This is an optimization exercise on Yosys and OpenROAD, whose aim is small area and a short achievable clock period, not a production implementation.
Where RTL was checked, it was by simulation tests only, not by an equivalence proof against the original.
The series may have gaps, and a smaller design here may also do less where the tests do not look.
Only the layout flow was run in runs 2 to 5; the RTL was not checked for function there.

<file path="flow/design.v">
`timescale 1ns / 1ps
module Compare_and_Swap
(
input [7:0] Pixel_1,Pixel_2,Pixel_3,  
output [7:0] H,M,L  
    );
wire [7:0] temp[2:0];  
assign temp[0] = (Pixel_1 > Pixel_2) ? Pixel_1 : Pixel_2;
assign temp[1] = (Pixel_1 > Pixel_2) ? Pixel_2 : Pixel_1;
assign temp[2] = (temp[1] > Pixel_3) ? temp[1] : Pixel_3;
assign L = (temp[1] > Pixel_3) ? Pixel_3 : temp[1];
assign H = (temp[0] > temp[2]) ? temp[0] : temp[2];
assign M = (temp[0] > temp[2]) ? temp[2] : temp[0];
endmodule
`timescale 1ns / 1ps
module Systolic_Array
(
input [7:0] X1,X2,X3,X4,X5,X6,X7,X8,X9,  
output [7:0] Median  
    );
wire [7:0] temp[10:0];  
assign temp[0] = (X1 > X4) ? X1 : X4;
assign temp[1] = (X2 > X5) ? X2 : X5;
assign temp[2] = (X2 > X5) ? X5 : X2;
assign temp[3] = (X9 > X6) ? X6 : X9;
assign temp[4] = (temp[0] > X7) ? temp[0] : X7;
assign temp[5] = (temp[2] < X8) ? X8 : temp[2];
assign temp[6] = (temp[3] < X3) ? temp[3] : X3;
assign temp[7] = (temp[1] > temp[5]) ? temp[5] : temp[1];
assign temp[8] = (temp[4] < temp[7]) ? temp[7] : temp[4];
assign temp[9] = (temp[4] < temp[7]) ? temp[4] : temp[7];
assign temp[10] = (temp[9] < temp[6]) ? temp[6] : temp[9];
assign Median = (temp[8] < temp[10]) ? temp[8] : temp[10];
endmodule
`timescale 1ns / 1ps
module Parallel_filter
(
input [7:0] I_00,I_01,I_02,I_03,I_10,I_11,I_12,I_13,  
input clk,rst, 
output [7:0] P1,P2,P3,P4  
    );
reg [7:0] H_0,M_0,L_0,H_1,M_1,L_1,H_2,M_2,L_2,H_3,M_3,L_3;  
wire [7:0] Hw_0,Mw_0,Lw_0,Hw_1,Mw_1,Lw_1,Hw_2,Mw_2,Lw_2,Hw_3,Mw_3,Lw_3;   
Compare_and_Swap E0(I_00,I_01,I_02,Hw_0,Mw_0,Lw_0);
Compare_and_Swap E1(I_10,I_11,I_12,Hw_1,Mw_1,Lw_1);
Compare_and_Swap E2(I_01,I_02,I_03,Hw_2,Mw_2,Lw_2);
Compare_and_Swap E3(I_11,I_12,I_13,Hw_3,Mw_3,Lw_3);
always @(posedge clk)
begin
H_0 <= Hw_0;
M_0 <= Mw_0;
L_0 <= Lw_0;
H_1 <= Hw_1;
M_1 <= Mw_1;
L_1 <= Lw_1;
H_2 <= Hw_2;
M_2 <= Mw_2;
L_2 <= Lw_2;
H_3 <= Hw_3;
M_3 <= Mw_3;
L_3 <= Lw_3;
end
Systolic_Array N4(L_3,M_3,H_3, L_2, M_2, H_2,Lw_2,Mw_2,Hw_2,P3);  
Systolic_Array N3(L_1,M_1,H_1, L_0, M_0, H_0,Lw_0,Mw_0,Hw_0,P1);  
Systolic_Array N2(L_3,M_3,H_3,Lw_3,Mw_3,Hw_3,Lw_2,Mw_2,Hw_2,P4);  
Systolic_Array N1(L_1,M_1,H_1,Lw_1,Mw_1,Hw_1,Lw_0,Mw_0,Hw_0,P2);  
endmodule
</file>
<file path="flow/run.sh">
#!/bin/bash
# synth_recipe.tcl (not shown) runs the flow's synth.tcl, then flattens the netlist and writes it again
# the make line also repeats each setting of config.mk as NAME=value (left out here)
make -C /OpenROAD-flow-scripts/flow DESIGN_CONFIG=/design/flow/config.mk WORK_HOME=/design/flow/orfs CLKGATE_MAP_FILE= SYNTH_SCRIPT=/design/flow/synth_recipe.tcl finish
</file>
<file path="flow/config.mk">
export PLATFORM = sky130hd
export DESIGN_NAME = Parallel_filter
export DESIGN_NICKNAME = Parallel_filter
export VERILOG_FILES = /design/flow/design.v
export SDC_FILE = /design/flow/constraint.sdc
export NUM_CORES = 4
export LEC_CHECK = 0
export CAP_MARGIN = 20
export CORE_MARGIN = 2
export CORE_UTILIZATION = 40
export SLEW_MARGIN = 20
</file>
<file path="flow/constraint.sdc">
create_clock -name core_clock -period 30.0 [get_ports {clk}]
set_input_delay 6.0000 -clock core_clock [delete_from_list [all_inputs] [get_ports {clk}]]
set_output_delay 6.0000 -clock core_clock [all_outputs]
set_load 0.01 [all_outputs]
</file>
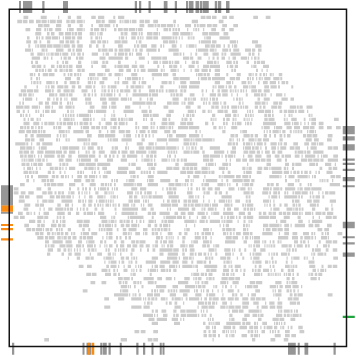
run_1/pinout.png
(1.5 px per µm) Pins as bars across the die edge, other pins in gray.
Green marks clk, pins 1, direction input, edge right. Orange marks I_10, pins 8, direction input, edge 6 left, 2 bottom.
All pins by edge: 33 top, 25 bottom, 23 right, 17 left.

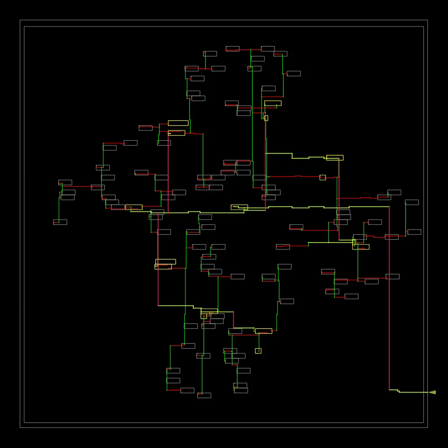
run_1/clock_nets.png
Num CTS Buffers: 9
num sequential: 96

==> results.cfg, run 1 <==
[worst_setup_path]
crit_arrival_ns = 22.92
timing.critical_path.slowest_cell_delay_ns = 0.55
timing_worst_setup_path_type = input pin to output pin
cp_top_delay_family = compound AO/OA/AOI/OAI gates
critical_path_buffers_and_inverters = 10
critPathSlowestCell = sky130_fd_sc_hd__clkdlybuf4s50_1
path_max_fanout = 17
worstSetupPathDepth = 82
worst_setup_path_start_kind = input pin
worst_setup_path_endpoint = P4[0]
critical_path_rt_ns = 24.00
worst_setup_path_end_kind = output pin
worst_setup_sp = I_12[3]

[flow_run]
maxCapViolCount = 0

[yosys]
synthesis.yosys.warnings = 3
yosys.area_share.xor_xnor = 0.002264
synth.lib_cells_used.distinct = 100
synth_simple_gate_area_share = 0.1775
main_combinational_cell_family_by_area_after_synthesis = compound AO/OA/AOI/OAI gates
post_synth_mux_area_share = 0.1299
synth_edf_count = 0
synthesized_flop_and_latch_total = 96
synth_fp_nets = 3103

[timing]
period_minus_slack_ns = 28.92
rsz0062_at_grt = yes
hold_violation_total_from_the_final_report = 0
maxSlewHeadroom = 0.2806
fin_tns_setup_ns = 0
finalSetupViolations = 0
fmax_ghz = 0.03457

[global_route]
first_global_vias = 18290
pin_count_of_the_biggest_net_entering_global_routing = 30
track_usage = 0.2426
grt_first_pass_wirelength_um = 97310
grt_antenna_before_repair = 0

[cts]
cts-root-to-sink-buffers = 2
cts_tree = yes
clkSinkCount = 96
clk_pin_slew_ns = 0.08

[place]
post-place-cells = 3357
hpwl_um = 52610
port_buffers = 96

[die]
io-pin-count = 98
die-area_um2 = 50140
die_w_um = 223.9
core_region_area_um2 = 47750
start_util = 0.4052

[routing]
detailroute.via_count = 19620
drt-vias-per-instance = 5.770
drcViolationCount = 0
drt_wl_total_um = 62560
wirelength_per_cell_um = 18.40
detailed_route_iter0_violations = 1346
detail_route.first_pass.iterations = 7

[run_status]
run_status = complete, no violations

[cells_and_area]
insertedDiodeCount = 0
final_cell_mix = sky130_fd_sc_hd__ha_1 (382), sky130_fd_sc_hd__inv_1 (317), sky130_fd_sc_hd__o21ai_0 (232)
finalNetCount = 3229
utilization = 0.4639
fill_cells = 4819
layout-drive-gt1-share = 0.1077

[min_path]
hp-class = input pin to flip-flop
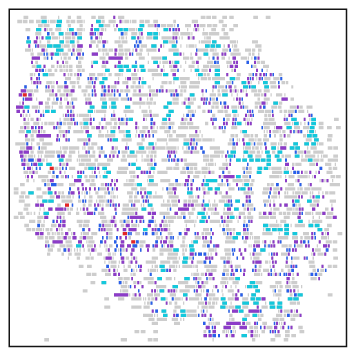
run_1/gates.png
(1.5 px per µm)
Blue marks nand cells, cells 375, most used nand2_1. Purple marks aoi and oai cells, cells 627, most used o21ai_0, where all over the die. Cyan marks mux cells, cells 240, most used mux2i_1, where all over the die. Red marks xor and xnor cells, cells 5, most used xnor2_1.

-- run 1: worst min path at each step --
stage	slack [ns]	depth (start not counted)	startpoint	endpoint
6_report	6.22	3	I_12[1]	L_1[1]
2_1_floorplan	6.19	2	I_13[5]	L_3[5]
3_5_place_dp	6.76	3	I_13[7]	L_3[7]
3_3_place_gp	6.76	3	I_13[0]	L_3[0]
5_1_grt	6.25	3	I_12[1]	L_1[1]
4_1_cts	6.34	3	I_12[4]	L_1[4]
-- run 1: state kept, by name (all words and copies together) (netlist names) --
register and cells:
H_0 8, H_1 8, H_2 8, H_3 8, L_0 8, L_1 8, L_2 8, L_3 8
M_0 8, M_1 8, M_2 8, M_3 8
-- run 1: through the flow --
stage	cell area, µm²	hold slack, ns	setup WS [ns]
floorplan	19340	6.193	0.6803
global placement	21360	6.759	0.09487
detailed placement	21360	6.763	-0.2684
CTS	21680	6.338	0.02018
global route	22150	6.255	-0.1418
finish	22150	6.223	1.075
-- run 1: routing by layer --
metal	global-route usage	vias up	wire (µm)
met5	0	-	0
met4	0.06000	0	1114
met3	0.02361	69	2808
met2	0.4097	423	29000
met1	0.3305	9312	29630
li1	-	9819	-
-- run 1: kinds of logic (layout without fill, tap and decap cells) --
logic type	Yosys count	count (layout)
AO/OA/AOI/OAI	803	803
XOR/XNOR	5	5
adder cells (fa/ha/maj)	385	385
buffers and inverters	405	536
flip-flops	96	96
multiplexers	240	240
AND/OR/NAND/NOR	721	721
-- run 1: synthesized netlist by cell type (26+ instances only) --
library cell / n / area share
sky130_fd_sc_hd__nand3_1: 64 / 0.017
sky130_fd_sc_hd__a21oi_1: 230 / 0.060
sky130_fd_sc_hd__nor2_1: 188 / 0.036
sky130_fd_sc_hd__clkbuf_1: 56 / 0.011
sky130_fd_sc_hd__o21a_1: 58 / 0.023
sky130_fd_sc_hd__nor2b_1: 41 / 0.013
sky130_fd_sc_hd__nor3_1: 26 / 0.0067
sky130_fd_sc_hd__mux2_2: 74 / 0.043
sky130_fd_sc_hd__nand4_1: 36 / 0.012
sky130_fd_sc_hd__inv_1: 318 / 0.062
sky130_fd_sc_hd__ha_1: 382 / 0.25
sky130_fd_sc_hd__nand2b_1: 38 / 0.012
sky130_fd_sc_hd__dfxtp_1: 96 / 0.099
sky130_fd_sc_hd__a21o_1: 74 / 0.029
sky130_fd_sc_hd__mux2i_1: 160 / 0.083
sky130_fd_sc_hd__nand2_1: 233 / 0.045
sky130_fd_sc_hd__o21ai_0: 244 / 0.063
-- run 1: cell type report --
cell class	instances	area, µm²	area share
Multi-Input combinational cell	2154	16160	0.7293
Sequential cell	96	1922	0.08676
Timing Repair Buffer	200	1782	0.08043
Inverter	320	1201	0.05423
Tap cell	615	769.5	0.03474
Clock buffer	9	225.2	0.01017
Clock inverter	7	96.34	0.004349
-- run 1: what timing repair did --
item / CTS / global route
hold buffers: 0 / 0
endpoints found under the hold margin: 0 / 0
resized for setup: 5 / 75
cloned: 0 / 1
setup endpoints to repair: 16 / 24
setup buffers: 0 / 26
pin swaps: 0 / 13
-- run 1: tightest hold or removal path, stage by stage --
cell	delay (ns)
sky130_fd_sc_hd__dlymetal6s2s_1	0.19
sky130_fd_sc_hd__inv_2	0.16
sky130_fd_sc_hd__a21oi_1	0.18
==> run 1 -> run 2 <==
==> flow/design.v (replaced) <==
module Compare_and_Swap
(
input  [7:0] a, b,
output       gt
);
wire [7:0] g = a & ~b;     
wire [7:0] e = ~(a ^ b);   
assign gt = g[7] | e[7] & (g[6] | e[6] & (g[5] | e[5] & (g[4] | e[4] &
           (g[3] | e[3] & (g[2] | e[2] & (g[1] | e[1] & g[0]))))));
endmodule
module Systolic_Array
(
input        clk,
input  [7:0] LC, MC, HC, LD, MD, HD,
output [7:0] Pa, Pb
);
reg [7:0] LAB, HAB, mAB, MAB, LB, MB, HB;
wire c_lcd, c_hcd, c_mcd;
Compare_and_Swap k0 (LC, LD, c_lcd);    
Compare_and_Swap k1 (HC, HD, c_hcd);    
Compare_and_Swap k2 (MC, MD, c_mcd);    
wire [7:0] LCD = c_lcd ? LC : LD;       
wire [7:0] HCD = c_hcd ? HD : HC;       
wire [7:0] mCD = c_mcd ? MD : MC;
wire [7:0] MCD = c_mcd ? MC : MD;
always @(posedge clk) begin
  LAB <= LCD; HAB <= HCD; mAB <= mCD; MAB <= MCD;
  LB <= LD; MB <= MD; HB <= HD;
end
wire bl_c, bl_d;
Compare_and_Swap k3 (LB, LC, bl_c);
Compare_and_Swap k4 (LB, LD, bl_d);
wire [7:0] lo_b = (bl_c & bl_d) ? LB : LCD;
wire bh_c, bh_d;
Compare_and_Swap k5 (HC, HB, bh_c);     
Compare_and_Swap k6 (HD, HB, bh_d);     
wire [7:0] hi_b = (bh_c & bh_d) ? HB : HCD;
wire bm_c, bm_d;
Compare_and_Swap k7 (MB, MC, bm_c);
Compare_and_Swap k8 (MB, MD, bm_d);
wire [7:0] md_b = (bm_c ^ bm_d) ? MB : ((bm_c & bm_d) ? MCD : mCD);
med3 f0 (lo_b, md_b, hi_b, Pb);
wire al, ah, am_lo, am_hi;
Compare_and_Swap k9  (LAB, LC, al);      
Compare_and_Swap k10 (HC, HAB, ah);      
Compare_and_Swap k11 (mAB, MC, am_lo);   
Compare_and_Swap k12 (MC, MAB, am_hi);   
wire [7:0] lo_a = al ? LAB : LC;
wire [7:0] hi_a = ah ? HAB : HC;
wire [7:0] md_a = am_lo ? mAB : (am_hi ? MAB : MC);
med3 f1 (lo_a, md_a, hi_a, Pa);
endmodule
module med3
(
input  [7:0] x, y, z,
output [7:0] m
);
wire xy, yz, xz;
Compare_and_Swap c0 (x, y, xy);
Compare_and_Swap c1 (y, z, yz);
Compare_and_Swap c2 (x, z, xz);
wire sel_y = ~(xy ^ yz);
wire sel_x = ~sel_y & ~(xz ^ yz);
assign m = sel_y ? y : (sel_x ? x : z);
endmodule
module Parallel_filter
(
input [7:0] I_00,I_01,I_02,I_03,I_10,I_11,I_12,I_13,
input clk,rst,
output [7:0] P1,P2,P3,P4
);
wire [7:0] LC0, MC0, HC0, LC1, MC1, HC1, LD0, MD0, HD0, LD1, MD1, HD1;
sort_col sc (I_00, I_01, I_02, I_03, LC0, MC0, HC0, LC1, MC1, HC1);
sort_col sd (I_10, I_11, I_12, I_13, LD0, MD0, HD0, LD1, MD1, HD1);
Systolic_Array top (clk, LC0, MC0, HC0, LD0, MD0, HD0, P1, P2);
Systolic_Array bot (clk, LC1, MC1, HC1, LD1, MD1, HD1, P3, P4);
endmodule
module sort_col
(
input  [7:0] r0, r1, r2, r3,
output [7:0] L0, M0, H0, L1, M1, H1
);
wire g01, g02, g12, g31, g32;
Compare_and_Swap c0 (r0, r1, g01);
Compare_and_Swap c1 (r0, r2, g02);
Compare_and_Swap c2 (r1, r2, g12);
Compare_and_Swap c3 (r3, r1, g31);
Compare_and_Swap c4 (r3, r2, g32);
sort3 s0 (r0, r1, r2, g01, g02, g12, L0, M0, H0);
sort3 s1 (r3, r1, r2, g31, g32, g12, L1, M1, H1);
endmodule
module sort3
(
input  [7:0] x, y, z,
input        gxy, gxz, gyz,
output [7:0] L, M, H
);
wire x_hi = gxy & gxz;
wire x_lo = ~gxy & ~gxz;
wire y_hi = ~gxy & gyz;
wire y_lo = gxy & ~gyz;
assign H = x_hi ? x : (y_hi ? y : z);
assign L = x_lo ? x : (y_lo ? y : z);
assign M = (~x_hi & ~x_lo) ? x : ((~y_hi & ~y_lo) ? y : z);
endmodule
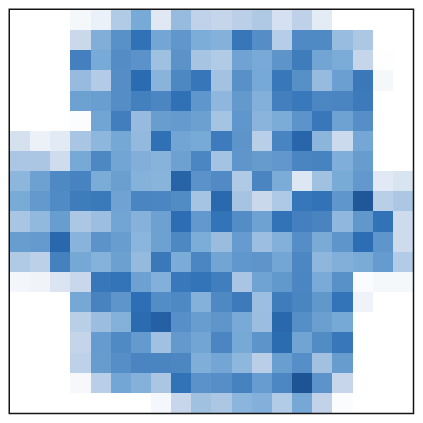
run_2/util_map.png
(2 px per µm) 20 x 20 tiles, from white (low) to dark blue (high), 0 to 100% covered.
The mean over all tiles is 41%. 19% of the tiles are nearly empty. The fullest tile reaches 86%. 3.5% of the tiles are over 75% full.
final core area utilization: 0.4473
effective utilization at floorplan: 0.4042
area of the core: 38,560 µm²

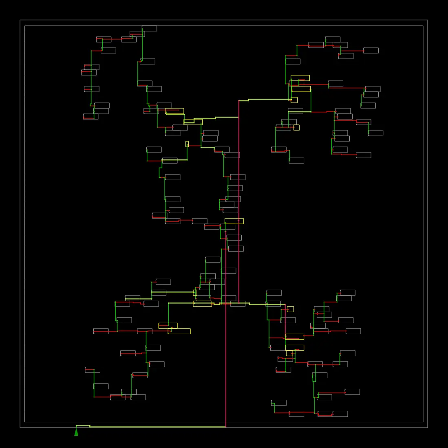
run_2/clock_nets.png
count of clock buffers in the final design: 10
clock net sink count: 112
num sequential: 112

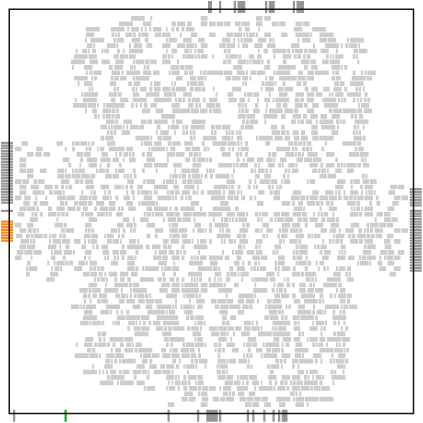
run_2/pinout.png
(2 px per µm) Pins as bars across the die edge, other pins in gray.
Orange marks I_10, pins 8, direction input, edge left. Green marks clk, pins 1, direction input, edge bottom.
All pins by edge: 32 left, 30 right, 19 bottom, 17 top.

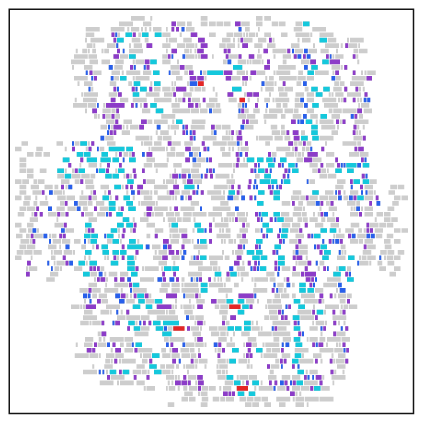
run_2/gates.png
(2 px per µm)
Cyan marks mux cells, cells 197, most used mux2i_1. Blue marks nand cells, cells 217, most used nand2_1, where all over the die. Purple marks aoi and oai cells, cells 413, most used a21oi_1. Red marks xor and xnor cells, cells 5.

==> run 2 against run 1 <==
Net effect:
- worst setup slack improved by 7.0 ns
- non-clock buffer count decreased by 101
- clock-buffer cell count increased by 1
- global-route usage decreased by 0.82 points
- still clean on timing, DRC and antenna
==> results.cfg, run 2 <==
[cells_and_area]
insertedDiodeCount = 0
fill_cells = 3898
finalNetCount = 2410
final_cell_mix = sky130_fd_sc_hd__ha_1 (364), sky130_fd_sc_hd__inv_1 (233), sky130_fd_sc_hd__mux2i_1 (166)
layout-drive-gt1-share = 0.04332
final_common_cell = sky130_fd_sc_hd__ha_1

[worst_setup_path]
worst_setup_path_start_kind = input pin
worst_setup_path_end_kind = output pin
critPathSlowestCell = sky130_fd_sc_hd__a21oi_1
crit_arrival_ns = 15.91
timing.critical_path.slowest_cell_delay_ns = 0.76
cp_common_cell = sky130_fd_sc_hd__ha_1
timing_worst_setup_path_type = input pin to output pin
path_max_fanout = 16
critical_path_rt_ns = 24.00
critical_path_buffers_and_inverters = 5
cp_top_delay_family = compound AO/OA/AOI/OAI gates

[timing]
finalSetupViolations = 0
fmax_ghz = 0.04564
period_minus_slack_ns = 21.91
setup_ws_ns = 8.088
fin_tns_setup_ns = 0
rsz0062_at_grt = no
maxSlewHeadroom = 0.2114
hold_violation_total_from_the_final_report = 0

[cts]
clk_pin_slew_ns = 0.08
cts-root-to-sink-buffers = 2
post_cts_hold_buffer_count = 0
cts_inserted_buffers = 9
cts_tree = yes
postCtsSetupRepairBufs = 0

[routing]
wirelength_per_cell_um = 19.25
drt_wl_total_um = 48180
drt-vias-per-instance = 5.630
detail_route.first_pass.iterations = 9
detailroute.via_count = 14090
detailed_route_iter0_violations = 1104

[yosys]
synth_fp_nets = 2360
synth_top_area_frac = 0.2922
synth_edf_count = 0
yosysMostFrequentCell = sky130_fd_sc_hd__ha_1
synthesized_flop_and_latch_total = 112
synth_top_area_cell = sky130_fd_sc_hd__ha_1
synth.cells.most_frequent = sky130_fd_sc_hd__ha_1 (364), sky130_fd_sc_hd__inv_1 (233), sky130_fd_sc_hd__mux2i_1 (166)
yosys-top-cells-area = sky130_fd_sc_hd__ha_1 (29%), sky130_fd_sc_hd__dfxtp_1 (14%), sky130_fd_sc_hd__mux2i_1 (11%)
synth.lib_cells_used.distinct = 92

[run_status]
run_status = complete, no violations

[min_path]
hp-class = input pin to flip-flop

[die]
die-area_um2 = 40560
die_w_um = 201.4

[flow_run]
maxCapViolCount = 0

[global_route]
pin_count_of_the_biggest_net_entering_global_routing = 25
track_usage = 0.2344
grt_antenna_before_repair = 0
grt_first_pass_wirelength_um = 74980

[place]
port_buffers = 96
preCtsSetupSlack_ns = 8.219
hpwl_um = 39350
run 2: layout make-up:
cell class | instances | area [µm²] | share of cell area
Clock buffer | 10 | 229.0 | 0.01328
Clock inverter | 6 | 68.82 | 0.003990
Inverter | 235 | 882.1 | 0.05115
Tap cell | 518 | 648.1 | 0.03758
Sequential cell | 112 | 2242 | 0.1300
Multi-Input combinational cell | 1523 | 12190 | 0.7070
Timing Repair Buffer | 99 | 983.4 | 0.05702
run 2: worst paths after layout:
check / from / to / slack, ns / depth (start not counted)
setup / recovery: I_12[1] / P4[1] / 8.09 / 36
hold / removal: I_10[4] / top.HB[4] / 6.52 / 3
run 2: cells by family (layout without fill, tap and decap cells):
family,after synthesis,count (layout),share of synthesized area
flip-flops,112,112,0.1439
XOR/XNOR,5,5,0.004255
AO/OA/AOI/OAI,534,534,0.2253
AND/OR/NAND/NOR,422,422,0.1258
adder cells (fa/ha/maj),365,365,0.2928
buffers and inverters,295,350,0.07434
multiplexers,197,197,0.1336
run 2: stage by stage:
step | instances | hold slack [ns] | instance area, µm²
finish | 2503 | 6.515 | 17250
global placement | 2487 | 6.870 | 16940
detailed placement | 2487 | 6.894 | 16940
global route | 2503 | 6.535 | 17250
CTS | 2503 | 6.506 | 17240
floorplan | 1930 | 6.126 | 15590
run 2: layer usage:
metal | global-route usage | wire (µm) | up-vias
met5 | 0 | 0 | -
met4 | 0.07537 | 1256 | 0
met3 | 0.03272 | 2862 | 64
met2 | 0.3656 | 20560 | 413
met1 | 0.3316 | 23500 | 6580
li1 | - | - | 7036
run_2/m2.png
(3 px per µm)
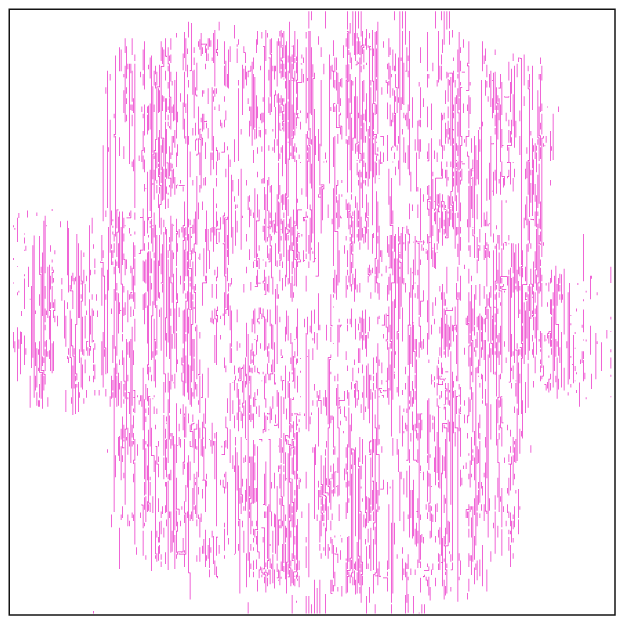

==> run 2 -> run 3 <==
==> flow/design.v (replaced) <==
module Compare_and_Swap
(
input  [7:0] a, b,
output       gt
);
wire [7:0] g = a & ~b;    
wire [7:0] p = a | ~b;    
assign gt = g[7] | p[7] & (g[6] | p[6] & (g[5] | p[5] & (g[4] | p[4] &
           (g[3] | p[3] & (g[2] | p[2] & (g[1] | p[1] & g[0]))))));
endmodule
module Systolic_Array
(
input        clk,
input  [7:0] LC, MC, HC, LD, MD, HD,
output [7:0] Pa, Pb
);
reg [7:0] LA, MA, HA, LB, MB, HB;
always @(posedge clk) begin
  LA <= LC; MA <= MC; HA <= HC;
  LB <= LD; MB <= MD; HB <= HD;
end
wire g_l, g_h, g_m;
Compare_and_Swap k0 (LB, LC, g_l);
Compare_and_Swap k1 (HB, HC, g_h);
Compare_and_Swap k2 (MB, MC, g_m);
wire [7:0] Lx = g_l ? LB : LC;    
wire [7:0] Hn = g_h ? HC : HB;    
wire [7:0] Mn = g_m ? MC : MB;    
wire [7:0] Mx = g_m ? MB : MC;    
win3 wa (LA, MA, HA, Lx, Hn, Mn, Mx, Pa);
win3 wb (LD, MD, HD, Lx, Hn, Mn, Mx, Pb);
endmodule
module win3
(
input  [7:0] L, M, H, Lx, Hn, Mn, Mx,
output [7:0] P
);
wire gl, gh, m_lo, m_hi;
Compare_and_Swap c0 (L, Lx, gl);
Compare_and_Swap c1 (Hn, H, gh);
Compare_and_Swap c2 (Mn, M, m_lo);    
Compare_and_Swap c3 (M, Mx, m_hi);    
wire [7:0] lo = gl ? L : Lx;
wire [7:0] hi = gh ? H : Hn;
wire [7:0] md = m_lo ? Mn : (m_hi ? Mx : M);
med3 f (lo, md, hi, P);
endmodule
module med3
(
input  [7:0] x, y, z,
output [7:0] m
);
wire xy, yz, xz;
Compare_and_Swap c0 (x, y, xy);
Compare_and_Swap c1 (y, z, yz);
Compare_and_Swap c2 (x, z, xz);
wire sel_y = ~(xy ^ yz);
wire sel_x = ~sel_y & ~(xz ^ yz);
assign m = sel_y ? y : (sel_x ? x : z);
endmodule
module Parallel_filter
(
input [7:0] I_00,I_01,I_02,I_03,I_10,I_11,I_12,I_13,
input clk,rst,
output [7:0] P1,P2,P3,P4
);
wire [7:0] LC0, MC0, HC0, LC1, MC1, HC1, LD0, MD0, HD0, LD1, MD1, HD1;
sort_col sc (I_00, I_01, I_02, I_03, LC0, MC0, HC0, LC1, MC1, HC1);
sort_col sd (I_10, I_11, I_12, I_13, LD0, MD0, HD0, LD1, MD1, HD1);
Systolic_Array top (clk, LC0, MC0, HC0, LD0, MD0, HD0, P1, P2);
Systolic_Array bot (clk, LC1, MC1, HC1, LD1, MD1, HD1, P3, P4);
endmodule
module sort_col
(
input  [7:0] r0, r1, r2, r3,
output [7:0] L0, M0, H0, L1, M1, H1
);
wire g01, g02, g12, g31, g32;
Compare_and_Swap c0 (r0, r1, g01);
Compare_and_Swap c1 (r0, r2, g02);
Compare_and_Swap c2 (r1, r2, g12);
Compare_and_Swap c3 (r3, r1, g31);
Compare_and_Swap c4 (r3, r2, g32);
sort3 s0 (r0, r1, r2, g01, g02, g12, L0, M0, H0);
sort3 s1 (r3, r1, r2, g31, g32, g12, L1, M1, H1);
endmodule
module sort3
(
input  [7:0] x, y, z,
input        gxy, gxz, gyz,
output [7:0] L, M, H
);
wire x_hi = gxy & gxz;
wire x_lo = ~gxy & ~gxz;
wire y_hi = ~gxy & gyz;
wire y_lo = gxy & ~gyz;
assign H = x_hi ? x : (y_hi ? y : z);
assign L = x_lo ? x : (y_lo ? y : z);
assign M = (~x_hi & ~x_lo) ? x : ((~y_hi & ~y_lo) ? y : z);
endmodule
--- a/flow/config.mk
+++ b/flow/config.mk
@@ -5,6 +5,7 @@
 export SDC_FILE = /design/flow/constraint.sdc
 export NUM_CORES = 4
 export LEC_CHECK = 0
+export ABC_AREA = 1
 export CAP_MARGIN = 20
 export CORE_MARGIN = 2
 export CORE_UTILIZATION = 40
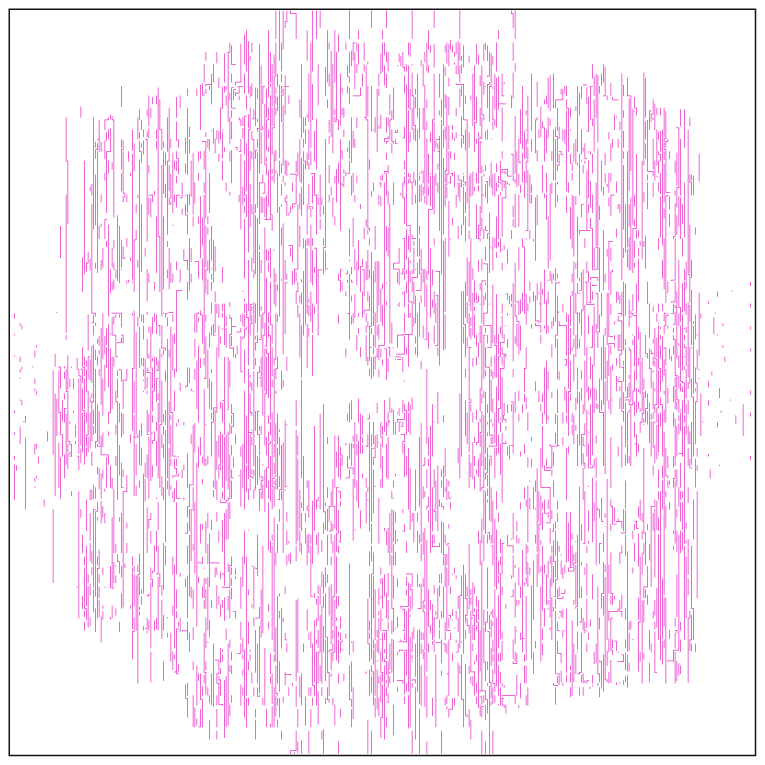
run_3/m2.png
(4 px per µm)
1,922 nets have wire on it. The longest straight run is 51.3 µm. The layer carries 19,300 µm of wire.
global-route track usage on met2: 0.4009
wirelength, routed: 45,610 µm
vias after detailed routing: 15,680

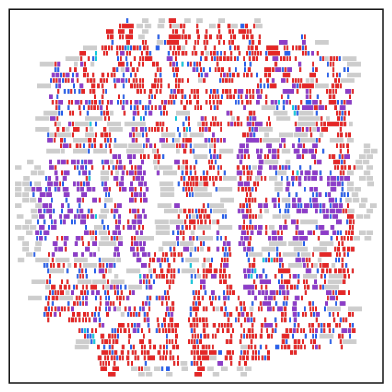
run_3/gates.png
(2 px per µm)
Cyan marks nor cells, cells 24, most used nor2_1. Red marks nand cells, cells 1,284, most used nand2_1, where all over the die. Purple marks aoi and oai cells, cells 441, most used o21ai_0. Blue marks inv cells, cells 439, most used inv_1, where all over the die.

==> run 3 against run 2 <==
Net effect:
- design area decreased by 15%
- synthesized cell count increased by 26%
- via count increased by 11%
- synthesized area decreased by 15%
==> results.cfg, run 3 <==
[global_route]
track_usage = 0.2603
grt_first_pass_wirelength_um = 71260
pin_count_of_the_biggest_net_entering_global_routing = 21

[timing]
fin_tns_setup_ns = 0
period_share = 0.6513
maxSlewHeadroom = 0.2297
fmax_ghz = 0.05118
rsz0062_at_grt = no
finalSetupViolations = 0
hold_violation_total_from_the_final_report = 0
setup_ws_ns = 10.46

[cells_and_area]
layout-drive-gt1-share = 0.08962
final_cell_mix = sky130_fd_sc_hd__nand2_1 (924), sky130_fd_sc_hd__inv_1 (383), sky130_fd_sc_hd__nand3_1 (273)
multi_input_area_um2 = 9276
finalNetCount = 2554
final_common_cell = sky130_fd_sc_hd__nand2_1
ff_latch_area_um2 = 1922

[run_status]
run_status = complete, no violations

[die]
io-pin-count = 98
die-area_um2 = 34660
die_w_um = 186.2

[yosys]
yosysMostFrequentCell = sky130_fd_sc_hd__nand2_1
synth_edf_count = 0
yosys-top-cells-area = sky130_fd_sc_hd__nand2_1 (26%), sky130_fd_sc_hd__dfxtp_1 (14%), sky130_fd_sc_hd__inv_1 (11%)
synth.lib_cells_used.distinct = 45
synth_top_area_frac = 0.2612
synthesized_flop_and_latch_total = 96
synth.cells.most_frequent = sky130_fd_sc_hd__nand2_1 (924), sky130_fd_sc_hd__inv_1 (383), sky130_fd_sc_hd__nand3_1 (273)

[worst_setup_path]
worst_setup_path_end_kind = output pin
critical_path_rt_ns = 24.00
worst_setup_path_start_kind = input pin
cp_common_cell = sky130_fd_sc_hd__nand2_1
crit_arrival_ns = 13.54
critical_path_buffers_and_inverters = 9
cp_top_delay_family = simple AND/OR/NAND/NOR gates
timing.critical_path.slowest_cell_delay_ns = 0.80
timing_worst_setup_path_type = input pin to output pin

[cts]
cts-root-to-sink-buffers = 2
cts_repair_resize_count = 0
clkSinkCount = 96
post_cts_hold_buffer_count = 0
cts_tree = yes
clk_pin_slew_ns = 0.07
postCtsSetupRepairBufs = 0
cts_inserted_buffers = 9

[flow_run]
maxCapViolCount = 0

[min_path]
hp-class = input pin to flip-flop

[routing]
drt-vias-per-instance = 5.370
detail_route.first_pass.iterations = 6
wirelength_per_cell_um = 15.62

[place]
port_buffers = 96
preCtsSetupSlack_ns = 10.67
hpwl_um = 36670
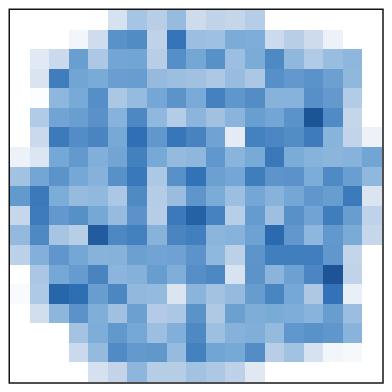
run_3/util_map.png
(2 px per µm) 19 x 19 tiles, from white (low) to dark blue (high), 0 to 100% covered.
1.7% of the tiles are over 75% full. The mean over all tiles is 41%. The fullest tile reaches 86%.
final core area utilization: 0.4514
area of the core: 32,620 µm²
effective utilization at floorplan: 0.4070

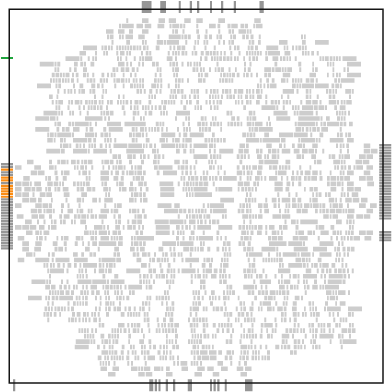
run_3/pinout.png
(2 px per µm) Pins as bars across the die edge, other pins in gray.
Orange marks I_10, pins 8, direction input, edge left. Green marks clk, pins 1, direction input, edge left.
All pins by edge: 33 left, 32 right, 17 bottom, 16 top.

-- run 3: cell count changes in the layout (fill, tap and decap cells not counted), moves of 42 or more --
cell / change
sky130_fd_sc_hd__nor2_1: -113
sky130_fd_sc_hd__ha_1: -348
sky130_fd_sc_hd__o21ai_1: +55
sky130_fd_sc_hd__inv_1: +150
sky130_fd_sc_hd__o21ai_2: +42
sky130_fd_sc_hd__mux2i_1: -166
sky130_fd_sc_hd__a21oi_1: -138
sky130_fd_sc_hd__o22ai_1: +54
sky130_fd_sc_hd__nand2_1: +790
sky130_fd_sc_hd__nand2b_1: -44
sky130_fd_sc_hd__a21o_1: -45
sky130_fd_sc_hd__nand3_1: +249
sky130_fd_sc_hd__o211ai_1: +67
-- run 3: layout make-up --
class	count	area share
clock inverter	4	0.005183
tap	442	0.03756
antenna	1	0.0001699
clock buffer	12	0.01742
multi-input combinational	1829	0.6300
sequential	96	0.1305
timing repair buffer	97	0.06577
inverter	439	0.1134
-- run 3: logic make-up after synthesis --
logic type / synth area share
AND/OR/NAND/NOR: 0.4581
buffers and inverters: 0.1565
AO/OA/AOI/OAI: 0.2255
flip-flops: 0.1448
adder cells (fa/ha/maj): 0.01508
-- run 3: worst min-delay path, stage by stage --
cell	delay, ns
sky130_fd_sc_hd__clkdlybuf4s50_1	0.48
sky130_fd_sc_hd__nand2_1	0.11
sky130_fd_sc_hd__nand2_1	0.10
-- run 3: per-layer routing --
metal / share of wire / vias up / global-route usage / wire length, µm
li1: - / 7943 / - / -
met1: 0.49 / 7142 / 0.3908 / 22370
met2: 0.42 / 556 / 0.4009 / 19270
met3: 0.078 / 37 / 0.03271 / 3541
met4: 0.0091 / 2 / 0.04252 / 413
met5: 0.00029 / - / 0 / 13
-- run 3: final timing paths --
path | startpoint | end | slack [ns] | cells after the start
max | I_01[1] | P3[5] | 10.46 | 52
min | I_03[2] | bot.MA[2] | 6.40 | 3
-- run 3: stage by stage --
| step | instance area (µm²) | hold WS [ns] | cells | utilization |
|---|---|---|---|---|
| after detailed placement | 14390 | 6.761 | 2903 | 0.4412 |
| after floorplan | 13280 | 6.121 | 2425 | - |
| after global placement | 14390 | 6.770 | 2903 | 0.4412 |
| after global routing | 14720 | 6.410 | 2919 | 0.4514 |
| after CTS | 14720 | 6.387 | 2919 | 0.4514 |
| final | 14730 | 6.404 | 2920 | 0.4514 |
==> run 3 -> run 4 <==
--- a/flow/config.mk
+++ b/flow/config.mk
@@ -8,5 +8,5 @@
 export ABC_AREA = 1
 export CAP_MARGIN = 20
 export CORE_MARGIN = 2
-export CORE_UTILIZATION = 40
+export CORE_UTILIZATION = 70
 export SLEW_MARGIN = 20
==> run 4 against run 3 <==
Net effect:
- clock-buffer cell count down 2
- core utilization grew 32 points
- die area down 42%
- design area is 2.0% lower
- hold slack lost 0.060 ns
- global-route usage grew 16 points
- largest cell class unchanged
==> results.cfg, run 4 <==
[run_status]
run_status = complete, no violations

[flow_run]
maxCapViolCount = 0

[routing]
drt_wl_total_um = 43350
detailed_route_iter0_violations = 1979
detail_route.first_pass.iterations = 7
wirelength_per_cell_um = 16.00
detail-route-antenna-nets = 0
drt-vias-per-instance = 6.047
drcViolationCount = 0
detailroute.via_count = 16380

[timing]
transition_at_the_pin_with_the_smallest_max_transition_slack_ns = 1.094
slew_violations = 0
final.hold.worst_slack_ns = 6.345
rsz0062_at_grt = no
fin_tns_setup_ns = 0
period_minus_slack_ns = 19.45
finalSetupViolations = 0
setup_ws_ns = 10.55
fmax_ghz = 0.05142
hold_violation_total_from_the_final_report = 0
period_share = 0.6482
maxSlewHeadroom = 0.2632

[min_path]
hold_path_startpoint = I_03[2]
hp-class = input pin to flip-flop

[global_route]
pin_count_of_the_biggest_net_entering_global_routing = 21
grt_remaining_overflow = 0
track_usage = 0.4164
grt_first_pass_wirelength_um = 68170
grt_antenna_before_repair = 0
first_global_vias = 14310

[cells_and_area]
final_design_area_no_fill_um2 = 14430
finish.cell_count_without_fillers = 2709
insertedDiodeCount = 0
fill_cells = 1566
finalNetCount = 2553
multi_input_area_um2 = 9276
final_cell_mix = sky130_fd_sc_hd__nand2_1 (924), sky130_fd_sc_hd__inv_1 (383), sky130_fd_sc_hd__nand3_1 (273)
final_common_cell = sky130_fd_sc_hd__nand2_1
ff_latch_area_um2 = 1922
layout-drive-gt1-share = 0.08929

[yosys]
synth_simple_gate_area_share = 0.4581
synth_adder_area_share = 0.01508
postSynthAreaPerCell_um2 = 5.475
synthesized_flop_and_latch_total = 96
synth.lib_cells_used.distinct = 45
synth.cells.most_frequent = sky130_fd_sc_hd__nand2_1 (924), sky130_fd_sc_hd__inv_1 (383), sky130_fd_sc_hd__nand3_1 (273)
synth_top_area_frac = 0.2612
synth_compound_area_frac = 0.2255
synth_edf_count = 0
yosys-top-cells-area = sky130_fd_sc_hd__nand2_1 (26%), sky130_fd_sc_hd__dfxtp_1 (14%), sky130_fd_sc_hd__inv_1 (11%)
post_synth_mux_area_share = 0
main_combinational_cell_family_by_area_after_synthesis = simple AND/OR/NAND/NOR gates
postSynthCellCount = 2425
yosysMostFrequentCell = sky130_fd_sc_hd__nand2_1
synth_top_area_cell = sky130_fd_sc_hd__nand2_1
yosys.area_share.xor_xnor = 0

[worst_setup_path]
worst_setup_path_start_kind = input pin
path_max_fanout = 20
timing_worst_setup_path_type = input pin to output pin
critical_path_rt_ns = 24.00
worst_setup_path_end_kind = output pin
cp_common_cell = sky130_fd_sc_hd__nand2_1
critPathSlowestCell = sky130_fd_sc_hd__clkdlybuf4s50_1
worst_setup_sp = I_01[1]
crit_arrival_ns = 13.45
timing.critical_path.slowest_cell_delay_ns = 0.72

[die]
io-pin-count = 98
die-area_um2 = 20080
placementRows = 50

[cts]
cts-root-to-sink-buffers = 2
cts_repair_resize_count = 0
cts_tree = yes
cts_inserted_buffers = 9
post_cts_hold_buffer_count = 0
clkSinkCount = 96
postCtsSetupRepairBufs = 0
clk_pin_slew_ns = 0.07
clk_root_buffer_cell = sky130_fd_sc_hd__clkbuf_16

[place]
hpwl_um = 34260
placed_area_um2 = 14120
preCtsSetupSlack_ns = 10.79
post-place-cells = 2694
==> run 4: cell counts after synthesis <==
Identical to the previous run, type by type.
==> run 4: cell families (layout without fill, tap and decap cells) <==
logic type | Yosys count | after routing
simple gates | 1363 | 1363
buf+inv | 500 | 550
compound gates | 450 | 450
flops | 96 | 96
fa+ha+maj | 16 | 16
==> run 4: final timing paths <==
check | endpoint | depth (start not counted) | slack (ns)
max | P4[2] | 49 | 10.55
min | bot.MA[2] | 3 | 6.34
==> run 4: critical path, delay by kind of cell <==
kind	cells	cell delay, ns
and+or+nand+nor	25	2.40
buffers and inverters	10	2.61
adders and majority gates	1	0.37
AOI/OAI and AO/OA	13	2.06
==> run 4: cell type report <==
cell class / count / share of cell area
Clock buffer: 10 / 0.01657
Inverter: 439 / 0.1158
Timing Repair Buffer: 96 / 0.06661
Tap cell: 234 / 0.02030
Multi-Input combinational cell: 1829 / 0.6431
Clock inverter: 5 / 0.004424
Sequential cell: 96 / 0.1332
==> run 4: per-layer routing <==
metal,up-vias,share of wire,global-route usage
met2,1046,0.42,0.6316
li1,7944,-,-
met1,7259,0.41,0.5784
met4,0,0.027,0.1442
met3,131,0.14,0.09821
met5,-,0,0
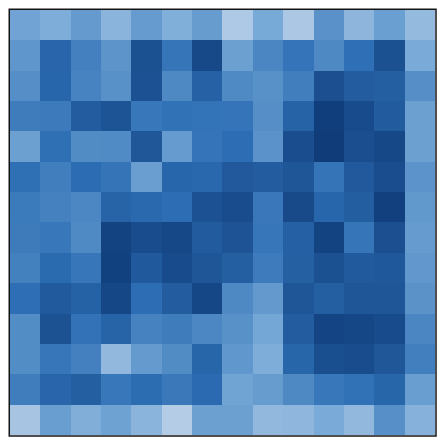
run_4/util_map.png
(3 px per µm) 14 x 14 tiles, from white (low) to dark blue (high), 0 to 100% covered.
The mean over all tiles is 70%. The fullest tile reaches 95%. 42% of the tiles are over 75% full.
final core area utilization: 0.7738
effective utilization at floorplan: 0.7121
area of the core: 18,640 µm²

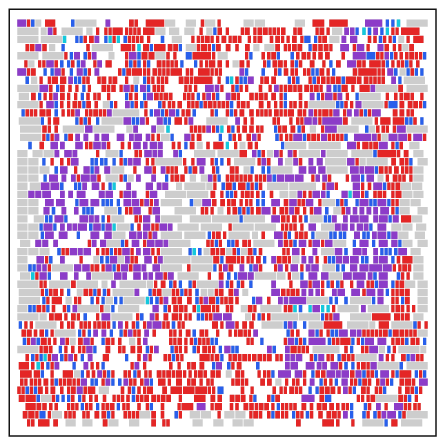
run_4/gates.png
(3 px per µm)
Blue marks inv cells, cells 439, most used inv_1, where all over the die. Purple marks aoi and oai cells, cells 441, most used o21ai_0, where all over the die. Cyan marks nor cells, cells 24, most used nor2_1, where all over the die. Red marks nand cells, cells 1,284, most used nand2_1, where all over the die.

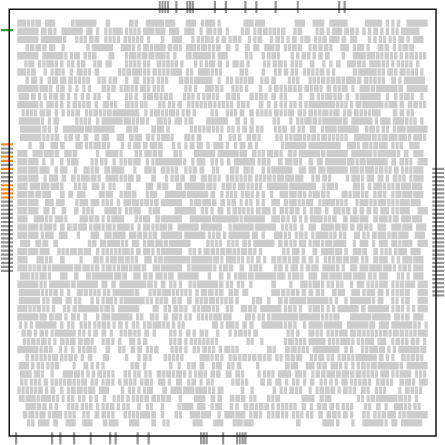
run_4/pinout.png
(3 px per µm) Pins as bars across the die edge, other pins in gray.
Green marks clk, pins 1, direction input, edge left. Orange marks I_10, pins 8, direction input, edge left.
All pins by edge: 33 left, 32 right, 17 bottom, 16 top.
vertical die dimension: 141.7 µm
Port-buffer cells: 96
Horiz. Die Dim: 141.7 µm

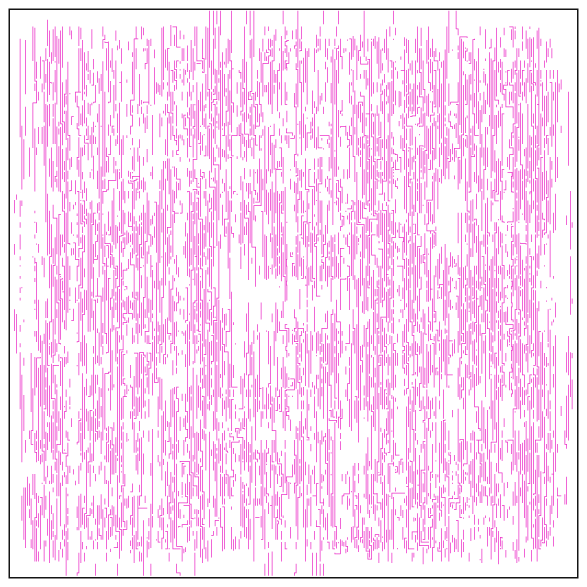
run_4/m2.png
(4 px per µm)
The layer holds 42% of the routed length. The wires run mostly vertical. The longest straight run is 43.7 µm. The layer carries 18,300 µm of wire. 2,041 nets have wire on it.

==> run 4 -> run 5 <==
==> flow/flow/run.sh (new file) <==
#!/bin/bash
set -euo pipefail
W=$PWD
export MY_ABC_SCRIPT=$W/flow/area.abc
sed "s#SYNTH_SCRIPT=[^ ]*#SYNTH_SCRIPT=$W/flow/my_synth.tcl#" standard.sh > my_standard.sh
grep -q "SYNTH_SCRIPT=$W/flow/my_synth.tcl" my_standard.sh
bash my_standard.sh > make_flow.log 2>&1
==> flow/flow/area.abc (new file) <==
strash
dch
map -a -B 0.9
topo
dnsize
==> flow/flow/my_synth.tcl (new file) <==
proc synth {args} { yosys synth -nofsm -noshare {*}$args }
proc extract_fa {args} { puts "my_synth: extract_fa skipped" }
proc abc {args} {
  set out {}
  set skip 0
  foreach a $args {
    if {$skip} { lappend out $::env(MY_ABC_SCRIPT); set skip 0; continue }
    if {$a eq "-script"} { set skip 1 }
    lappend out $a
  }
  puts "my_synth: abc $out"
  yosys abc {*}$out
}
source $::env(SCRIPTS_DIR)/synth.tcl
# left out here: clear keep_hierarchy, flatten, clean up, hide names made inside functions, write 1_2_yosys.v
==> flow/standard.sh (new file) <==
#!/bin/bash
# synth_recipe.tcl (not shown) runs the flow's synth.tcl, then flattens the netlist and writes it again
# the make line also repeats each setting of config.mk as NAME=value (left out here)
make -C /OpenROAD-flow-scripts/flow DESIGN_CONFIG=/design/flow/config.mk WORK_HOME=/design/flow/orfs CLKGATE_MAP_FILE= SYNTH_SCRIPT=/design/flow/synth_recipe.tcl "${@:-finish}"
--- a/flow/config.mk
+++ b/flow/config.mk
@@ -5,8 +5,7 @@
 export SDC_FILE = /design/flow/constraint.sdc
 export NUM_CORES = 4
 export LEC_CHECK = 0
-export ABC_AREA = 1
 export CAP_MARGIN = 20
 export CORE_MARGIN = 2
-export CORE_UTILIZATION = 70
+export CORE_UTILIZATION = 40
 export SLEW_MARGIN = 20
removed: flow/run.sh
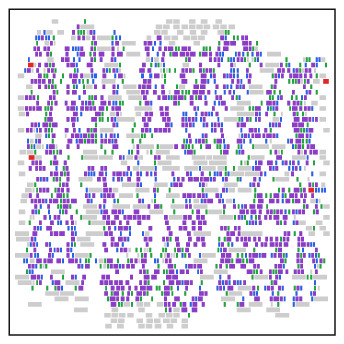
run_5/gates.png
(2 px per µm)
Blue marks nand cells, cells 336, most used nand2_1, where all over the die. Red marks xor and xnor cells, cells 4, most used xnor2_1. Purple marks aoi and oai cells, cells 840, most used o21ai_0, where all over the die. Green marks inv cells, cells 350, most used clkinv_1, where all over the die.

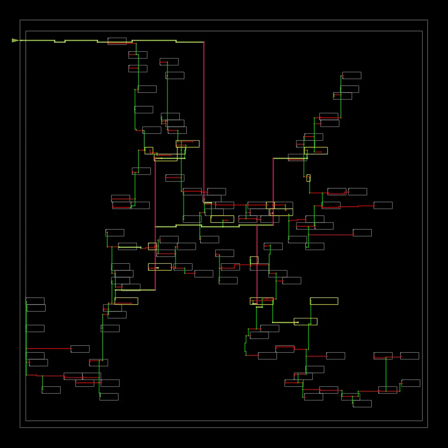
run_5/clock_nets.png
clock net sink count: 96
num sequential: 96

==> run 5 against run 4 <==
Net effect:
- first-iteration DRC count decreased by 46%
==> results.cfg, run 5 <==
[yosys]
synth_fp_nets = 1782
syn-cell-area_um2 = 10000
dominantRegCellSynth = sky130_fd_sc_hd__dfxtp_1
yosys-top-cells-area = sky130_fd_sc_hd__o21ai_0 (22%), sky130_fd_sc_hd__dfxtp_1 (19%), sky130_fd_sc_hd__clkinv_1 (13%)
synth_top_area_cell = sky130_fd_sc_hd__o21ai_0
synth.yosys.seq_area_share = 0.1921
postSynthCellCount = 1716
synth.lib_cells_used.distinct = 22
yosysMostFrequentCell = sky130_fd_sc_hd__o21ai_0
synthesized_flop_and_latch_total = 96
synth-async-reset-ratio = 0
synthesis.yosys.warnings = 1
postSynthAreaPerCell_um2 = 5.830
synth.cells.most_frequent = sky130_fd_sc_hd__o21ai_0 (444), sky130_fd_sc_hd__clkinv_1 (350), sky130_fd_sc_hd__nand2_1 (333)
synth_top_area_frac = 0.2221
synth_edf_count = 0

[routing]
detail-route-antenna-nets = 0
drt-vias-per-instance = 5.884
wirelength_per_cell_um = 17.14
drcViolationCount = 0
detailroute.via_count = 12690
detailed_route_iter0_violations = 1066
detail_route.first_pass.iterations = 6
drt_wl_total_um = 36970

[worst_setup_path]
cp_top_delay_family = compound AO/OA/AOI/OAI gates
crit_arrival_ns = 17.99
timing_worst_setup_path_type = input pin to output pin
worst_setup_path_start_kind = input pin
path_max_fanout = 16
critPathSlowestCell = sky130_fd_sc_hd__clkdlybuf4s50_1
critical_path_rt_ns = 24.00
cp_common_cell = sky130_fd_sc_hd__o21ai_0
worst_setup_path_end_kind = output pin
timing.critical_path.slowest_cell_delay_ns = 0.81
critical_path_buffers_and_inverters = 13

[global_route]
grt_first_pass_wirelength_um = 58260
first_global_vias = 11060
track_usage = 0.2748
grt_antenna_before_repair = 0
grt_remaining_overflow = 0
pin_count_of_the_biggest_net_entering_global_routing = 18

[timing]
transition_at_the_pin_with_the_smallest_max_transition_slack_ns = 1.046
hold_violation_total_from_the_final_report = 0
final.hold.worst_slack_ns = 6.368
finalSetupViolations = 0
fmax_ghz = 0.04169
period_share = 0.7996
rsz0062_at_grt = no
maxSlewHeadroom = 0.2954
fin_tns_setup_ns = 0
slew_violations = 0
period_minus_slack_ns = 23.99

[run_status]
run_status = complete, no violations

[cells_and_area]
finalNetCount = 1894
layout-drive-gt1-share = 0.01309
final_cell_mix = sky130_fd_sc_hd__o21ai_0 (441), sky130_fd_sc_hd__clkinv_1 (350), sky130_fd_sc_hd__nand2_1 (333)
final_common_cell = sky130_fd_sc_hd__o21ai_0
insertedDiodeCount = 0
growth_of_design_area_from_synthesis_to_finish_pct = 17.06

[cts]
cts_htree_levels = 3
cts-root-to-sink-buffers = 2
cts_repair_resize_count = 0
cts_tree = yes
clk_root_buffer_cell = sky130_fd_sc_hd__clkbuf_16
cts_inserted_buffers = 9
postCtsSetupRepairBufs = 0
clk_pin_slew_ns = 0.07
post_cts_hold_buffer_count = 0

[die]
start_util = 0.4090
chipHeight_um = 162.2
placementRows = 57
io-pin-count = 98
die_w_um = 162.2
die-area_um2 = 26290
core_region_area_um2 = 24460

[place]
gp_congestion = 0.9559
port_buffers = 96
hpwl_um = 29760

[flow_run]
maxCapViolCount = 0

[min_path]
hp-class = input pin to flip-flop
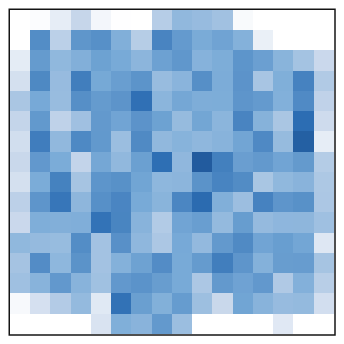
run_5/util_map.png
(2 px per µm) 16 x 16 tiles, from white (low) to dark blue (high), 0 to 100% covered.
8.6% of the tiles are nearly empty. The densest ninth of the die: center. The fullest tile reaches 83%. 1.6% of the tiles are over 75% full.

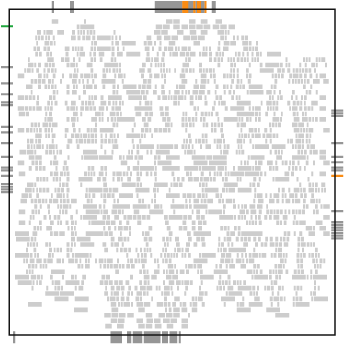
run_5/pinout.png
(2 px per µm) Pins as bars across the die edge, other pins in gray.
Orange marks I_10, pins 8, direction input, edge 7 top, 1 right. Green marks clk, pins 1, direction input, edge left.
All pins by edge: 33 top, 31 bottom, 17 left, 17 right.

run 5: worst paths after layout:
path	depth (start not counted)	end	start	slack, ns
max	62	P4[0]	I_02[2]	6.01
min	3	bot.LA[0]	I_03[0]	6.37
run 5: through the flow:
step | worst slack, ns | instances | instance area (µm²) | utilization
floorplan | 9.435 | 1716 | 10000 | -
global placement | 6.286 | 2141 | 11410 | 0.4664
detailed placement | 6.294 | 2141 | 11410 | 0.4664
CTS | 6.201 | 2157 | 11710 | 0.4787
global route | 4.683 | 2157 | 11710 | 0.4787
finish | 6.013 | 2157 | 11710 | 0.4787
run 5: per-layer routing:
metal / track usage / routed length, µm
met3: 0.03218 / 1908
met5: 0 / 0
met2: 0.4965 / 18040
met4: 0.09091 / 1094
met1: 0.3382 / 15920
run 5: area by class of cell:
| class | instances | area [µm²] |
|---|---|---|
| inverters | 350 | 1314 |
| fillers | 2552 | 12750 |
| well taps | 324 | 405.4 |
| repair buffers | 101 | 998.5 |
| clock inverters | 6 | 73.82 |
| clock buffers | 10 | 229.0 |
| multi-input cells | 1270 | 6769 |
| flip-flops and latches | 96 | 1922 |
run 5: cell families after synthesis:
kind of cell,synth area share
adder cells (fa/ha/maj),0.01101
XOR/XNOR,0.003502
flip-flops,0.1921
AO/OA/AOI/OAI,0.5088
AND/OR/NAND/NOR,0.1533
buffers and inverters,0.1313
==> run 5 -> run 6 <==
--- a/flow/design.v
+++ b/flow/design.v
@@ -15,35 +15,43 @@
 output [7:0] Pa, Pb
 );
 reg [7:0] LA, MA, HA, LB, MB, HB;
+reg       lAB, mAB, hAB;              
+wire lCD, mCD, hCD;
+Compare_and_Swap k0 (LC, LD, lCD);
+Compare_and_Swap k1 (MC, MD, mCD);
+Compare_and_Swap k2 (HC, HD, hCD);
 always @(posedge clk) begin
   LA <= LC; MA <= MC; HA <= HC;
   LB <= LD; MB <= MD; HB <= HD;
+  lAB <= lCD; mAB <= mCD; hAB <= hCD;
 end
-wire g_l, g_h, g_m;
-Compare_and_Swap k0 (LB, LC, g_l);
-Compare_and_Swap k1 (HB, HC, g_h);
-Compare_and_Swap k2 (MB, MC, g_m);
-wire [7:0] Lx = g_l ? LB : LC;    
-wire [7:0] Hn = g_h ? HC : HB;    
-wire [7:0] Mn = g_m ? MC : MB;    
-wire [7:0] Mx = g_m ? MB : MC;    
-win3 wa (LA, MA, HA, Lx, Hn, Mn, Mx, Pa);
-win3 wb (LD, MD, HD, Lx, Hn, Mn, Mx, Pb);
+wire lAC, lBC, lBD, mAC, mBC, mBD, hAC, hBC, hBD;
+Compare_and_Swap k3 (LA, LC, lAC);
+Compare_and_Swap k4 (LB, LC, lBC);
+Compare_and_Swap k5 (LB, LD, lBD);
+Compare_and_Swap k6 (MA, MC, mAC);
+Compare_and_Swap k7 (MB, MC, mBC);
+Compare_and_Swap k8 (MB, MD, mBD);
+Compare_and_Swap k9 (HA, HC, hAC);
+Compare_and_Swap k10 (HB, HC, hBC);
+Compare_and_Swap k11 (HB, HD, hBD);
+wire [7:0] loa, mda, hia, lob, mdb, hib;
+sel3 sa (LA, MA, HA, LB, MB, HB, LC, MC, HC, lAB, lAC, lBC, mAB, mAC, mBC, hAB, hAC, hBC, loa, mda, hia);
+sel3 sb (LB, MB, HB, LC, MC, HC, LD, MD, HD, lBC, lBD, lCD, mBC, mBD, mCD, hBC, hBD, hCD, lob, mdb, hib);
+med3 fa (loa, mda, hia, Pa);
+med3 fb (lob, mdb, hib, Pb);
 endmodule
-module win3
+module sel3
 (
-input  [7:0] L, M, H, Lx, Hn, Mn, Mx,
-output [7:0] P
+input  [7:0] Lx, Mx, Hx, Ly, My, Hy, Lz, Mz, Hz,
+input        lxy, lxz, lyz, mxy, mxz, myz, hxy, hxz, hyz,
+output [7:0] lo, md, hi
 );
-wire gl, gh, m_lo, m_hi;
-Compare_and_Swap c0 (L, Lx, gl);
-Compare_and_Swap c1 (Hn, H, gh);
-Compare_and_Swap c2 (Mn, M, m_lo);    
-Compare_and_Swap c3 (M, Mx, m_hi);    
-wire [7:0] lo = gl ? L : Lx;
-wire [7:0] hi = gh ? H : Hn;
-wire [7:0] md = m_lo ? Mn : (m_hi ? Mx : M);
-med3 f (lo, md, hi, P);
+assign lo = (lxy & lxz) ? Lx : ((~lxy & lyz) ? Ly : Lz);
+assign hi = (~hxy & ~hxz) ? Hx : ((hxy & ~hyz) ? Hy : Hz);
+wire sy = ~(mxy ^ myz);
+wire sx = ~(mxz ^ myz);
+assign md = sy ? My : (sx ? Mx : Mz);
 endmodule
 module med3
 (
@@ -55,7 +63,7 @@
 Compare_and_Swap c1 (y, z, yz);
 Compare_and_Swap c2 (x, z, xz);
 wire sel_y = ~(xy ^ yz);
-wire sel_x = ~sel_y & ~(xz ^ yz);
+wire sel_x = ~(xz ^ yz);
 assign m = sel_y ? y : (sel_x ? x : z);
 endmodule
 module Parallel_filter
==> flow/flow/run.sh (replaced) <==
#!/bin/bash
set -euo pipefail
W=$PWD
export MY_ABC_SCRIPT=$W/flow/area.abc
sed "s#SYNTH_SCRIPT=[^ ]*#SYNTH_SCRIPT=$W/flow/my_synth.tcl#" standard.sh > my_standard.sh
grep -q "SYNTH_SCRIPT=$W/flow/my_synth.tcl" my_standard.sh
bash my_standard.sh BUFFER_PORTS_ARGS='-buffer_cell sky130_fd_sc_hd__buf_1' finish > make_flow.log 2>&1
==> run 6 against run 5 <==
Net effect:
- worst setup slack gained 2.7 ns
- clock-buffer cell count grew 2
- synthesized cell count shrank 1.8%
- cell count shrank 0.88%
- global-route usage grew 0.30 points
- critical endpoint is now P2[7]
- wire length grew 3.6%
==> results.cfg, run 6 <==
[run_status]
run_status = complete, no violations

[timing]
finalSetupViolations = 0
period_share = 0.7103
rsz0062_at_grt = no
final.hold.worst_slack_ns = 6.112
fin_tns_setup_ns = 0
slew_violations = 0
transition_at_the_pin_with_the_smallest_max_transition_slack_ns = 1.133
maxSlewHeadroom = 0.2366
fmax_ghz = 0.04693
hold_violation_total_from_the_final_report = 0
period_minus_slack_ns = 21.31

[routing]
detailed_route_iter0_violations = 1208
detail-route-antenna-nets = 0
drt_wl_total_um = 38300
drcViolationCount = 0
detailroute.via_count = 13260
wirelength_per_cell_um = 17.91
detail_route.first_pass.iterations = 5

[cts]
clk_pin_slew_ns = 0.07
cts_repair_resize_count = 0
cts_htree_levels = 3
clk_root_buffer_cell = sky130_fd_sc_hd__clkbuf_16
post_cts_hold_buffer_count = 0
cts-root-to-sink-buffers = 2
cts_tree = yes
postCtsSetupRepairBufs = 0
cts_inserted_buffers = 9

[global_route]
grt_remaining_overflow = 0
pin_count_of_the_biggest_net_entering_global_routing = 18
first_global_vias = 11270
track_usage = 0.2778
grt_first_pass_wirelength_um = 59970
grt_antenna_before_repair = 1

[die]
io-pin-count = 98
start_util = 0.4078
die_w_um = 164.5
die-area_um2 = 27050
chipHeight_um = 164.5
placementRows = 58

[place]
placed_area_um2 = 11140
gp_congestion = 0.9503
port_buffers = 96
hpwl_um = 30980
post-place-cells = 2120

[cells_and_area]
finalNetCount = 1867
multi_input_area_um2 = 6944
finish.cell_count_without_fillers = 2138
final_cell_mix = sky130_fd_sc_hd__o21ai_0 (396), sky130_fd_sc_hd__clkinv_1 (350), sky130_fd_sc_hd__nand2_1 (237)
final_design_area_no_fill_um2 = 11460
fill_cells = 2762
ff_latch_area_um2 = 2042
layout-drive-gt1-share = 0.02104
growth_of_design_area_from_synthesis_to_finish_pct = 11.30
final_common_cell = sky130_fd_sc_hd__o21ai_0

[worst_setup_path]
path_max_fanout = 15
timing_worst_setup_path_type = input pin to output pin
critPathSlowestCell = sky130_fd_sc_hd__o21ai_0
crit_arrival_ns = 15.31
timing.critical_path.slowest_cell_delay_ns = 0.76
critical_path_buffers_and_inverters = 10
worst_setup_path_start_kind = input pin
worst_setup_path_end_kind = output pin
critical_path_rt_ns = 24.00
cp_top_delay_family = compound AO/OA/AOI/OAI gates
cp_common_cell = sky130_fd_sc_hd__o21ai_0

[yosys]
synthesized_flop_and_latch_total = 102
synth_top_area_cell = sky130_fd_sc_hd__dfxtp_1
yosys-top-cells-area = sky130_fd_sc_hd__dfxtp_1 (20%), sky130_fd_sc_hd__o21ai_0 (19%), sky130_fd_sc_hd__clkinv_1 (13%)
synth_fp_nets = 1751
syn-cell-area_um2 = 10300
synth.yosys.seq_area_share = 0.1983
synth-async-reset-ratio = 0
synth_top_area_frac = 0.1983
synth.cells.most_frequent = sky130_fd_sc_hd__o21ai_0 (397), sky130_fd_sc_hd__clkinv_1 (350), sky130_fd_sc_hd__nand2_1 (237)
dominantRegCellSynth = sky130_fd_sc_hd__dfxtp_1
postSynthCellCount = 1685
postSynthAreaPerCell_um2 = 6.113
synthesis.yosys.warnings = 1
synth_edf_count = 0
yosysMostFrequentCell = sky130_fd_sc_hd__o21ai_0

[min_path]
hp-class = input pin to flip-flop

[flow_run]
maxCapViolCount = 0
-- run 6: per-stage QoR --
step / setup WS, ns / util
2_1_floorplan: 11.26 / -
3_3_place_gp: 9.024 / 0.4411
3_5_place_dp: 8.958 / 0.4411
4_1_cts: 8.913 / 0.4537
5_1_grt: 7.585 / 0.4537
6_report: 8.691 / 0.4539
-- run 6: logic make-up (layout without fill, tap and decap cells) --
logic type | count (synthesis) | count (layout) | share of synthesized area
compound gates | 905 | 905 | 0.5431
simple gates | 315 | 315 | 0.1188
other cells | 0 | 2 | 0
buf+inv | 350 | 471 | 0.1276
xor+xnor | 3 | 3 | 0.002551
fa+ha+maj | 10 | 10 | 0.009719
flops | 102 | 102 | 0.1983
-- run 6: final timing paths --
check,cells after the start,startpoint,endpoint,slack (ns)
hold / removal,2,I_10[7],top.HB[7],6.11
setup / recovery,49,I_12[2],P2[7],8.69
-- run 6: final cells by class --
class / count / share of cell area
clock buffers: 12 / 0.02325
diodes: 2 / 0.0004366
inverters: 350 / 0.1146
repair buffers: 105 / 0.03733
clock inverters: 4 / 0.004475
multi-input cells: 1233 / 0.6058
flip-flops and latches: 102 / 0.1781
well taps: 330 / 0.03602
-- run 6: per-layer routing --
metal,track usage,part of all wire,vias up
met2,0.4152,0.41,591
met3,0.04495,0.087,60
met1,0.4149,0.48,6024
met4,0.06403,0.020,0
met5,0,0,-
li1,-,-,6580
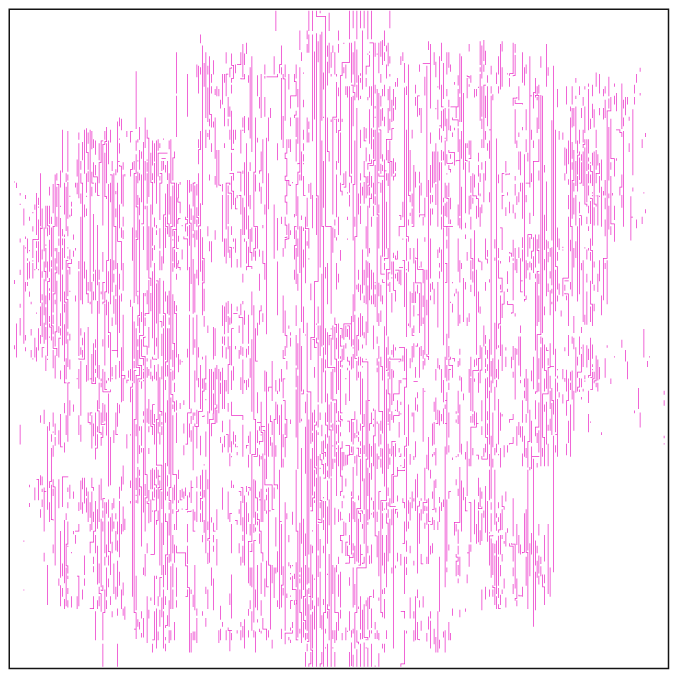
run_6/m2.png
(4 px per µm)
The wires run mostly vertical. 1,521 nets have wire on it. The longest straight run is 72.1 µm.

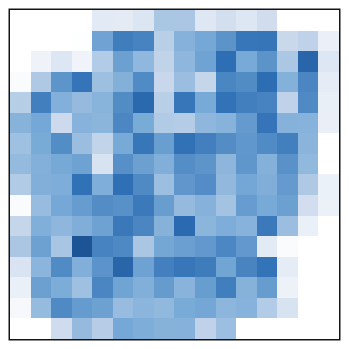
run_6/util_map.png
(2 px per µm) 16 x 16 tiles, from white (low) to dark blue (high), 0 to 100% covered.
The fullest tile reaches 86%. 2.7% of the tiles are over 75% full. The emptiest ninth of the die: lower right. The mean over all tiles is 41%. 12% of the tiles are nearly empty.
area of the core: 25,250 µm²
final core area utilization: 0.4539

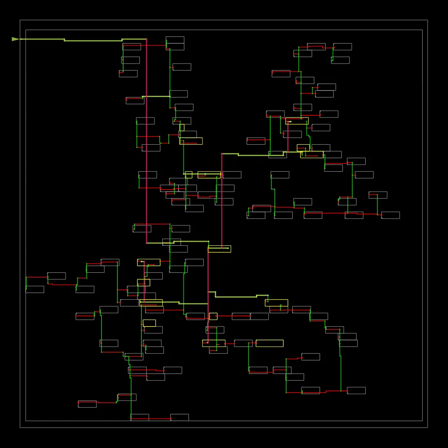
run_6/clock_nets.png
num sequential: 102
count of clock buffers in the final design: 12
clock net sink count: 102

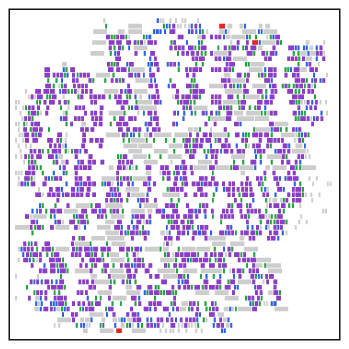
run_6/gates.png
(2 px per µm)
Red marks xor and xnor cells, cells 3, most used xnor2_1. Green marks inv cells, cells 350, most used clkinv_1, where all over the die. Purple marks aoi and oai cells, cells 886, most used o21ai_0, where all over the die. Blue marks nand cells, cells 244, most used nand2_1, where all over the die.

==> run 6 -> run 7 <==
==> flow/flow/area.abc (replaced) <==
strash
dch
map -a
topo
buffer -p
upsize -c -D 5000
dnsize -c -D 5000
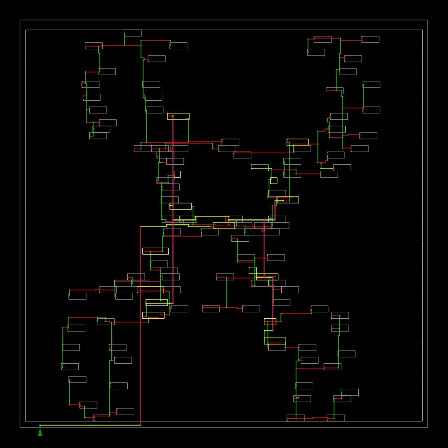
run_7/clock_nets.png
count of clock buffers in the final design: 10

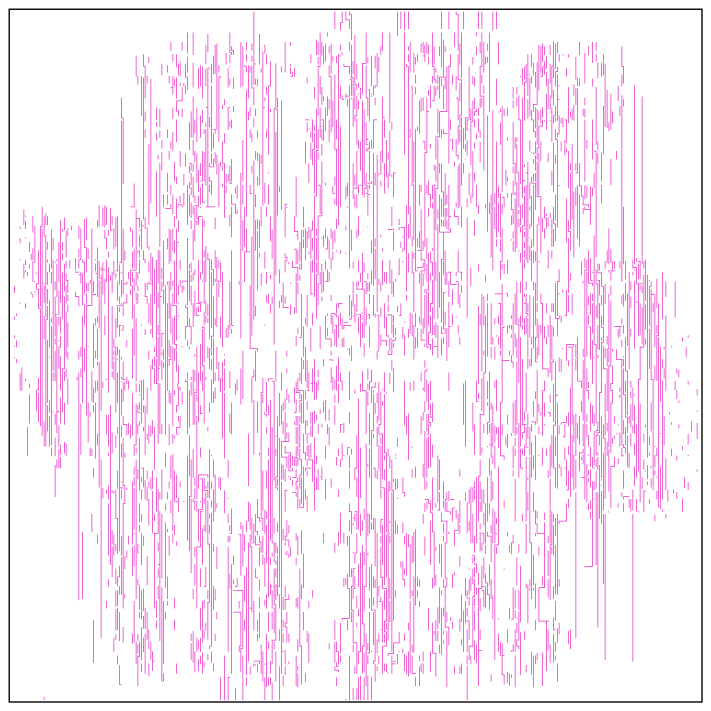
run_7/m2.png
(4 px per µm)
The longest straight run is 59.2 µm. The layer holds 42% of the routed length.
wirelength, routed: 39,720 µm
vias after detailed routing: 13,400
global-route track usage on met2: 0.3797

==> run 7 against run 6 <==
Net effect:
- critical endpoint is now P2[5]
- critical path depth shrank 4
- design area grew 8.1%
- via count grew 1.1%
- cell count grew 7.5%
==> results.cfg, run 7 <==
[run_status]
run_status = complete, no violations

[yosys]
synth.lib_cells_used.distinct = 55
synth.cells.most_frequent = sky130_fd_sc_hd__nand2_1 (280), sky130_fd_sc_hd__inv_1 (268), sky130_fd_sc_hd__o21ai_1 (167)
syn-cell-area_um2 = 11400
synth.yosys.seq_area_share = 0.1791
postSynthCellCount = 1836
postSynthAreaPerCell_um2 = 6.210
synthesized_flop_and_latch_total = 102
synthesis.yosys.warnings = 1
dominantRegCellSynth = sky130_fd_sc_hd__dfxtp_1
synth_top_area_frac = 0.1791
synth_edf_count = 0
synth_top_area_cell = sky130_fd_sc_hd__dfxtp_1
yosysMostFrequentCell = sky130_fd_sc_hd__nand2_1
yosys-top-cells-area = sky130_fd_sc_hd__dfxtp_1 (18%), sky130_fd_sc_hd__nand2_1 (9.2%), sky130_fd_sc_hd__inv_1 (8.8%)
synth-async-reset-ratio = 0
synth_fp_nets = 1902

[cells_and_area]
final_design_area_no_fill_um2 = 12390
final_common_cell = sky130_fd_sc_hd__nand2_1
layout-drive-gt1-share = 0.1095
final_cell_mix = sky130_fd_sc_hd__nand2_1 (280), sky130_fd_sc_hd__inv_1 (268), sky130_fd_sc_hd__o21ai_1 (168)
growth_of_design_area_from_synthesis_to_finish_pct = 8.681
finalNetCount = 1980

[cts]
cts_htree_levels = 3
cts_tree = yes
postCtsSetupRepairBufs = 0
clk_pin_slew_ns = 0.07
cts_inserted_buffers = 9
cts_repair_resize_count = 0
cts-root-to-sink-buffers = 2
clkSinkCount = 102
post_cts_hold_buffer_count = 0
clk_root_buffer_cell = sky130_fd_sc_hd__clkbuf_16

[die]
die-area_um2 = 29870
io-pin-count = 98
die_w_um = 172.8
chipHeight_um = 172.8
placementRows = 61

[timing]
fin_tns_setup_ns = 0
fmax_ghz = 0.05092
hold_violation_total_from_the_final_report = 0
transition_at_the_pin_with_the_smallest_max_transition_slack_ns = 1.085
slew_violations = 0
period_share = 0.6546
period_minus_slack_ns = 19.64
finalSetupViolations = 0
rsz0062_at_grt = no
setup_ws_ns = 10.36
maxSlewHeadroom = 0.2718

[global_route]
grt_remaining_overflow = 0
pin_count_of_the_biggest_net_entering_global_routing = 17
grt_first_pass_wirelength_um = 61980
track_usage = 0.2546
grt_antenna_before_repair = 1
first_global_vias = 11640

[min_path]
hp-class = input pin to flip-flop
hold_path_startpoint = I_13[3]
number_of_stages_on_the_worst_hold_path = 3
hold_end = bot.HB[3]

[flow_run]
maxCapViolCount = 0

[routing]
drcViolationCount = 0
detail-route-antenna-nets = 0
drt-vias-per-instance = 5.830
detail_route.first_pass.iterations = 7
detailed_route_iter0_violations = 1439
wirelength_per_cell_um = 17.28

[worst_setup_path]
critical_path_rt_ns = 24.00
path_max_fanout = 12
crit_arrival_ns = 13.64
timing_worst_setup_path_type = input pin to output pin
timing.critical_path.slowest_cell_delay_ns = 0.80
worst_setup_path_end_kind = output pin
worst_setup_path_start_kind = input pin
critPathSlowestCell = sky130_fd_sc_hd__a311oi_1

[place]
port_buffers = 96
preCtsSetupSlack_ns = 10.53
placed_area_um2 = 12050
gp_congestion = 0.9241
hpwl_um = 32190
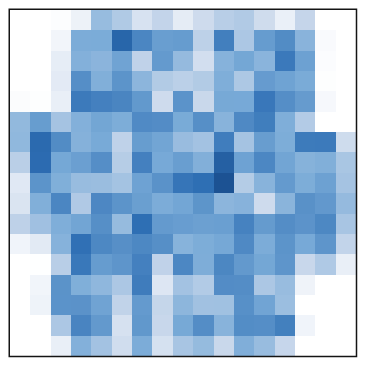
run_7/util_map.png
(2 px per µm) 17 x 17 tiles, from white (low) to dark blue (high), 0 to 100% covered.
The fullest tile reaches 86%. 13% of the tiles are nearly empty. The mean over all tiles is 40%. 1.7% of the tiles are over 75% full. The densest ninth of the die: center.
effective utilization at floorplan: 0.4081
area of the core: 27,930 µm²
final core area utilization: 0.4436

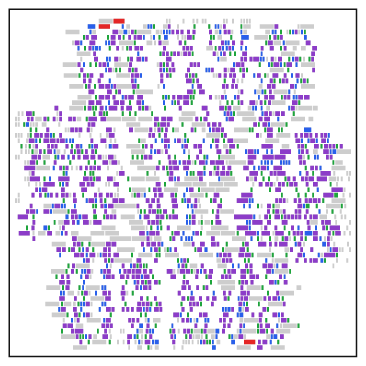
run_7/gates.png
(2 px per µm)
Blue marks nand cells, cells 308, most used nand2_1, where all over the die. Red marks xor and xnor cells, cells 3, most used xor2_2. Green marks inv cells, cells 350, most used inv_1, where all over the die. Purple marks aoi and oai cells, cells 825, most used o21ai_1, where all over the die.

run 7: cell count changes after synthesis, moves of 14 or more:
cell / before / now
sky130_fd_sc_hd__a21oi_1: 87 / 148
sky130_fd_sc_hd__buf_2: 0 / 16
sky130_fd_sc_hd__clkinv_1: 350 / 3
sky130_fd_sc_hd__inv_1: 0 / 268
sky130_fd_sc_hd__inv_2: 0 / 76
sky130_fd_sc_hd__nand2_1: 237 / 280
sky130_fd_sc_hd__nor2_1: 58 / 139
sky130_fd_sc_hd__o211ai_1: 93 / 59
sky130_fd_sc_hd__o21ai_0: 397 / 119
sky130_fd_sc_hd__o21ai_1: 0 / 167
sky130_fd_sc_hd__o21ai_2: 0 / 14
sky130_fd_sc_hd__o221ai_1: 137 / 68
sky130_fd_sc_hd__or2_1: 0 / 16
run 7: cell type report:
| type | count | area (µm²) |
|---|---|---|
| Clock inverter | 5 | 83.83 |
| Clock buffer | 10 | 239.0 |
| Tap cell | 378 | 473.0 |
| Fill cell | 3041 | 15540 |
| Inverter | 350 | 1321 |
| Antenna cell | 2 | 5.005 |
| Sequential cell | 102 | 2042 |
| Multi-Input combinational cell | 1347 | 7809 |
| Timing Repair Buffer | 104 | 417.9 |
run 7: per-stage QoR:
stage / cells / hold WS [ns]
finish: 2298 / 6.064
global route: 2296 / 6.081
CTS: 2295 / 6.048
detailed placement: 2280 / 6.426
global placement: 2279 / 6.433
floorplan: 1836 / 6.165
run 7: worst max path at each step:
stage | depth (start not counted) | start | end | slack [ns]
after floorplan | 51 | I_01[1] | P3[6] | 12.64
after global placement | 45 | I_12[1] | P2[3] | 10.52
after detailed placement | 45 | I_12[1] | P2[3] | 10.53
after CTS | 45 | I_12[1] | P2[3] | 10.52
after global routing | 46 | I_12[1] | P2[5] | 9.60
final | 45 | I_12[1] | P2[5] | 10.36
run 7: kinds of logic after synthesis:
family                     count (synthesis)  synth area share
adders and majority gates                  9          0.008341
and+or+nand+nor                          495            0.1917
DFF                                      102            0.1791
AOI/OAI and AO/OA                        840            0.4801
buffers and inverters                    387            0.1364
xor gates and xnor gates                   3          0.004280
run 7: critical path, delay by kind of cell:
kind / cells / cell delay (ns)
simple gates: 6 / 1.21
buf+inv: 7 / 1.38
compound gates: 32 / 5.00
run 7: per-layer routing:
metal / GRT usage / part of all wire / vias to the layer above
met3: 0.04156 / 0.072 / 44
met1: 0.3774 / 0.49 / 6174
met5: 0 / 0 / -
met2: 0.3797 / 0.42 / 454
li1: - / - / 6725
met4: 0.06638 / 0.016 / 0
==> run 7 -> run 8 <==
==> flow/flow/area.abc (replaced) <==
strash
dch
map -a
topo
buffer -p
upsize -c -D 6000
dnsize -c -D 6000
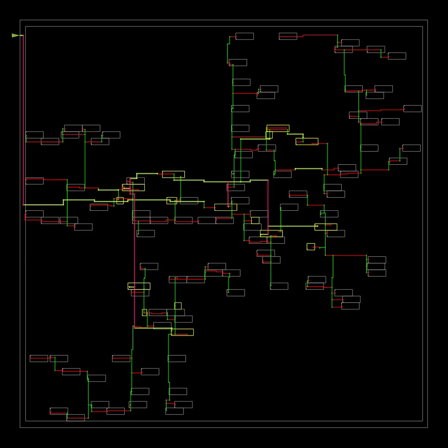
run_8/clock_nets.png
count of clock buffers in the final design: 9

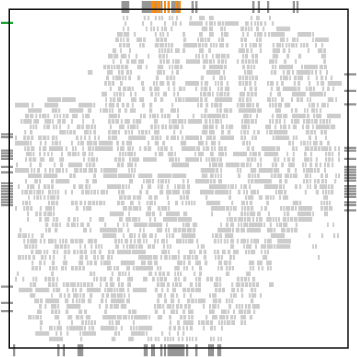
run_8/pinout.png
(2 px per µm) Pins as bars across the die edge, other pins in gray.
Orange marks I_10, pins 8, direction input, edge top. Green marks clk, pins 1, direction input, edge left.
All pins by edge: 29 top, 28 bottom, 21 left, 20 right.
vertical die dimension: 168.6 µm
Horiz. Die Dim: 168.6 µm

==> run 8 against run 7 <==
Net effect:
- design area shrank 4.6%
- synthesized cell count stayed put
- worst setup slack worse by 0.68 ns
- global-route usage rose by 1.6 points
- critical path type unchanged
==> results.cfg, run 8 <==
[run_status]
run_status = complete, no violations

[timing]
fin_tns_setup_ns = 0
slew_violations = 0
period_share = 0.6771
hold_violation_total_from_the_final_report = 0
period_minus_slack_ns = 20.31
fmax_ghz = 0.04923
rsz0062_at_grt = no
finalSetupViolations = 0
transition_at_the_pin_with_the_smallest_max_transition_slack_ns = 1.092
maxSlewHeadroom = 0.2640

[die]
start_util = 0.4042
io-pin-count = 98
die-area_um2 = 28420
core_region_area_um2 = 26800
placementRows = 60

[cts]
clk_pin_slew_ns = 0.08
cts_repair_resize_count = 0
cts_tree = yes
clk_root_buffer_cell = sky130_fd_sc_hd__clkbuf_16
clkSinkCount = 102
cts_htree_levels = 3
postCtsSetupRepairBufs = 0
post_cts_hold_buffer_count = 0
cts-root-to-sink-buffers = 2
cts_inserted_buffers = 9

[cells_and_area]
final_design_area_no_fill_um2 = 11830
fill_cells = 2874
layout-drive-gt1-share = 0.04987
insertedDiodeCount = 0
growth_of_design_area_from_synthesis_to_finish_pct = 9.158
final_cell_mix = sky130_fd_sc_hd__inv_1 (325), sky130_fd_sc_hd__nand2_1 (287), sky130_fd_sc_hd__o21ai_0 (253)
ff_latch_area_um2 = 2042
finalNetCount = 1986
multi_input_area_um2 = 7297

[global_route]
first_global_vias = 11840
grt_remaining_overflow = 0
track_usage = 0.2706
grt_first_pass_wirelength_um = 62130
pin_count_of_the_biggest_net_entering_global_routing = 19
grt_antenna_before_repair = 0

[yosys]
synth_top_area_cell = sky130_fd_sc_hd__dfxtp_1
postSynthCellCount = 1836
synthesized_flop_and_latch_total = 102
synthesis.yosys.warnings = 1
dominantRegCellSynth = sky130_fd_sc_hd__dfxtp_1
synth_top_area_frac = 0.1885
synth.cells.most_frequent = sky130_fd_sc_hd__inv_1 (325), sky130_fd_sc_hd__nand2_1 (287), sky130_fd_sc_hd__o21ai_0 (253)
synth-async-reset-ratio = 0
postSynthAreaPerCell_um2 = 5.901
synth.yosys.seq_area_share = 0.1885
synth_edf_count = 0
yosys-top-cells-area = sky130_fd_sc_hd__dfxtp_1 (19%), sky130_fd_sc_hd__o21ai_0 (12%), sky130_fd_sc_hd__inv_1 (11%)
synth_fp_nets = 1902
syn-cell-area_um2 = 10830
synth.lib_cells_used.distinct = 46
yosysMostFrequentCell = sky130_fd_sc_hd__inv_1

[routing]
detailed_route_iter0_violations = 1210
detail_route.first_pass.iterations = 6
drt-vias-per-instance = 5.926
detail-route-antenna-nets = 0
wirelength_per_cell_um = 17.42
drcViolationCount = 0

[place]
placed_area_um2 = 11540
gp_congestion = 0.9833
hpwl_um = 32020
port_buffers = 96

[worst_setup_path]
timing_worst_setup_path_type = input pin to output pin
critical_path_rt_ns = 24.00
worst_setup_path_end_kind = output pin
timing.critical_path.slowest_cell_delay_ns = 0.53
worst_setup_path_endpoint = P1[3]
crit_arrival_ns = 14.31
worst_setup_sp = I_01[1]
worst_setup_path_start_kind = input pin
critPathSlowestCell = sky130_fd_sc_hd__nor2_1
cp_common_cell = sky130_fd_sc_hd__o21ai_0
path_max_fanout = 16

[min_path]
hp-class = input pin to flip-flop

[flow_run]
maxCapViolCount = 0
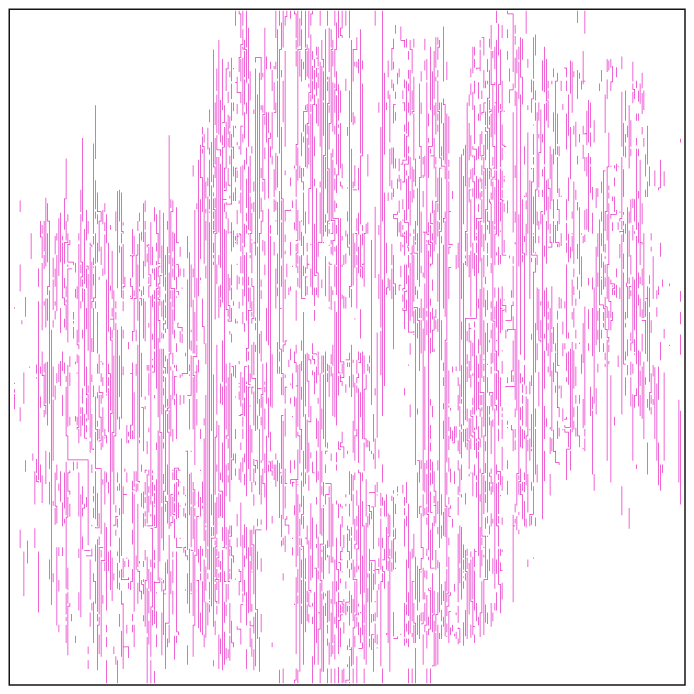
run_8/m2.png
(4 px per µm)
The wires run mostly vertical. 1,609 nets have wire on it. The layer carries 18,900 µm of wire.
vias after detailed routing: 13,430
wirelength, routed: 39,480 µm
global-route track usage on met2: 0.4704

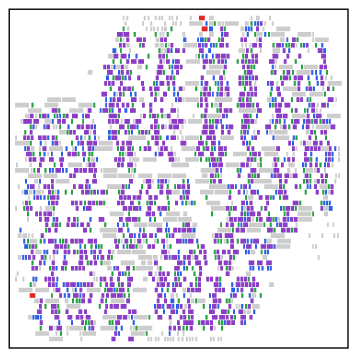
run_8/gates.png
(2 px per µm)
Green marks inv cells, cells 350, most used inv_1, where all over the die. Red marks xor and xnor cells, cells 3, most used xor2_1. Blue marks nand cells, cells 308, most used nand2_1, where all over the die. Purple marks aoi and oai cells, cells 825, most used o21ai_0, where all over the die.
most common cell after layout, fill and taps aside: sky130_fd_sc_hd__inv_1
final instance count without filler cells: 2,266
fraction of area in multi-input gates: 0.6170

==> run 8: cell count changes in the layout (fill, tap and decap cells not counted), moves of 10 or more <==
cell,change
sky130_fd_sc_hd__o21ai_1,-123
sky130_fd_sc_hd__nor2_1,+11
sky130_fd_sc_hd__o311ai_2,-10
sky130_fd_sc_hd__inv_2,-53
sky130_fd_sc_hd__inv_1,+57
sky130_fd_sc_hd__o21ai_0,+135
==> run 8: worst min path at each step <==
stage	to	slack, ns	cells after the start	startpoint
floorplan	bot.HB[5]	6.19	2	I_11[5]
global placement	top.MB[7]	6.39	3	I_10[7]
detailed placement	top.MB[7]	6.38	3	I_10[7]
CTS	top.MB[7]	5.99	3	I_10[7]
global route	top.MB[7]	6.04	3	I_10[7]
finish	top.MB[7]	6.00	3	I_10[7]
==> run 8: stage by stage <==
stage                 util  cells  worst slack [ns]  hold slack [ns]
floorplan                -   1836             12.35            6.194
global placement    0.4308   2250             9.901            6.392
detailed placement  0.4308   2250             9.852            6.384
CTS                 0.4413   2266             9.808            5.993
global route        0.4413   2266             8.823            6.037
finish              0.4413   2266             9.686            5.998
==> run 8: metal layers <==
metal  vias to the layer above  GRT usage  wire length, µm
met5                         -          0                0
met4                         0     0.1098             1557
met3                        73    0.03554             2309
met2                       500     0.4704            18880
met1                      6143     0.3385            16730
li1                       6713          -                -
==> run 8: critical path, delay by kind of cell <==
| kind | cells | cell delay [ns] |
|---|---|---|
| AND/OR/NAND/NOR | 10 | 2.02 |
| AO/OA/AOI/OAI | 36 | 4.55 |
| adder cells (fa/ha/maj) | 1 | 0.35 |
| buffers and inverters | 9 | 1.37 |
==> run 8: area by class of cell <==
cell class / instances / share of cell area
repair buffers: 110 / 0.03936
well taps: 341 / 0.03608
inverters: 350 / 0.1111
multi-input cells: 1347 / 0.6170
clock buffers: 9 / 0.01904
flip-flops and latches: 102 / 0.1727
clock inverters: 7 / 0.004761
==> run 8: logic make-up (layout without fill, tap and decap cells) <==
logic type                 after synthesis  count (layout)  synth area share
AOI/OAI and AO/OA                      840             840            0.4786
xor gates and xnor gates                 3               3          0.002426
adders and majority gates                9               9          0.008546
buffers and inverters                  387             476            0.1380
DFF                                    102             102            0.1885
and+or+nand+nor                        495             495            0.1840
==> run 8 -> run 9 <==
==> flow/flow/run.sh (replaced) <==
#!/bin/bash
set -euo pipefail
W=$PWD
export MY_ABC_SCRIPT=$W/flow/area.abc
sed "s#SYNTH_SCRIPT=[^ ]*#SYNTH_SCRIPT=$W/flow/my_synth.tcl#" standard.sh > my_standard.sh
grep -q "SYNTH_SCRIPT=$W/flow/my_synth.tcl" my_standard.sh
bash my_standard.sh BUFFER_PORTS_ARGS='-buffer_cell sky130_fd_sc_hd__buf_2' finish > make_flow.log 2>&1
==> flow/flow/area.abc (replaced) <==
strash
dch
map -a -B 0.9
topo
dnsize
==> run 9 against run 8 <==
Net effect:
- still clean on timing, DRC and antenna
- synthesized cell count fell by 8.2%
- clock-buffer cell count did not move
- design area fell by 1.9%
- non-clock buffer count fell by 4
- sequential cell count did not move
- core utilization rose by 1.8 points
- via count fell by 2.9%
- critical path depth fell by 7
- cell count fell by 5.6%
- highest routed layer is now met5
==> results.cfg, run 9 <==
[run_status]
run_status = complete, no violations

[cts]
cts_repair_resize_count = 0
cts_tree = yes
post_cts_hold_buffer_count = 0
clk_root_buffer_cell = sky130_fd_sc_hd__clkbuf_16
postCtsSetupRepairBufs = 0

[cells_and_area]
fill_cells = 2708
finish.cell_count_without_fillers = 2138

[die]
die_w_um = 164.5
placementRows = 58
chipHeight_um = 164.5
die-area_um2 = 27050

[worst_setup_path]
cp_top_delay_family = compound AO/OA/AOI/OAI gates
worst_setup_path_start_kind = input pin
critPathSlowestCell = sky130_fd_sc_hd__o21ai_0
critical_path_buffers_and_inverters = 10
crit_arrival_ns = 15.08
critical_path_rt_ns = 24.00
timing_worst_setup_path_type = input pin to output pin
cp_common_cell = sky130_fd_sc_hd__o21ai_0

[routing]
detailed_route_iter0_violations = 1132
drt-vias-per-instance = 6.099
wirelength_per_cell_um = 17.87
drt_wl_total_um = 38200
detail-route-antenna-nets = 0

[global_route]
track_usage = 0.2769
pin_count_of_the_biggest_net_entering_global_routing = 21
grt_first_pass_wirelength_um = 59240
grt_antenna_before_repair = 2

[yosys]
synth_top_area_frac = 0.1983
yosysMostFrequentCell = sky130_fd_sc_hd__o21ai_0
synth.cells.most_frequent = sky130_fd_sc_hd__o21ai_0 (397), sky130_fd_sc_hd__clkinv_1 (350), sky130_fd_sc_hd__nand2_1 (237)
synth.lib_cells_used.distinct = 22
synthesized_flop_and_latch_total = 102
synth_edf_count = 0
synth-async-reset-ratio = 0
yosys-top-cells-area = sky130_fd_sc_hd__dfxtp_1 (20%), sky130_fd_sc_hd__o21ai_0 (19%), sky130_fd_sc_hd__clkinv_1 (13%)
synth.yosys.seq_area_share = 0.1983
synth_fp_nets = 1751
dominantRegCellSynth = sky130_fd_sc_hd__dfxtp_1
synthesis.yosys.warnings = 1

[timing]
transition_at_the_pin_with_the_smallest_max_transition_slack_ns = 1.096
fin_tns_setup_ns = 0
period_minus_slack_ns = 21.08
fmax_ghz = 0.04745

[place]
post-place-cells = 2121
hpwl_um = 30920
placed_area_um2 = 11270
gp_congestion = 0.9598
port_buffers = 96

[flow_run]
maxCapViolCount = 0
-- run 9: cell types whose count changed after synthesis, moves of 16 or more --
cell / previous run / this run
sky130_fd_sc_hd__inv_2: 23 / 0
sky130_fd_sc_hd__o211ai_1: 60 / 93
sky130_fd_sc_hd__o22ai_1: 116 / 95
sky130_fd_sc_hd__a21oi_1: 154 / 87
sky130_fd_sc_hd__clkinv_1: 2 / 350
sky130_fd_sc_hd__buf_2: 16 / 0
sky130_fd_sc_hd__inv_1: 325 / 0
sky130_fd_sc_hd__nor2_1: 150 / 58
sky130_fd_sc_hd__nand2_1: 287 / 237
sky130_fd_sc_hd__o221ai_1: 69 / 137
sky130_fd_sc_hd__o21ai_0: 253 / 397
sky130_fd_sc_hd__o21ai_1: 45 / 0
-- run 9: final cells by class --
class,count,area (µm²),area share
diodes,1,2.502,0.0002157
clock buffers,9,225.2,0.01941
clock inverters,7,102.6,0.008842
inverters,350,1314,0.1132
multi-input cells,1233,6949,0.5989
flip-flops and latches,102,2042,0.1760
well taps,330,412.9,0.03558
repair buffers,106,555.5,0.04788
-- run 9: cell families after synthesis --
| kind of cell | share of synthesized area |
|---|---|
| flip-flops | 0.1983 |
| buffers and inverters | 0.1276 |
| XOR/XNOR | 0.002551 |
| AND/OR/NAND/NOR | 0.1188 |
| adder cells (fa/ha/maj) | 0.009719 |
| AO/OA/AOI/OAI | 0.5431 |
-- run 9: per-layer routing --
metal	share of wire	track usage	vias to the layer above
met5	0.00045	0	-
met4	0.029	0.08893	2
met3	0.091	0.06328	62
met2	0.40	0.3971	512
met1	0.48	0.4060	5911
li1	-	-	6552
-- run 9: worst paths after layout --
path / from / endpoint / slack, ns / cells past startpoint
max: I_11[2] / P2[7] / 8.92 / 49
min: I_10[7] / top.HB[7] / 6.02 / 2
-- run 9: stage by stage --
stage | hold slack [ns] | setup WS [ns] | utilization
floorplan | 6.159 | 11.26 | -
global placement | 6.400 | 9.226 | 0.4462
detailed placement | 6.397 | 9.172 | 0.4462
CTS | 6.027 | 9.174 | 0.4592
global route | 6.045 | 7.681 | 0.4594
finish | 6.022 | 8.924 | 0.4595
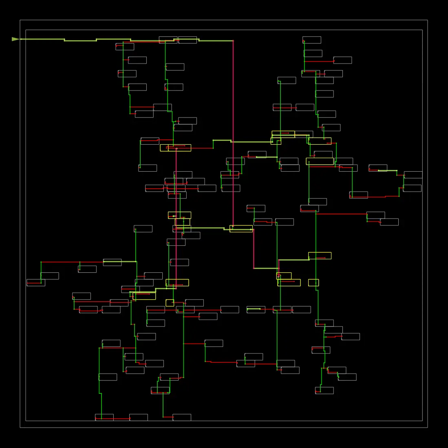
run_9/clock_nets.png

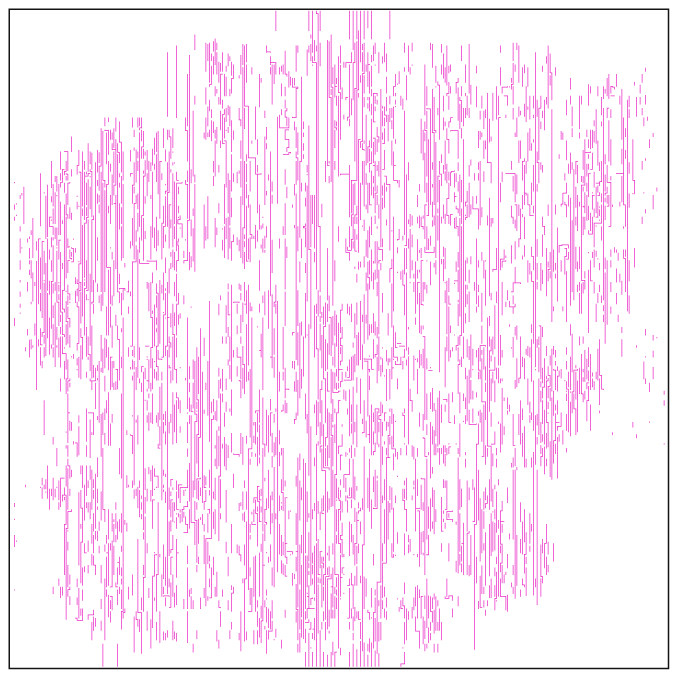
run_9/m2.png
(4 px per µm)
The layer carries 15,300 µm of wire. 1,487 nets have wire on it. The wires run mostly vertical.

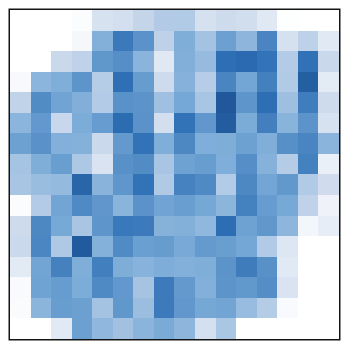
run_9/util_map.png
(2 px per µm) 16 x 16 tiles, from white (low) to dark blue (high), 0 to 100% covered.
The fullest tile reaches 84%. The mean over all tiles is 41%. 3.1% of the tiles are over 75% full.

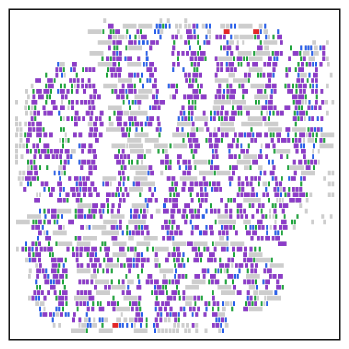
run_9/gates.png
(2 px per µm)
Green marks inv cells, cells 350, most used clkinv_1, where all over the die. Blue marks nand cells, cells 244, most used nand2_1, where all over the die. Red marks xor and xnor cells, cells 3, most used xnor2_1. Purple marks aoi and oai cells, cells 886, most used o21ai_0, where all over the die.
most common cell after layout, fill and taps aside: sky130_fd_sc_hd__o21ai_0
fraction of area in multi-input gates: 0.5989

run_9/pinout.png
(2 px per µm) Pins as bars across the die edge, other pins in gray.
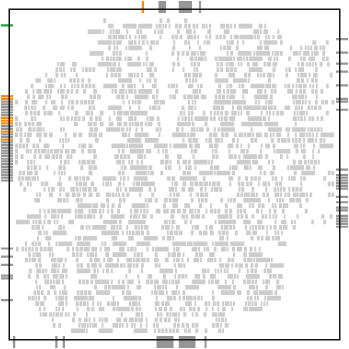

==> run 9 -> run 10 <==
==> flow/flow/run.sh (replaced) <==
#!/bin/bash
set -euo pipefail
W=$PWD
export MY_ABC_SCRIPT=$W/flow/area.abc
sed "s#SYNTH_SCRIPT=[^ ]*#SYNTH_SCRIPT=$W/flow/my_synth.tcl#" standard.sh > my_standard.sh
grep -q "SYNTH_SCRIPT=$W/flow/my_synth.tcl" my_standard.sh
bash my_standard.sh > make_flow.log 2>&1
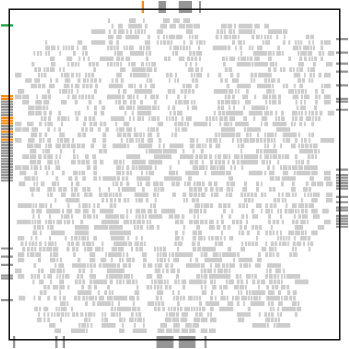
run_10/pinout.png
(2 px per µm) Pins as bars across the die edge, other pins in gray.
Green marks clk, pins 1, direction input, edge left. Orange marks I_10, pins 8, direction input, edge 7 left, 1 top.
All pins by edge: 39 left, 24 right, 22 bottom, 13 top.

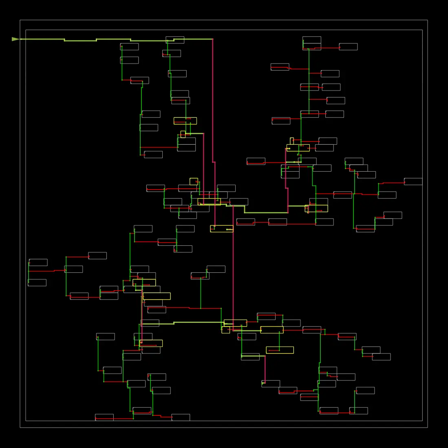
run_10/clock_nets.png
count of clock buffers in the final design: 10

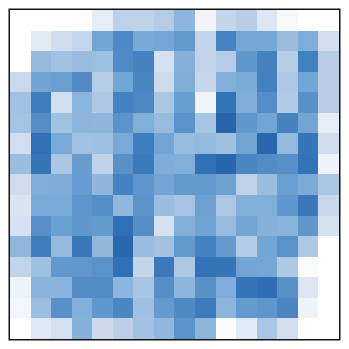
run_10/util_map.png
(2 px per µm) 16 x 16 tiles, from white (low) to dark blue (high), 0 to 100% covered.
The mean over all tiles is 43%. 1.6% of the tiles are over 75% full. The fullest tile reaches 79%. 5.9% of the tiles are nearly empty.

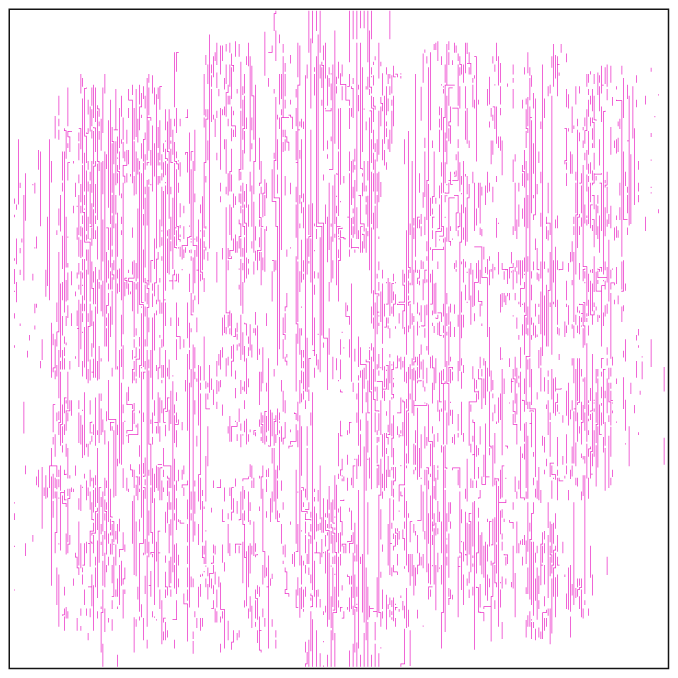
run_10/m2.png
(4 px per µm)
1,551 nets have wire on it. The layer holds 40% of the routed length. The wires run mostly vertical. The layer carries 15,700 µm of wire.
global-route track usage on met2: 0.4070
wirelength, routed: 39,120 µm
vias after detailed routing: 13,220

==> run 10 against run 9 <==
Net effect:
- still clean on timing, DRC and antenna
- synthesized area stayed put
- wire length is 2.4% higher
- worst setup slack worse by 1.0 ns
- critical path type unchanged
- critical endpoint is now P2[0]
==> results.cfg, run 10 <==
[run_status]
run_status = complete, no violations

[place]
hpwl_um = 31890
gp_congestion = 0.9801
placed_area_um2 = 11780
port_buffers = 96
post-place-cells = 2125

[flow_run]
maxCapViolCount = 0

[yosys]
postSynthAreaPerCell_um2 = 6.113
synth-async-reset-ratio = 0
synth_fp_nets = 1751
synth_top_area_cell = sky130_fd_sc_hd__dfxtp_1
synthesis.yosys.warnings = 1
synth.cells.most_frequent = sky130_fd_sc_hd__o21ai_0 (397), sky130_fd_sc_hd__clkinv_1 (350), sky130_fd_sc_hd__nand2_1 (237)
syn-cell-area_um2 = 10300
yosys-top-cells-area = sky130_fd_sc_hd__dfxtp_1 (20%), sky130_fd_sc_hd__o21ai_0 (19%), sky130_fd_sc_hd__clkinv_1 (13%)
synth_top_area_frac = 0.1983
dominantRegCellSynth = sky130_fd_sc_hd__dfxtp_1
postSynthCellCount = 1685
synth.yosys.seq_area_share = 0.1983
synth_edf_count = 0
synthesized_flop_and_latch_total = 102
synth.lib_cells_used.distinct = 22
yosysMostFrequentCell = sky130_fd_sc_hd__o21ai_0

[die]
die-area_um2 = 27050
io-pin-count = 98
core_region_area_um2 = 25250
placementRows = 58
start_util = 0.4078
chipHeight_um = 164.5
die_w_um = 164.5

[timing]
rsz0062_at_grt = no
hold_violation_total_from_the_final_report = 0
finalSetupViolations = 0
maxSlewHeadroom = 0.2258
period_minus_slack_ns = 22.10
fmax_ghz = 0.04525
period_share = 0.7366
fin_tns_setup_ns = 0
slew_violations = 0
transition_at_the_pin_with_the_smallest_max_transition_slack_ns = 1.149

[routing]
detail-route-antenna-nets = 0
detailed_route_iter0_violations = 1334
drcViolationCount = 0
wirelength_per_cell_um = 18.26
drt-vias-per-instance = 6.173
detail_route.first_pass.iterations = 6

[cts]
cts_htree_levels = 3
cts-root-to-sink-buffers = 2
clk_pin_slew_ns = 0.07
postCtsSetupRepairBufs = 0
clkSinkCount = 102
cts_repair_resize_count = 0
cts_tree = yes
post_cts_hold_buffer_count = 0
cts_inserted_buffers = 9
clk_root_buffer_cell = sky130_fd_sc_hd__clkbuf_16

[cells_and_area]
final_design_area_no_fill_um2 = 12100
final_cell_mix = sky130_fd_sc_hd__o21ai_0 (397), sky130_fd_sc_hd__clkinv_1 (350), sky130_fd_sc_hd__nand2_1 (237)
finish.cell_count_without_fillers = 2142
growth_of_design_area_from_synthesis_to_finish_pct = 17.51
finalNetCount = 1873
layout-drive-gt1-share = 0.02374
final_common_cell = sky130_fd_sc_hd__o21ai_0

[global_route]
track_usage = 0.2865
pin_count_of_the_biggest_net_entering_global_routing = 18
first_global_vias = 11350
grt_first_pass_wirelength_um = 61220
grt_antenna_before_repair = 2
grt_remaining_overflow = 0

[min_path]
hp-class = input pin to flip-flop
hold_end = top.HB[7]
hold_path_startpoint = I_10[7]
number_of_stages_on_the_worst_hold_path = 2

[worst_setup_path]
worst_setup_path_start_kind = input pin
critPathSlowestCell = sky130_fd_sc_hd__o21ai_0
timing_worst_setup_path_type = input pin to output pin
timing.critical_path.slowest_cell_delay_ns = 0.81
worst_setup_sp = I_11[2]
path_max_fanout = 15
worst_setup_path_end_kind = output pin
cp_common_cell = sky130_fd_sc_hd__o21ai_0
critical_path_rt_ns = 24.00
crit_arrival_ns = 16.10
## run 10: cells by family (layout without fill, tap and decap cells)
group / count (synthesis) / in the layout / synth area share
AO/OA/AOI/OAI: 905 / 905 / 0.5431
buffers and inverters: 350 / 476 / 0.1276
AND/OR/NAND/NOR: 315 / 315 / 0.1188
flip-flops: 102 / 102 / 0.1983
adder cells (fa/ha/maj): 10 / 10 / 0.009719
XOR/XNOR: 3 / 3 / 0.002551
other: 0 / 1 / 0
## run 10: per-layer routing
layer  wire length, µm  vias up  part of all wire  GRT usage
li1                  -     6561                 -          -
met4              1388        0             0.035     0.1075
met1             18640     6059              0.48     0.4202
met5                 0        -                 0          0
met3              3382       78             0.086    0.06002
met2             15710      525              0.40     0.4070
## run 10: cell type report
| cell class | instances | area (µm²) |
|---|---|---|
| multi-input combinational | 1233 | 6949 |
| sequential | 102 | 2042 |
| fill | 2640 | 13150 |
| antenna | 1 | 2.502 |
| inverter | 350 | 1314 |
| clock buffer | 10 | 229.0 |
| clock inverter | 5 | 82.58 |
| tap | 330 | 412.9 |
| timing repair buffer | 111 | 1071 |
## run 10: how the worst max path moves through the flow
| stage | endpoint | cells after the start |
|---|---|---|
| floorplan | P2[7] | 47 |
| global placement | P2[7] | 49 |
| detailed placement | P2[7] | 49 |
| CTS | P2[3] | 49 |
| global route | P2[5] | 49 |
| finish | P2[0] | 47 |
## run 10: metrics by stage
stage / worst slack, ns / hold WS, ns / util
final: 7.901 / 6.500 / 0.4792
after global routing: 6.810 / 6.526 / 0.4791
after CTS: 8.141 / 6.479 / 0.4787
after detailed placement: 8.144 / 6.861 / 0.4664
after global placement: 8.171 / 6.852 / 0.4664
after floorplan: 11.26 / 6.159 / -
## run 10: worst max-delay path: cells and delay by family
family          cells  cell delay (ns)
buf+inv            10             3.05
compound gates     29             4.95
fa+ha+maj           1             0.18
simple gates        7             1.91
==> run 10 -> run 11 <==
==> flow/flow/run.sh (replaced) <==
#!/bin/bash
set -euo pipefail
W=$PWD
export MY_ABC_SCRIPT=$W/flow/area.abc
sed "s#SYNTH_SCRIPT=[^ ]*#SYNTH_SCRIPT=$W/flow/my_synth.tcl#" standard.sh > my_standard.sh
grep -q "SYNTH_SCRIPT=$W/flow/my_synth.tcl" my_standard.sh
bash my_standard.sh BUFFER_PORTS_ARGS='-buffer_cell sky130_fd_sc_hd__buf_1' SETUP_SLACK_MARGIN=11 finish > make_flow.log 2>&1
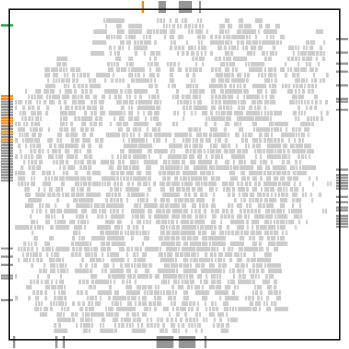
run_11/pinout.png
(2 px per µm) Pins as bars across the die edge, other pins in gray.
Green marks clk, pins 1, direction input, edge left. Orange marks I_10, pins 8, direction input, edge 7 left, 1 top.
Horiz. Die Dim: 164.5 µm
vertical die dimension: 164.5 µm

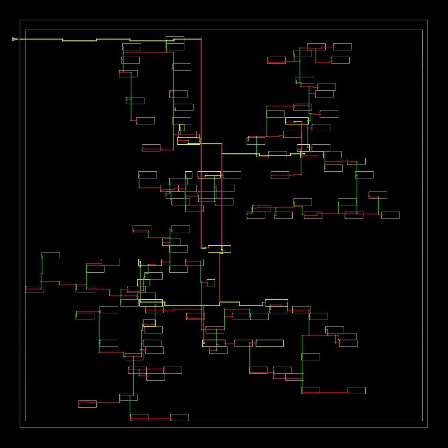
run_11/clock_nets.png
count of clock buffers in the final design: 12

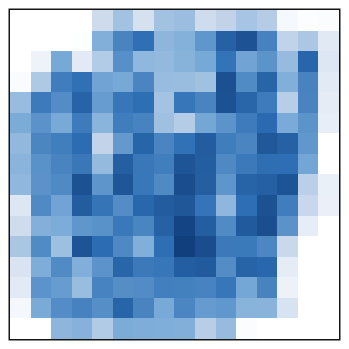
run_11/util_map.png
(2 px per µm) 16 x 16 tiles, from white (low) to dark blue (high), 0 to 100% covered.
The densest ninth of the die: center. 18% of the tiles are over 75% full. The mean over all tiles is 50%. 11% of the tiles are nearly empty. The fullest tile reaches 94%. The emptiest ninth of the die: lower right.

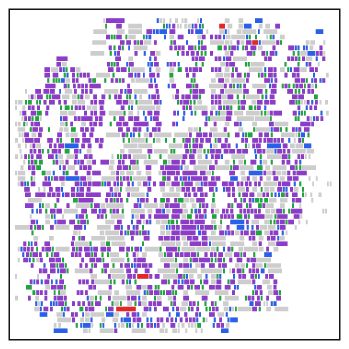
run_11/gates.png
(2 px per µm)
Green marks inv cells, cells 351, most used clkinv_1, where all over the die. Blue marks nand cells, cells 247, most used nand2_1, where all over the die. Red marks xor and xnor cells, cells 4, most used xnor2_1. Purple marks aoi and oai cells, cells 886, most used o21ai_0, where all over the die.

==> run 11 against run 10 <==
Net effect:
- still clean
- core utilization increased by 7.2 points
- fmax increased by 18%
- worst setup slack improved by 3.4 ns
- hold slack got worse by 0.49 ns
- sequential share of layout area decreased by 2.2 points
- global-route usage increased by 0.20 points
- sequential cell count unchanged
- first-iteration DRC count increased by 13%
- critical path depth decreased by 4
- highest routed layer unchanged
==> results.cfg, run 11 <==
[yosys]
yosysMostFrequentCell = sky130_fd_sc_hd__o21ai_0
yosys-top-cells-area = sky130_fd_sc_hd__dfxtp_1 (20%), sky130_fd_sc_hd__o21ai_0 (19%), sky130_fd_sc_hd__clkinv_1 (13%)
synth_top_area_cell = sky130_fd_sc_hd__dfxtp_1
synth.lib_cells_used.distinct = 22
synth.yosys.seq_area_share = 0.1983
dominantRegCellSynth = sky130_fd_sc_hd__dfxtp_1

[global_route]
grt_remaining_overflow = 0
first_global_vias = 11670
grt_first_pass_wirelength_um = 62230
pin_count_of_the_biggest_net_entering_global_routing = 18

[timing]
hold_violation_total_from_the_final_report = 0
slew_violations = 0
setup_ws_ns = 11.31
finalSetupViolations = 0
final.hold.worst_slack_ns = 6.014
period_share = 0.6229
rsz0062_at_grt = no
maxSlewHeadroom = 0.2036

[routing]
drt-vias-per-instance = 6.207
detailroute.via_count = 14230
detailed_route_iter0_violations = 1501

[cts]
cts_htree_levels = 3
clk_root_buffer_cell = sky130_fd_sc_hd__clkbuf_16
cts-root-to-sink-buffers = 2
cts_inserted_buffers = 9
post_cts_hold_buffer_count = 0

[run_status]
run_status = complete, no violations

[place]
gp_congestion = 0.9503
port_buffers = 96

[worst_setup_path]
timing.critical_path.slowest_cell_delay_ns = 0.52
critPathSlowestCell = sky130_fd_sc_hd__a31oi_1
timing_worst_setup_path_type = input pin to output pin

[min_path]
number_of_stages_on_the_worst_hold_path = 3
hp-class = input pin to flip-flop
hold_path_startpoint = I_12[1]

[die]
core_region_area_um2 = 25250
placementRows = 58
start_util = 0.4078
io-pin-count = 98

[flow_run]
maxCapViolCount = 0

[cells_and_area]
layout-drive-gt1-share = 0.2416
finalNetCount = 2023
## run 11: repair_timing
| action | in CTS | in global routing |
|---|---|---|
| setup buffers | 36 | 110 |
| resized for setup | 209 | 308 |
| cloned | 0 | 10 |
| pin swaps | 14 | 52 |
| endpoints found under the setup margin | 32 | 32 |
## run 11: cells by family (layout without fill, tap and decap cells)
group	Yosys count	in the layout	synth area share
AO/OA/AOI/OAI	905	905	0.5431
XOR/XNOR	3	4	0.002551
adder cells (fa/ha/maj)	10	10	0.009719
buffers and inverters	350	619	0.1276
flip-flops	102	102	0.1983
other	0	1	0
AND/OR/NAND/NOR	315	322	0.1188
## run 11: area by class of cell
class / count / area, µm²
diodes: 1 / 2.502
fillers: 2501 / 11330
repair buffers: 252 / 1660
multi-input cells: 1241 / 8048
inverters: 350 / 1436
repair inverters: 1 / 5.005
clock buffers: 12 / 266.5
clock inverters: 4 / 51.30
flip-flops and latches: 102 / 2042
well taps: 330 / 412.9
## run 11: per-stage QoR
| step | instances |
|---|---|
| detailed placement | 2120 |
| global placement | 2120 |
| floorplan | 1685 |
| global route | 2292 |
| finish | 2293 |
| CTS | 2172 |
## run 11: routing by layer
layer	vias to the layer above	track usage	part of all wire
met5	-	0	0
met4	0	0.06917	0.019
met3	77	0.04822	0.090
met2	709	0.4376	0.44
met1	6550	0.4235	0.45
li1	6896	-	-
## run 11: worst max path at each step
stage          startpoint     to
5_1_grt           I_01[1]  P1[1]
4_1_cts           I_00[0]  P2[7]
3_5_place_dp      I_12[2]  P2[7]
6_report          I_01[2]  P4[4]
3_3_place_gp      I_12[2]  P2[7]
2_1_floorplan     I_11[2]  P2[7]
## run 11: critical path, delay by kind of cell
| kind | cells | cell delay, ns |
|---|---|---|
| AOI/OAI and AO/OA | 29 | 4.44 |
| buffers and inverters | 10 | 1.66 |
| and+or+nand+nor | 4 | 0.58 |

## Gallery

Metal 2.
shot_01.png
(4 px per µm)
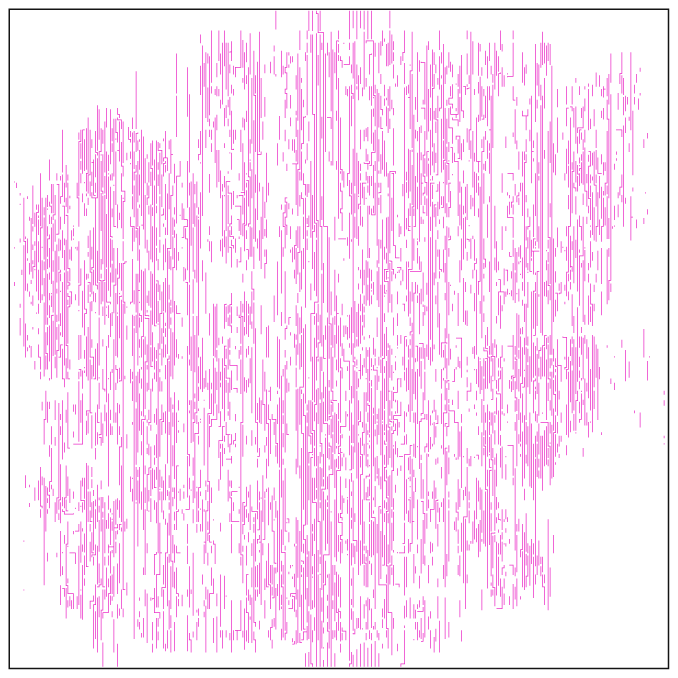
shot_02.png
(3 px per µm)
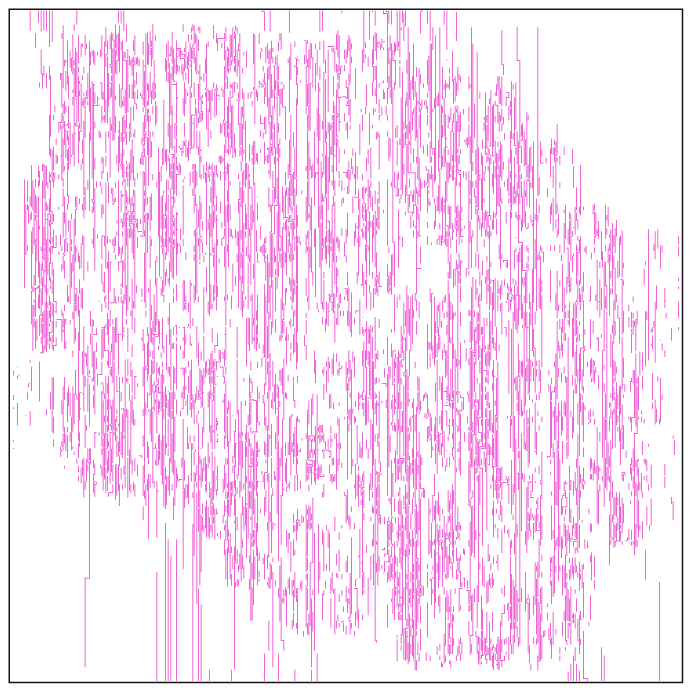
shot_03.png
(4 px per µm)
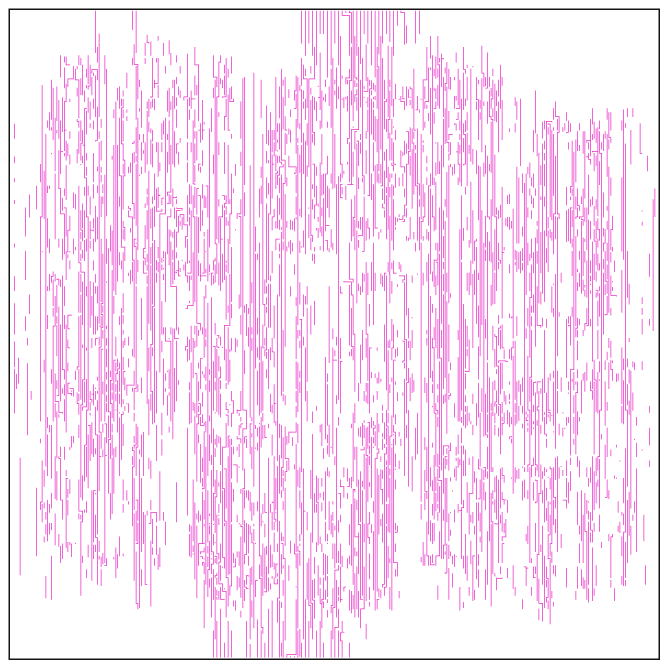
The one with the largest die is shot_02.png.
shot_02.png comes from run 1.
shot_03.png comes from run 5.
shot_01.png comes from run 11.

-- static timing again, ports no longer ideal --
How much do the figures lean on ideal ports? The routed layouts below were timed once more, with nothing changed but the port constraints.
Step 1 (the two cells are an assumption about what drives the block):
set clk [get_ports {clk}]
set_driving_cell -lib_cell sky130_fd_sc_hd__clkbuf_16 $clk
set_driving_cell -lib_cell sky130_fd_sc_hd__buf_2 [delete_from_list [all_inputs] $clk]
Step 2, shift: input delay + t, output delay - t, t = (earliest + latest rising clock arrival at the registers) / 2. This alone moves slack from input paths to output paths.
Slacks: ideal ports / drivers / drivers and shift; pairs: ideal ports / drivers.
run	t, ns	setup slack, ns	cell pins on the clock port's net
run 1	0.444	1.075 / 1.049 / 1.049	1
run 2	0.408	8.088 / 8.057 / 8.057	1
run 3	0.408	10.461 / 10.423 / 10.423	1
run 4	0.409	10.553 / 10.528 / 10.528	1
run 5	0.403	6.013 / 5.986 / 5.986	1
run 6	0.401	8.691 / 8.666 / 8.666	1
run 7	0.406	10.362 / 10.312 / 10.312	1
run 8	0.408	9.686 / 9.628 / 9.628	1
run 9	0.410	8.924 / 8.902 / 8.902	1
run 10	0.403	7.901 / 7.879 / 7.879	1
run 11	0.404	11.312 / 11.229 / 11.229	1
After both steps setup and hold are still met in every run listed. For run 11, which loses most, drivers alone change the setup slack by -0.083 ns; drivers and shift together by -0.083 ns.
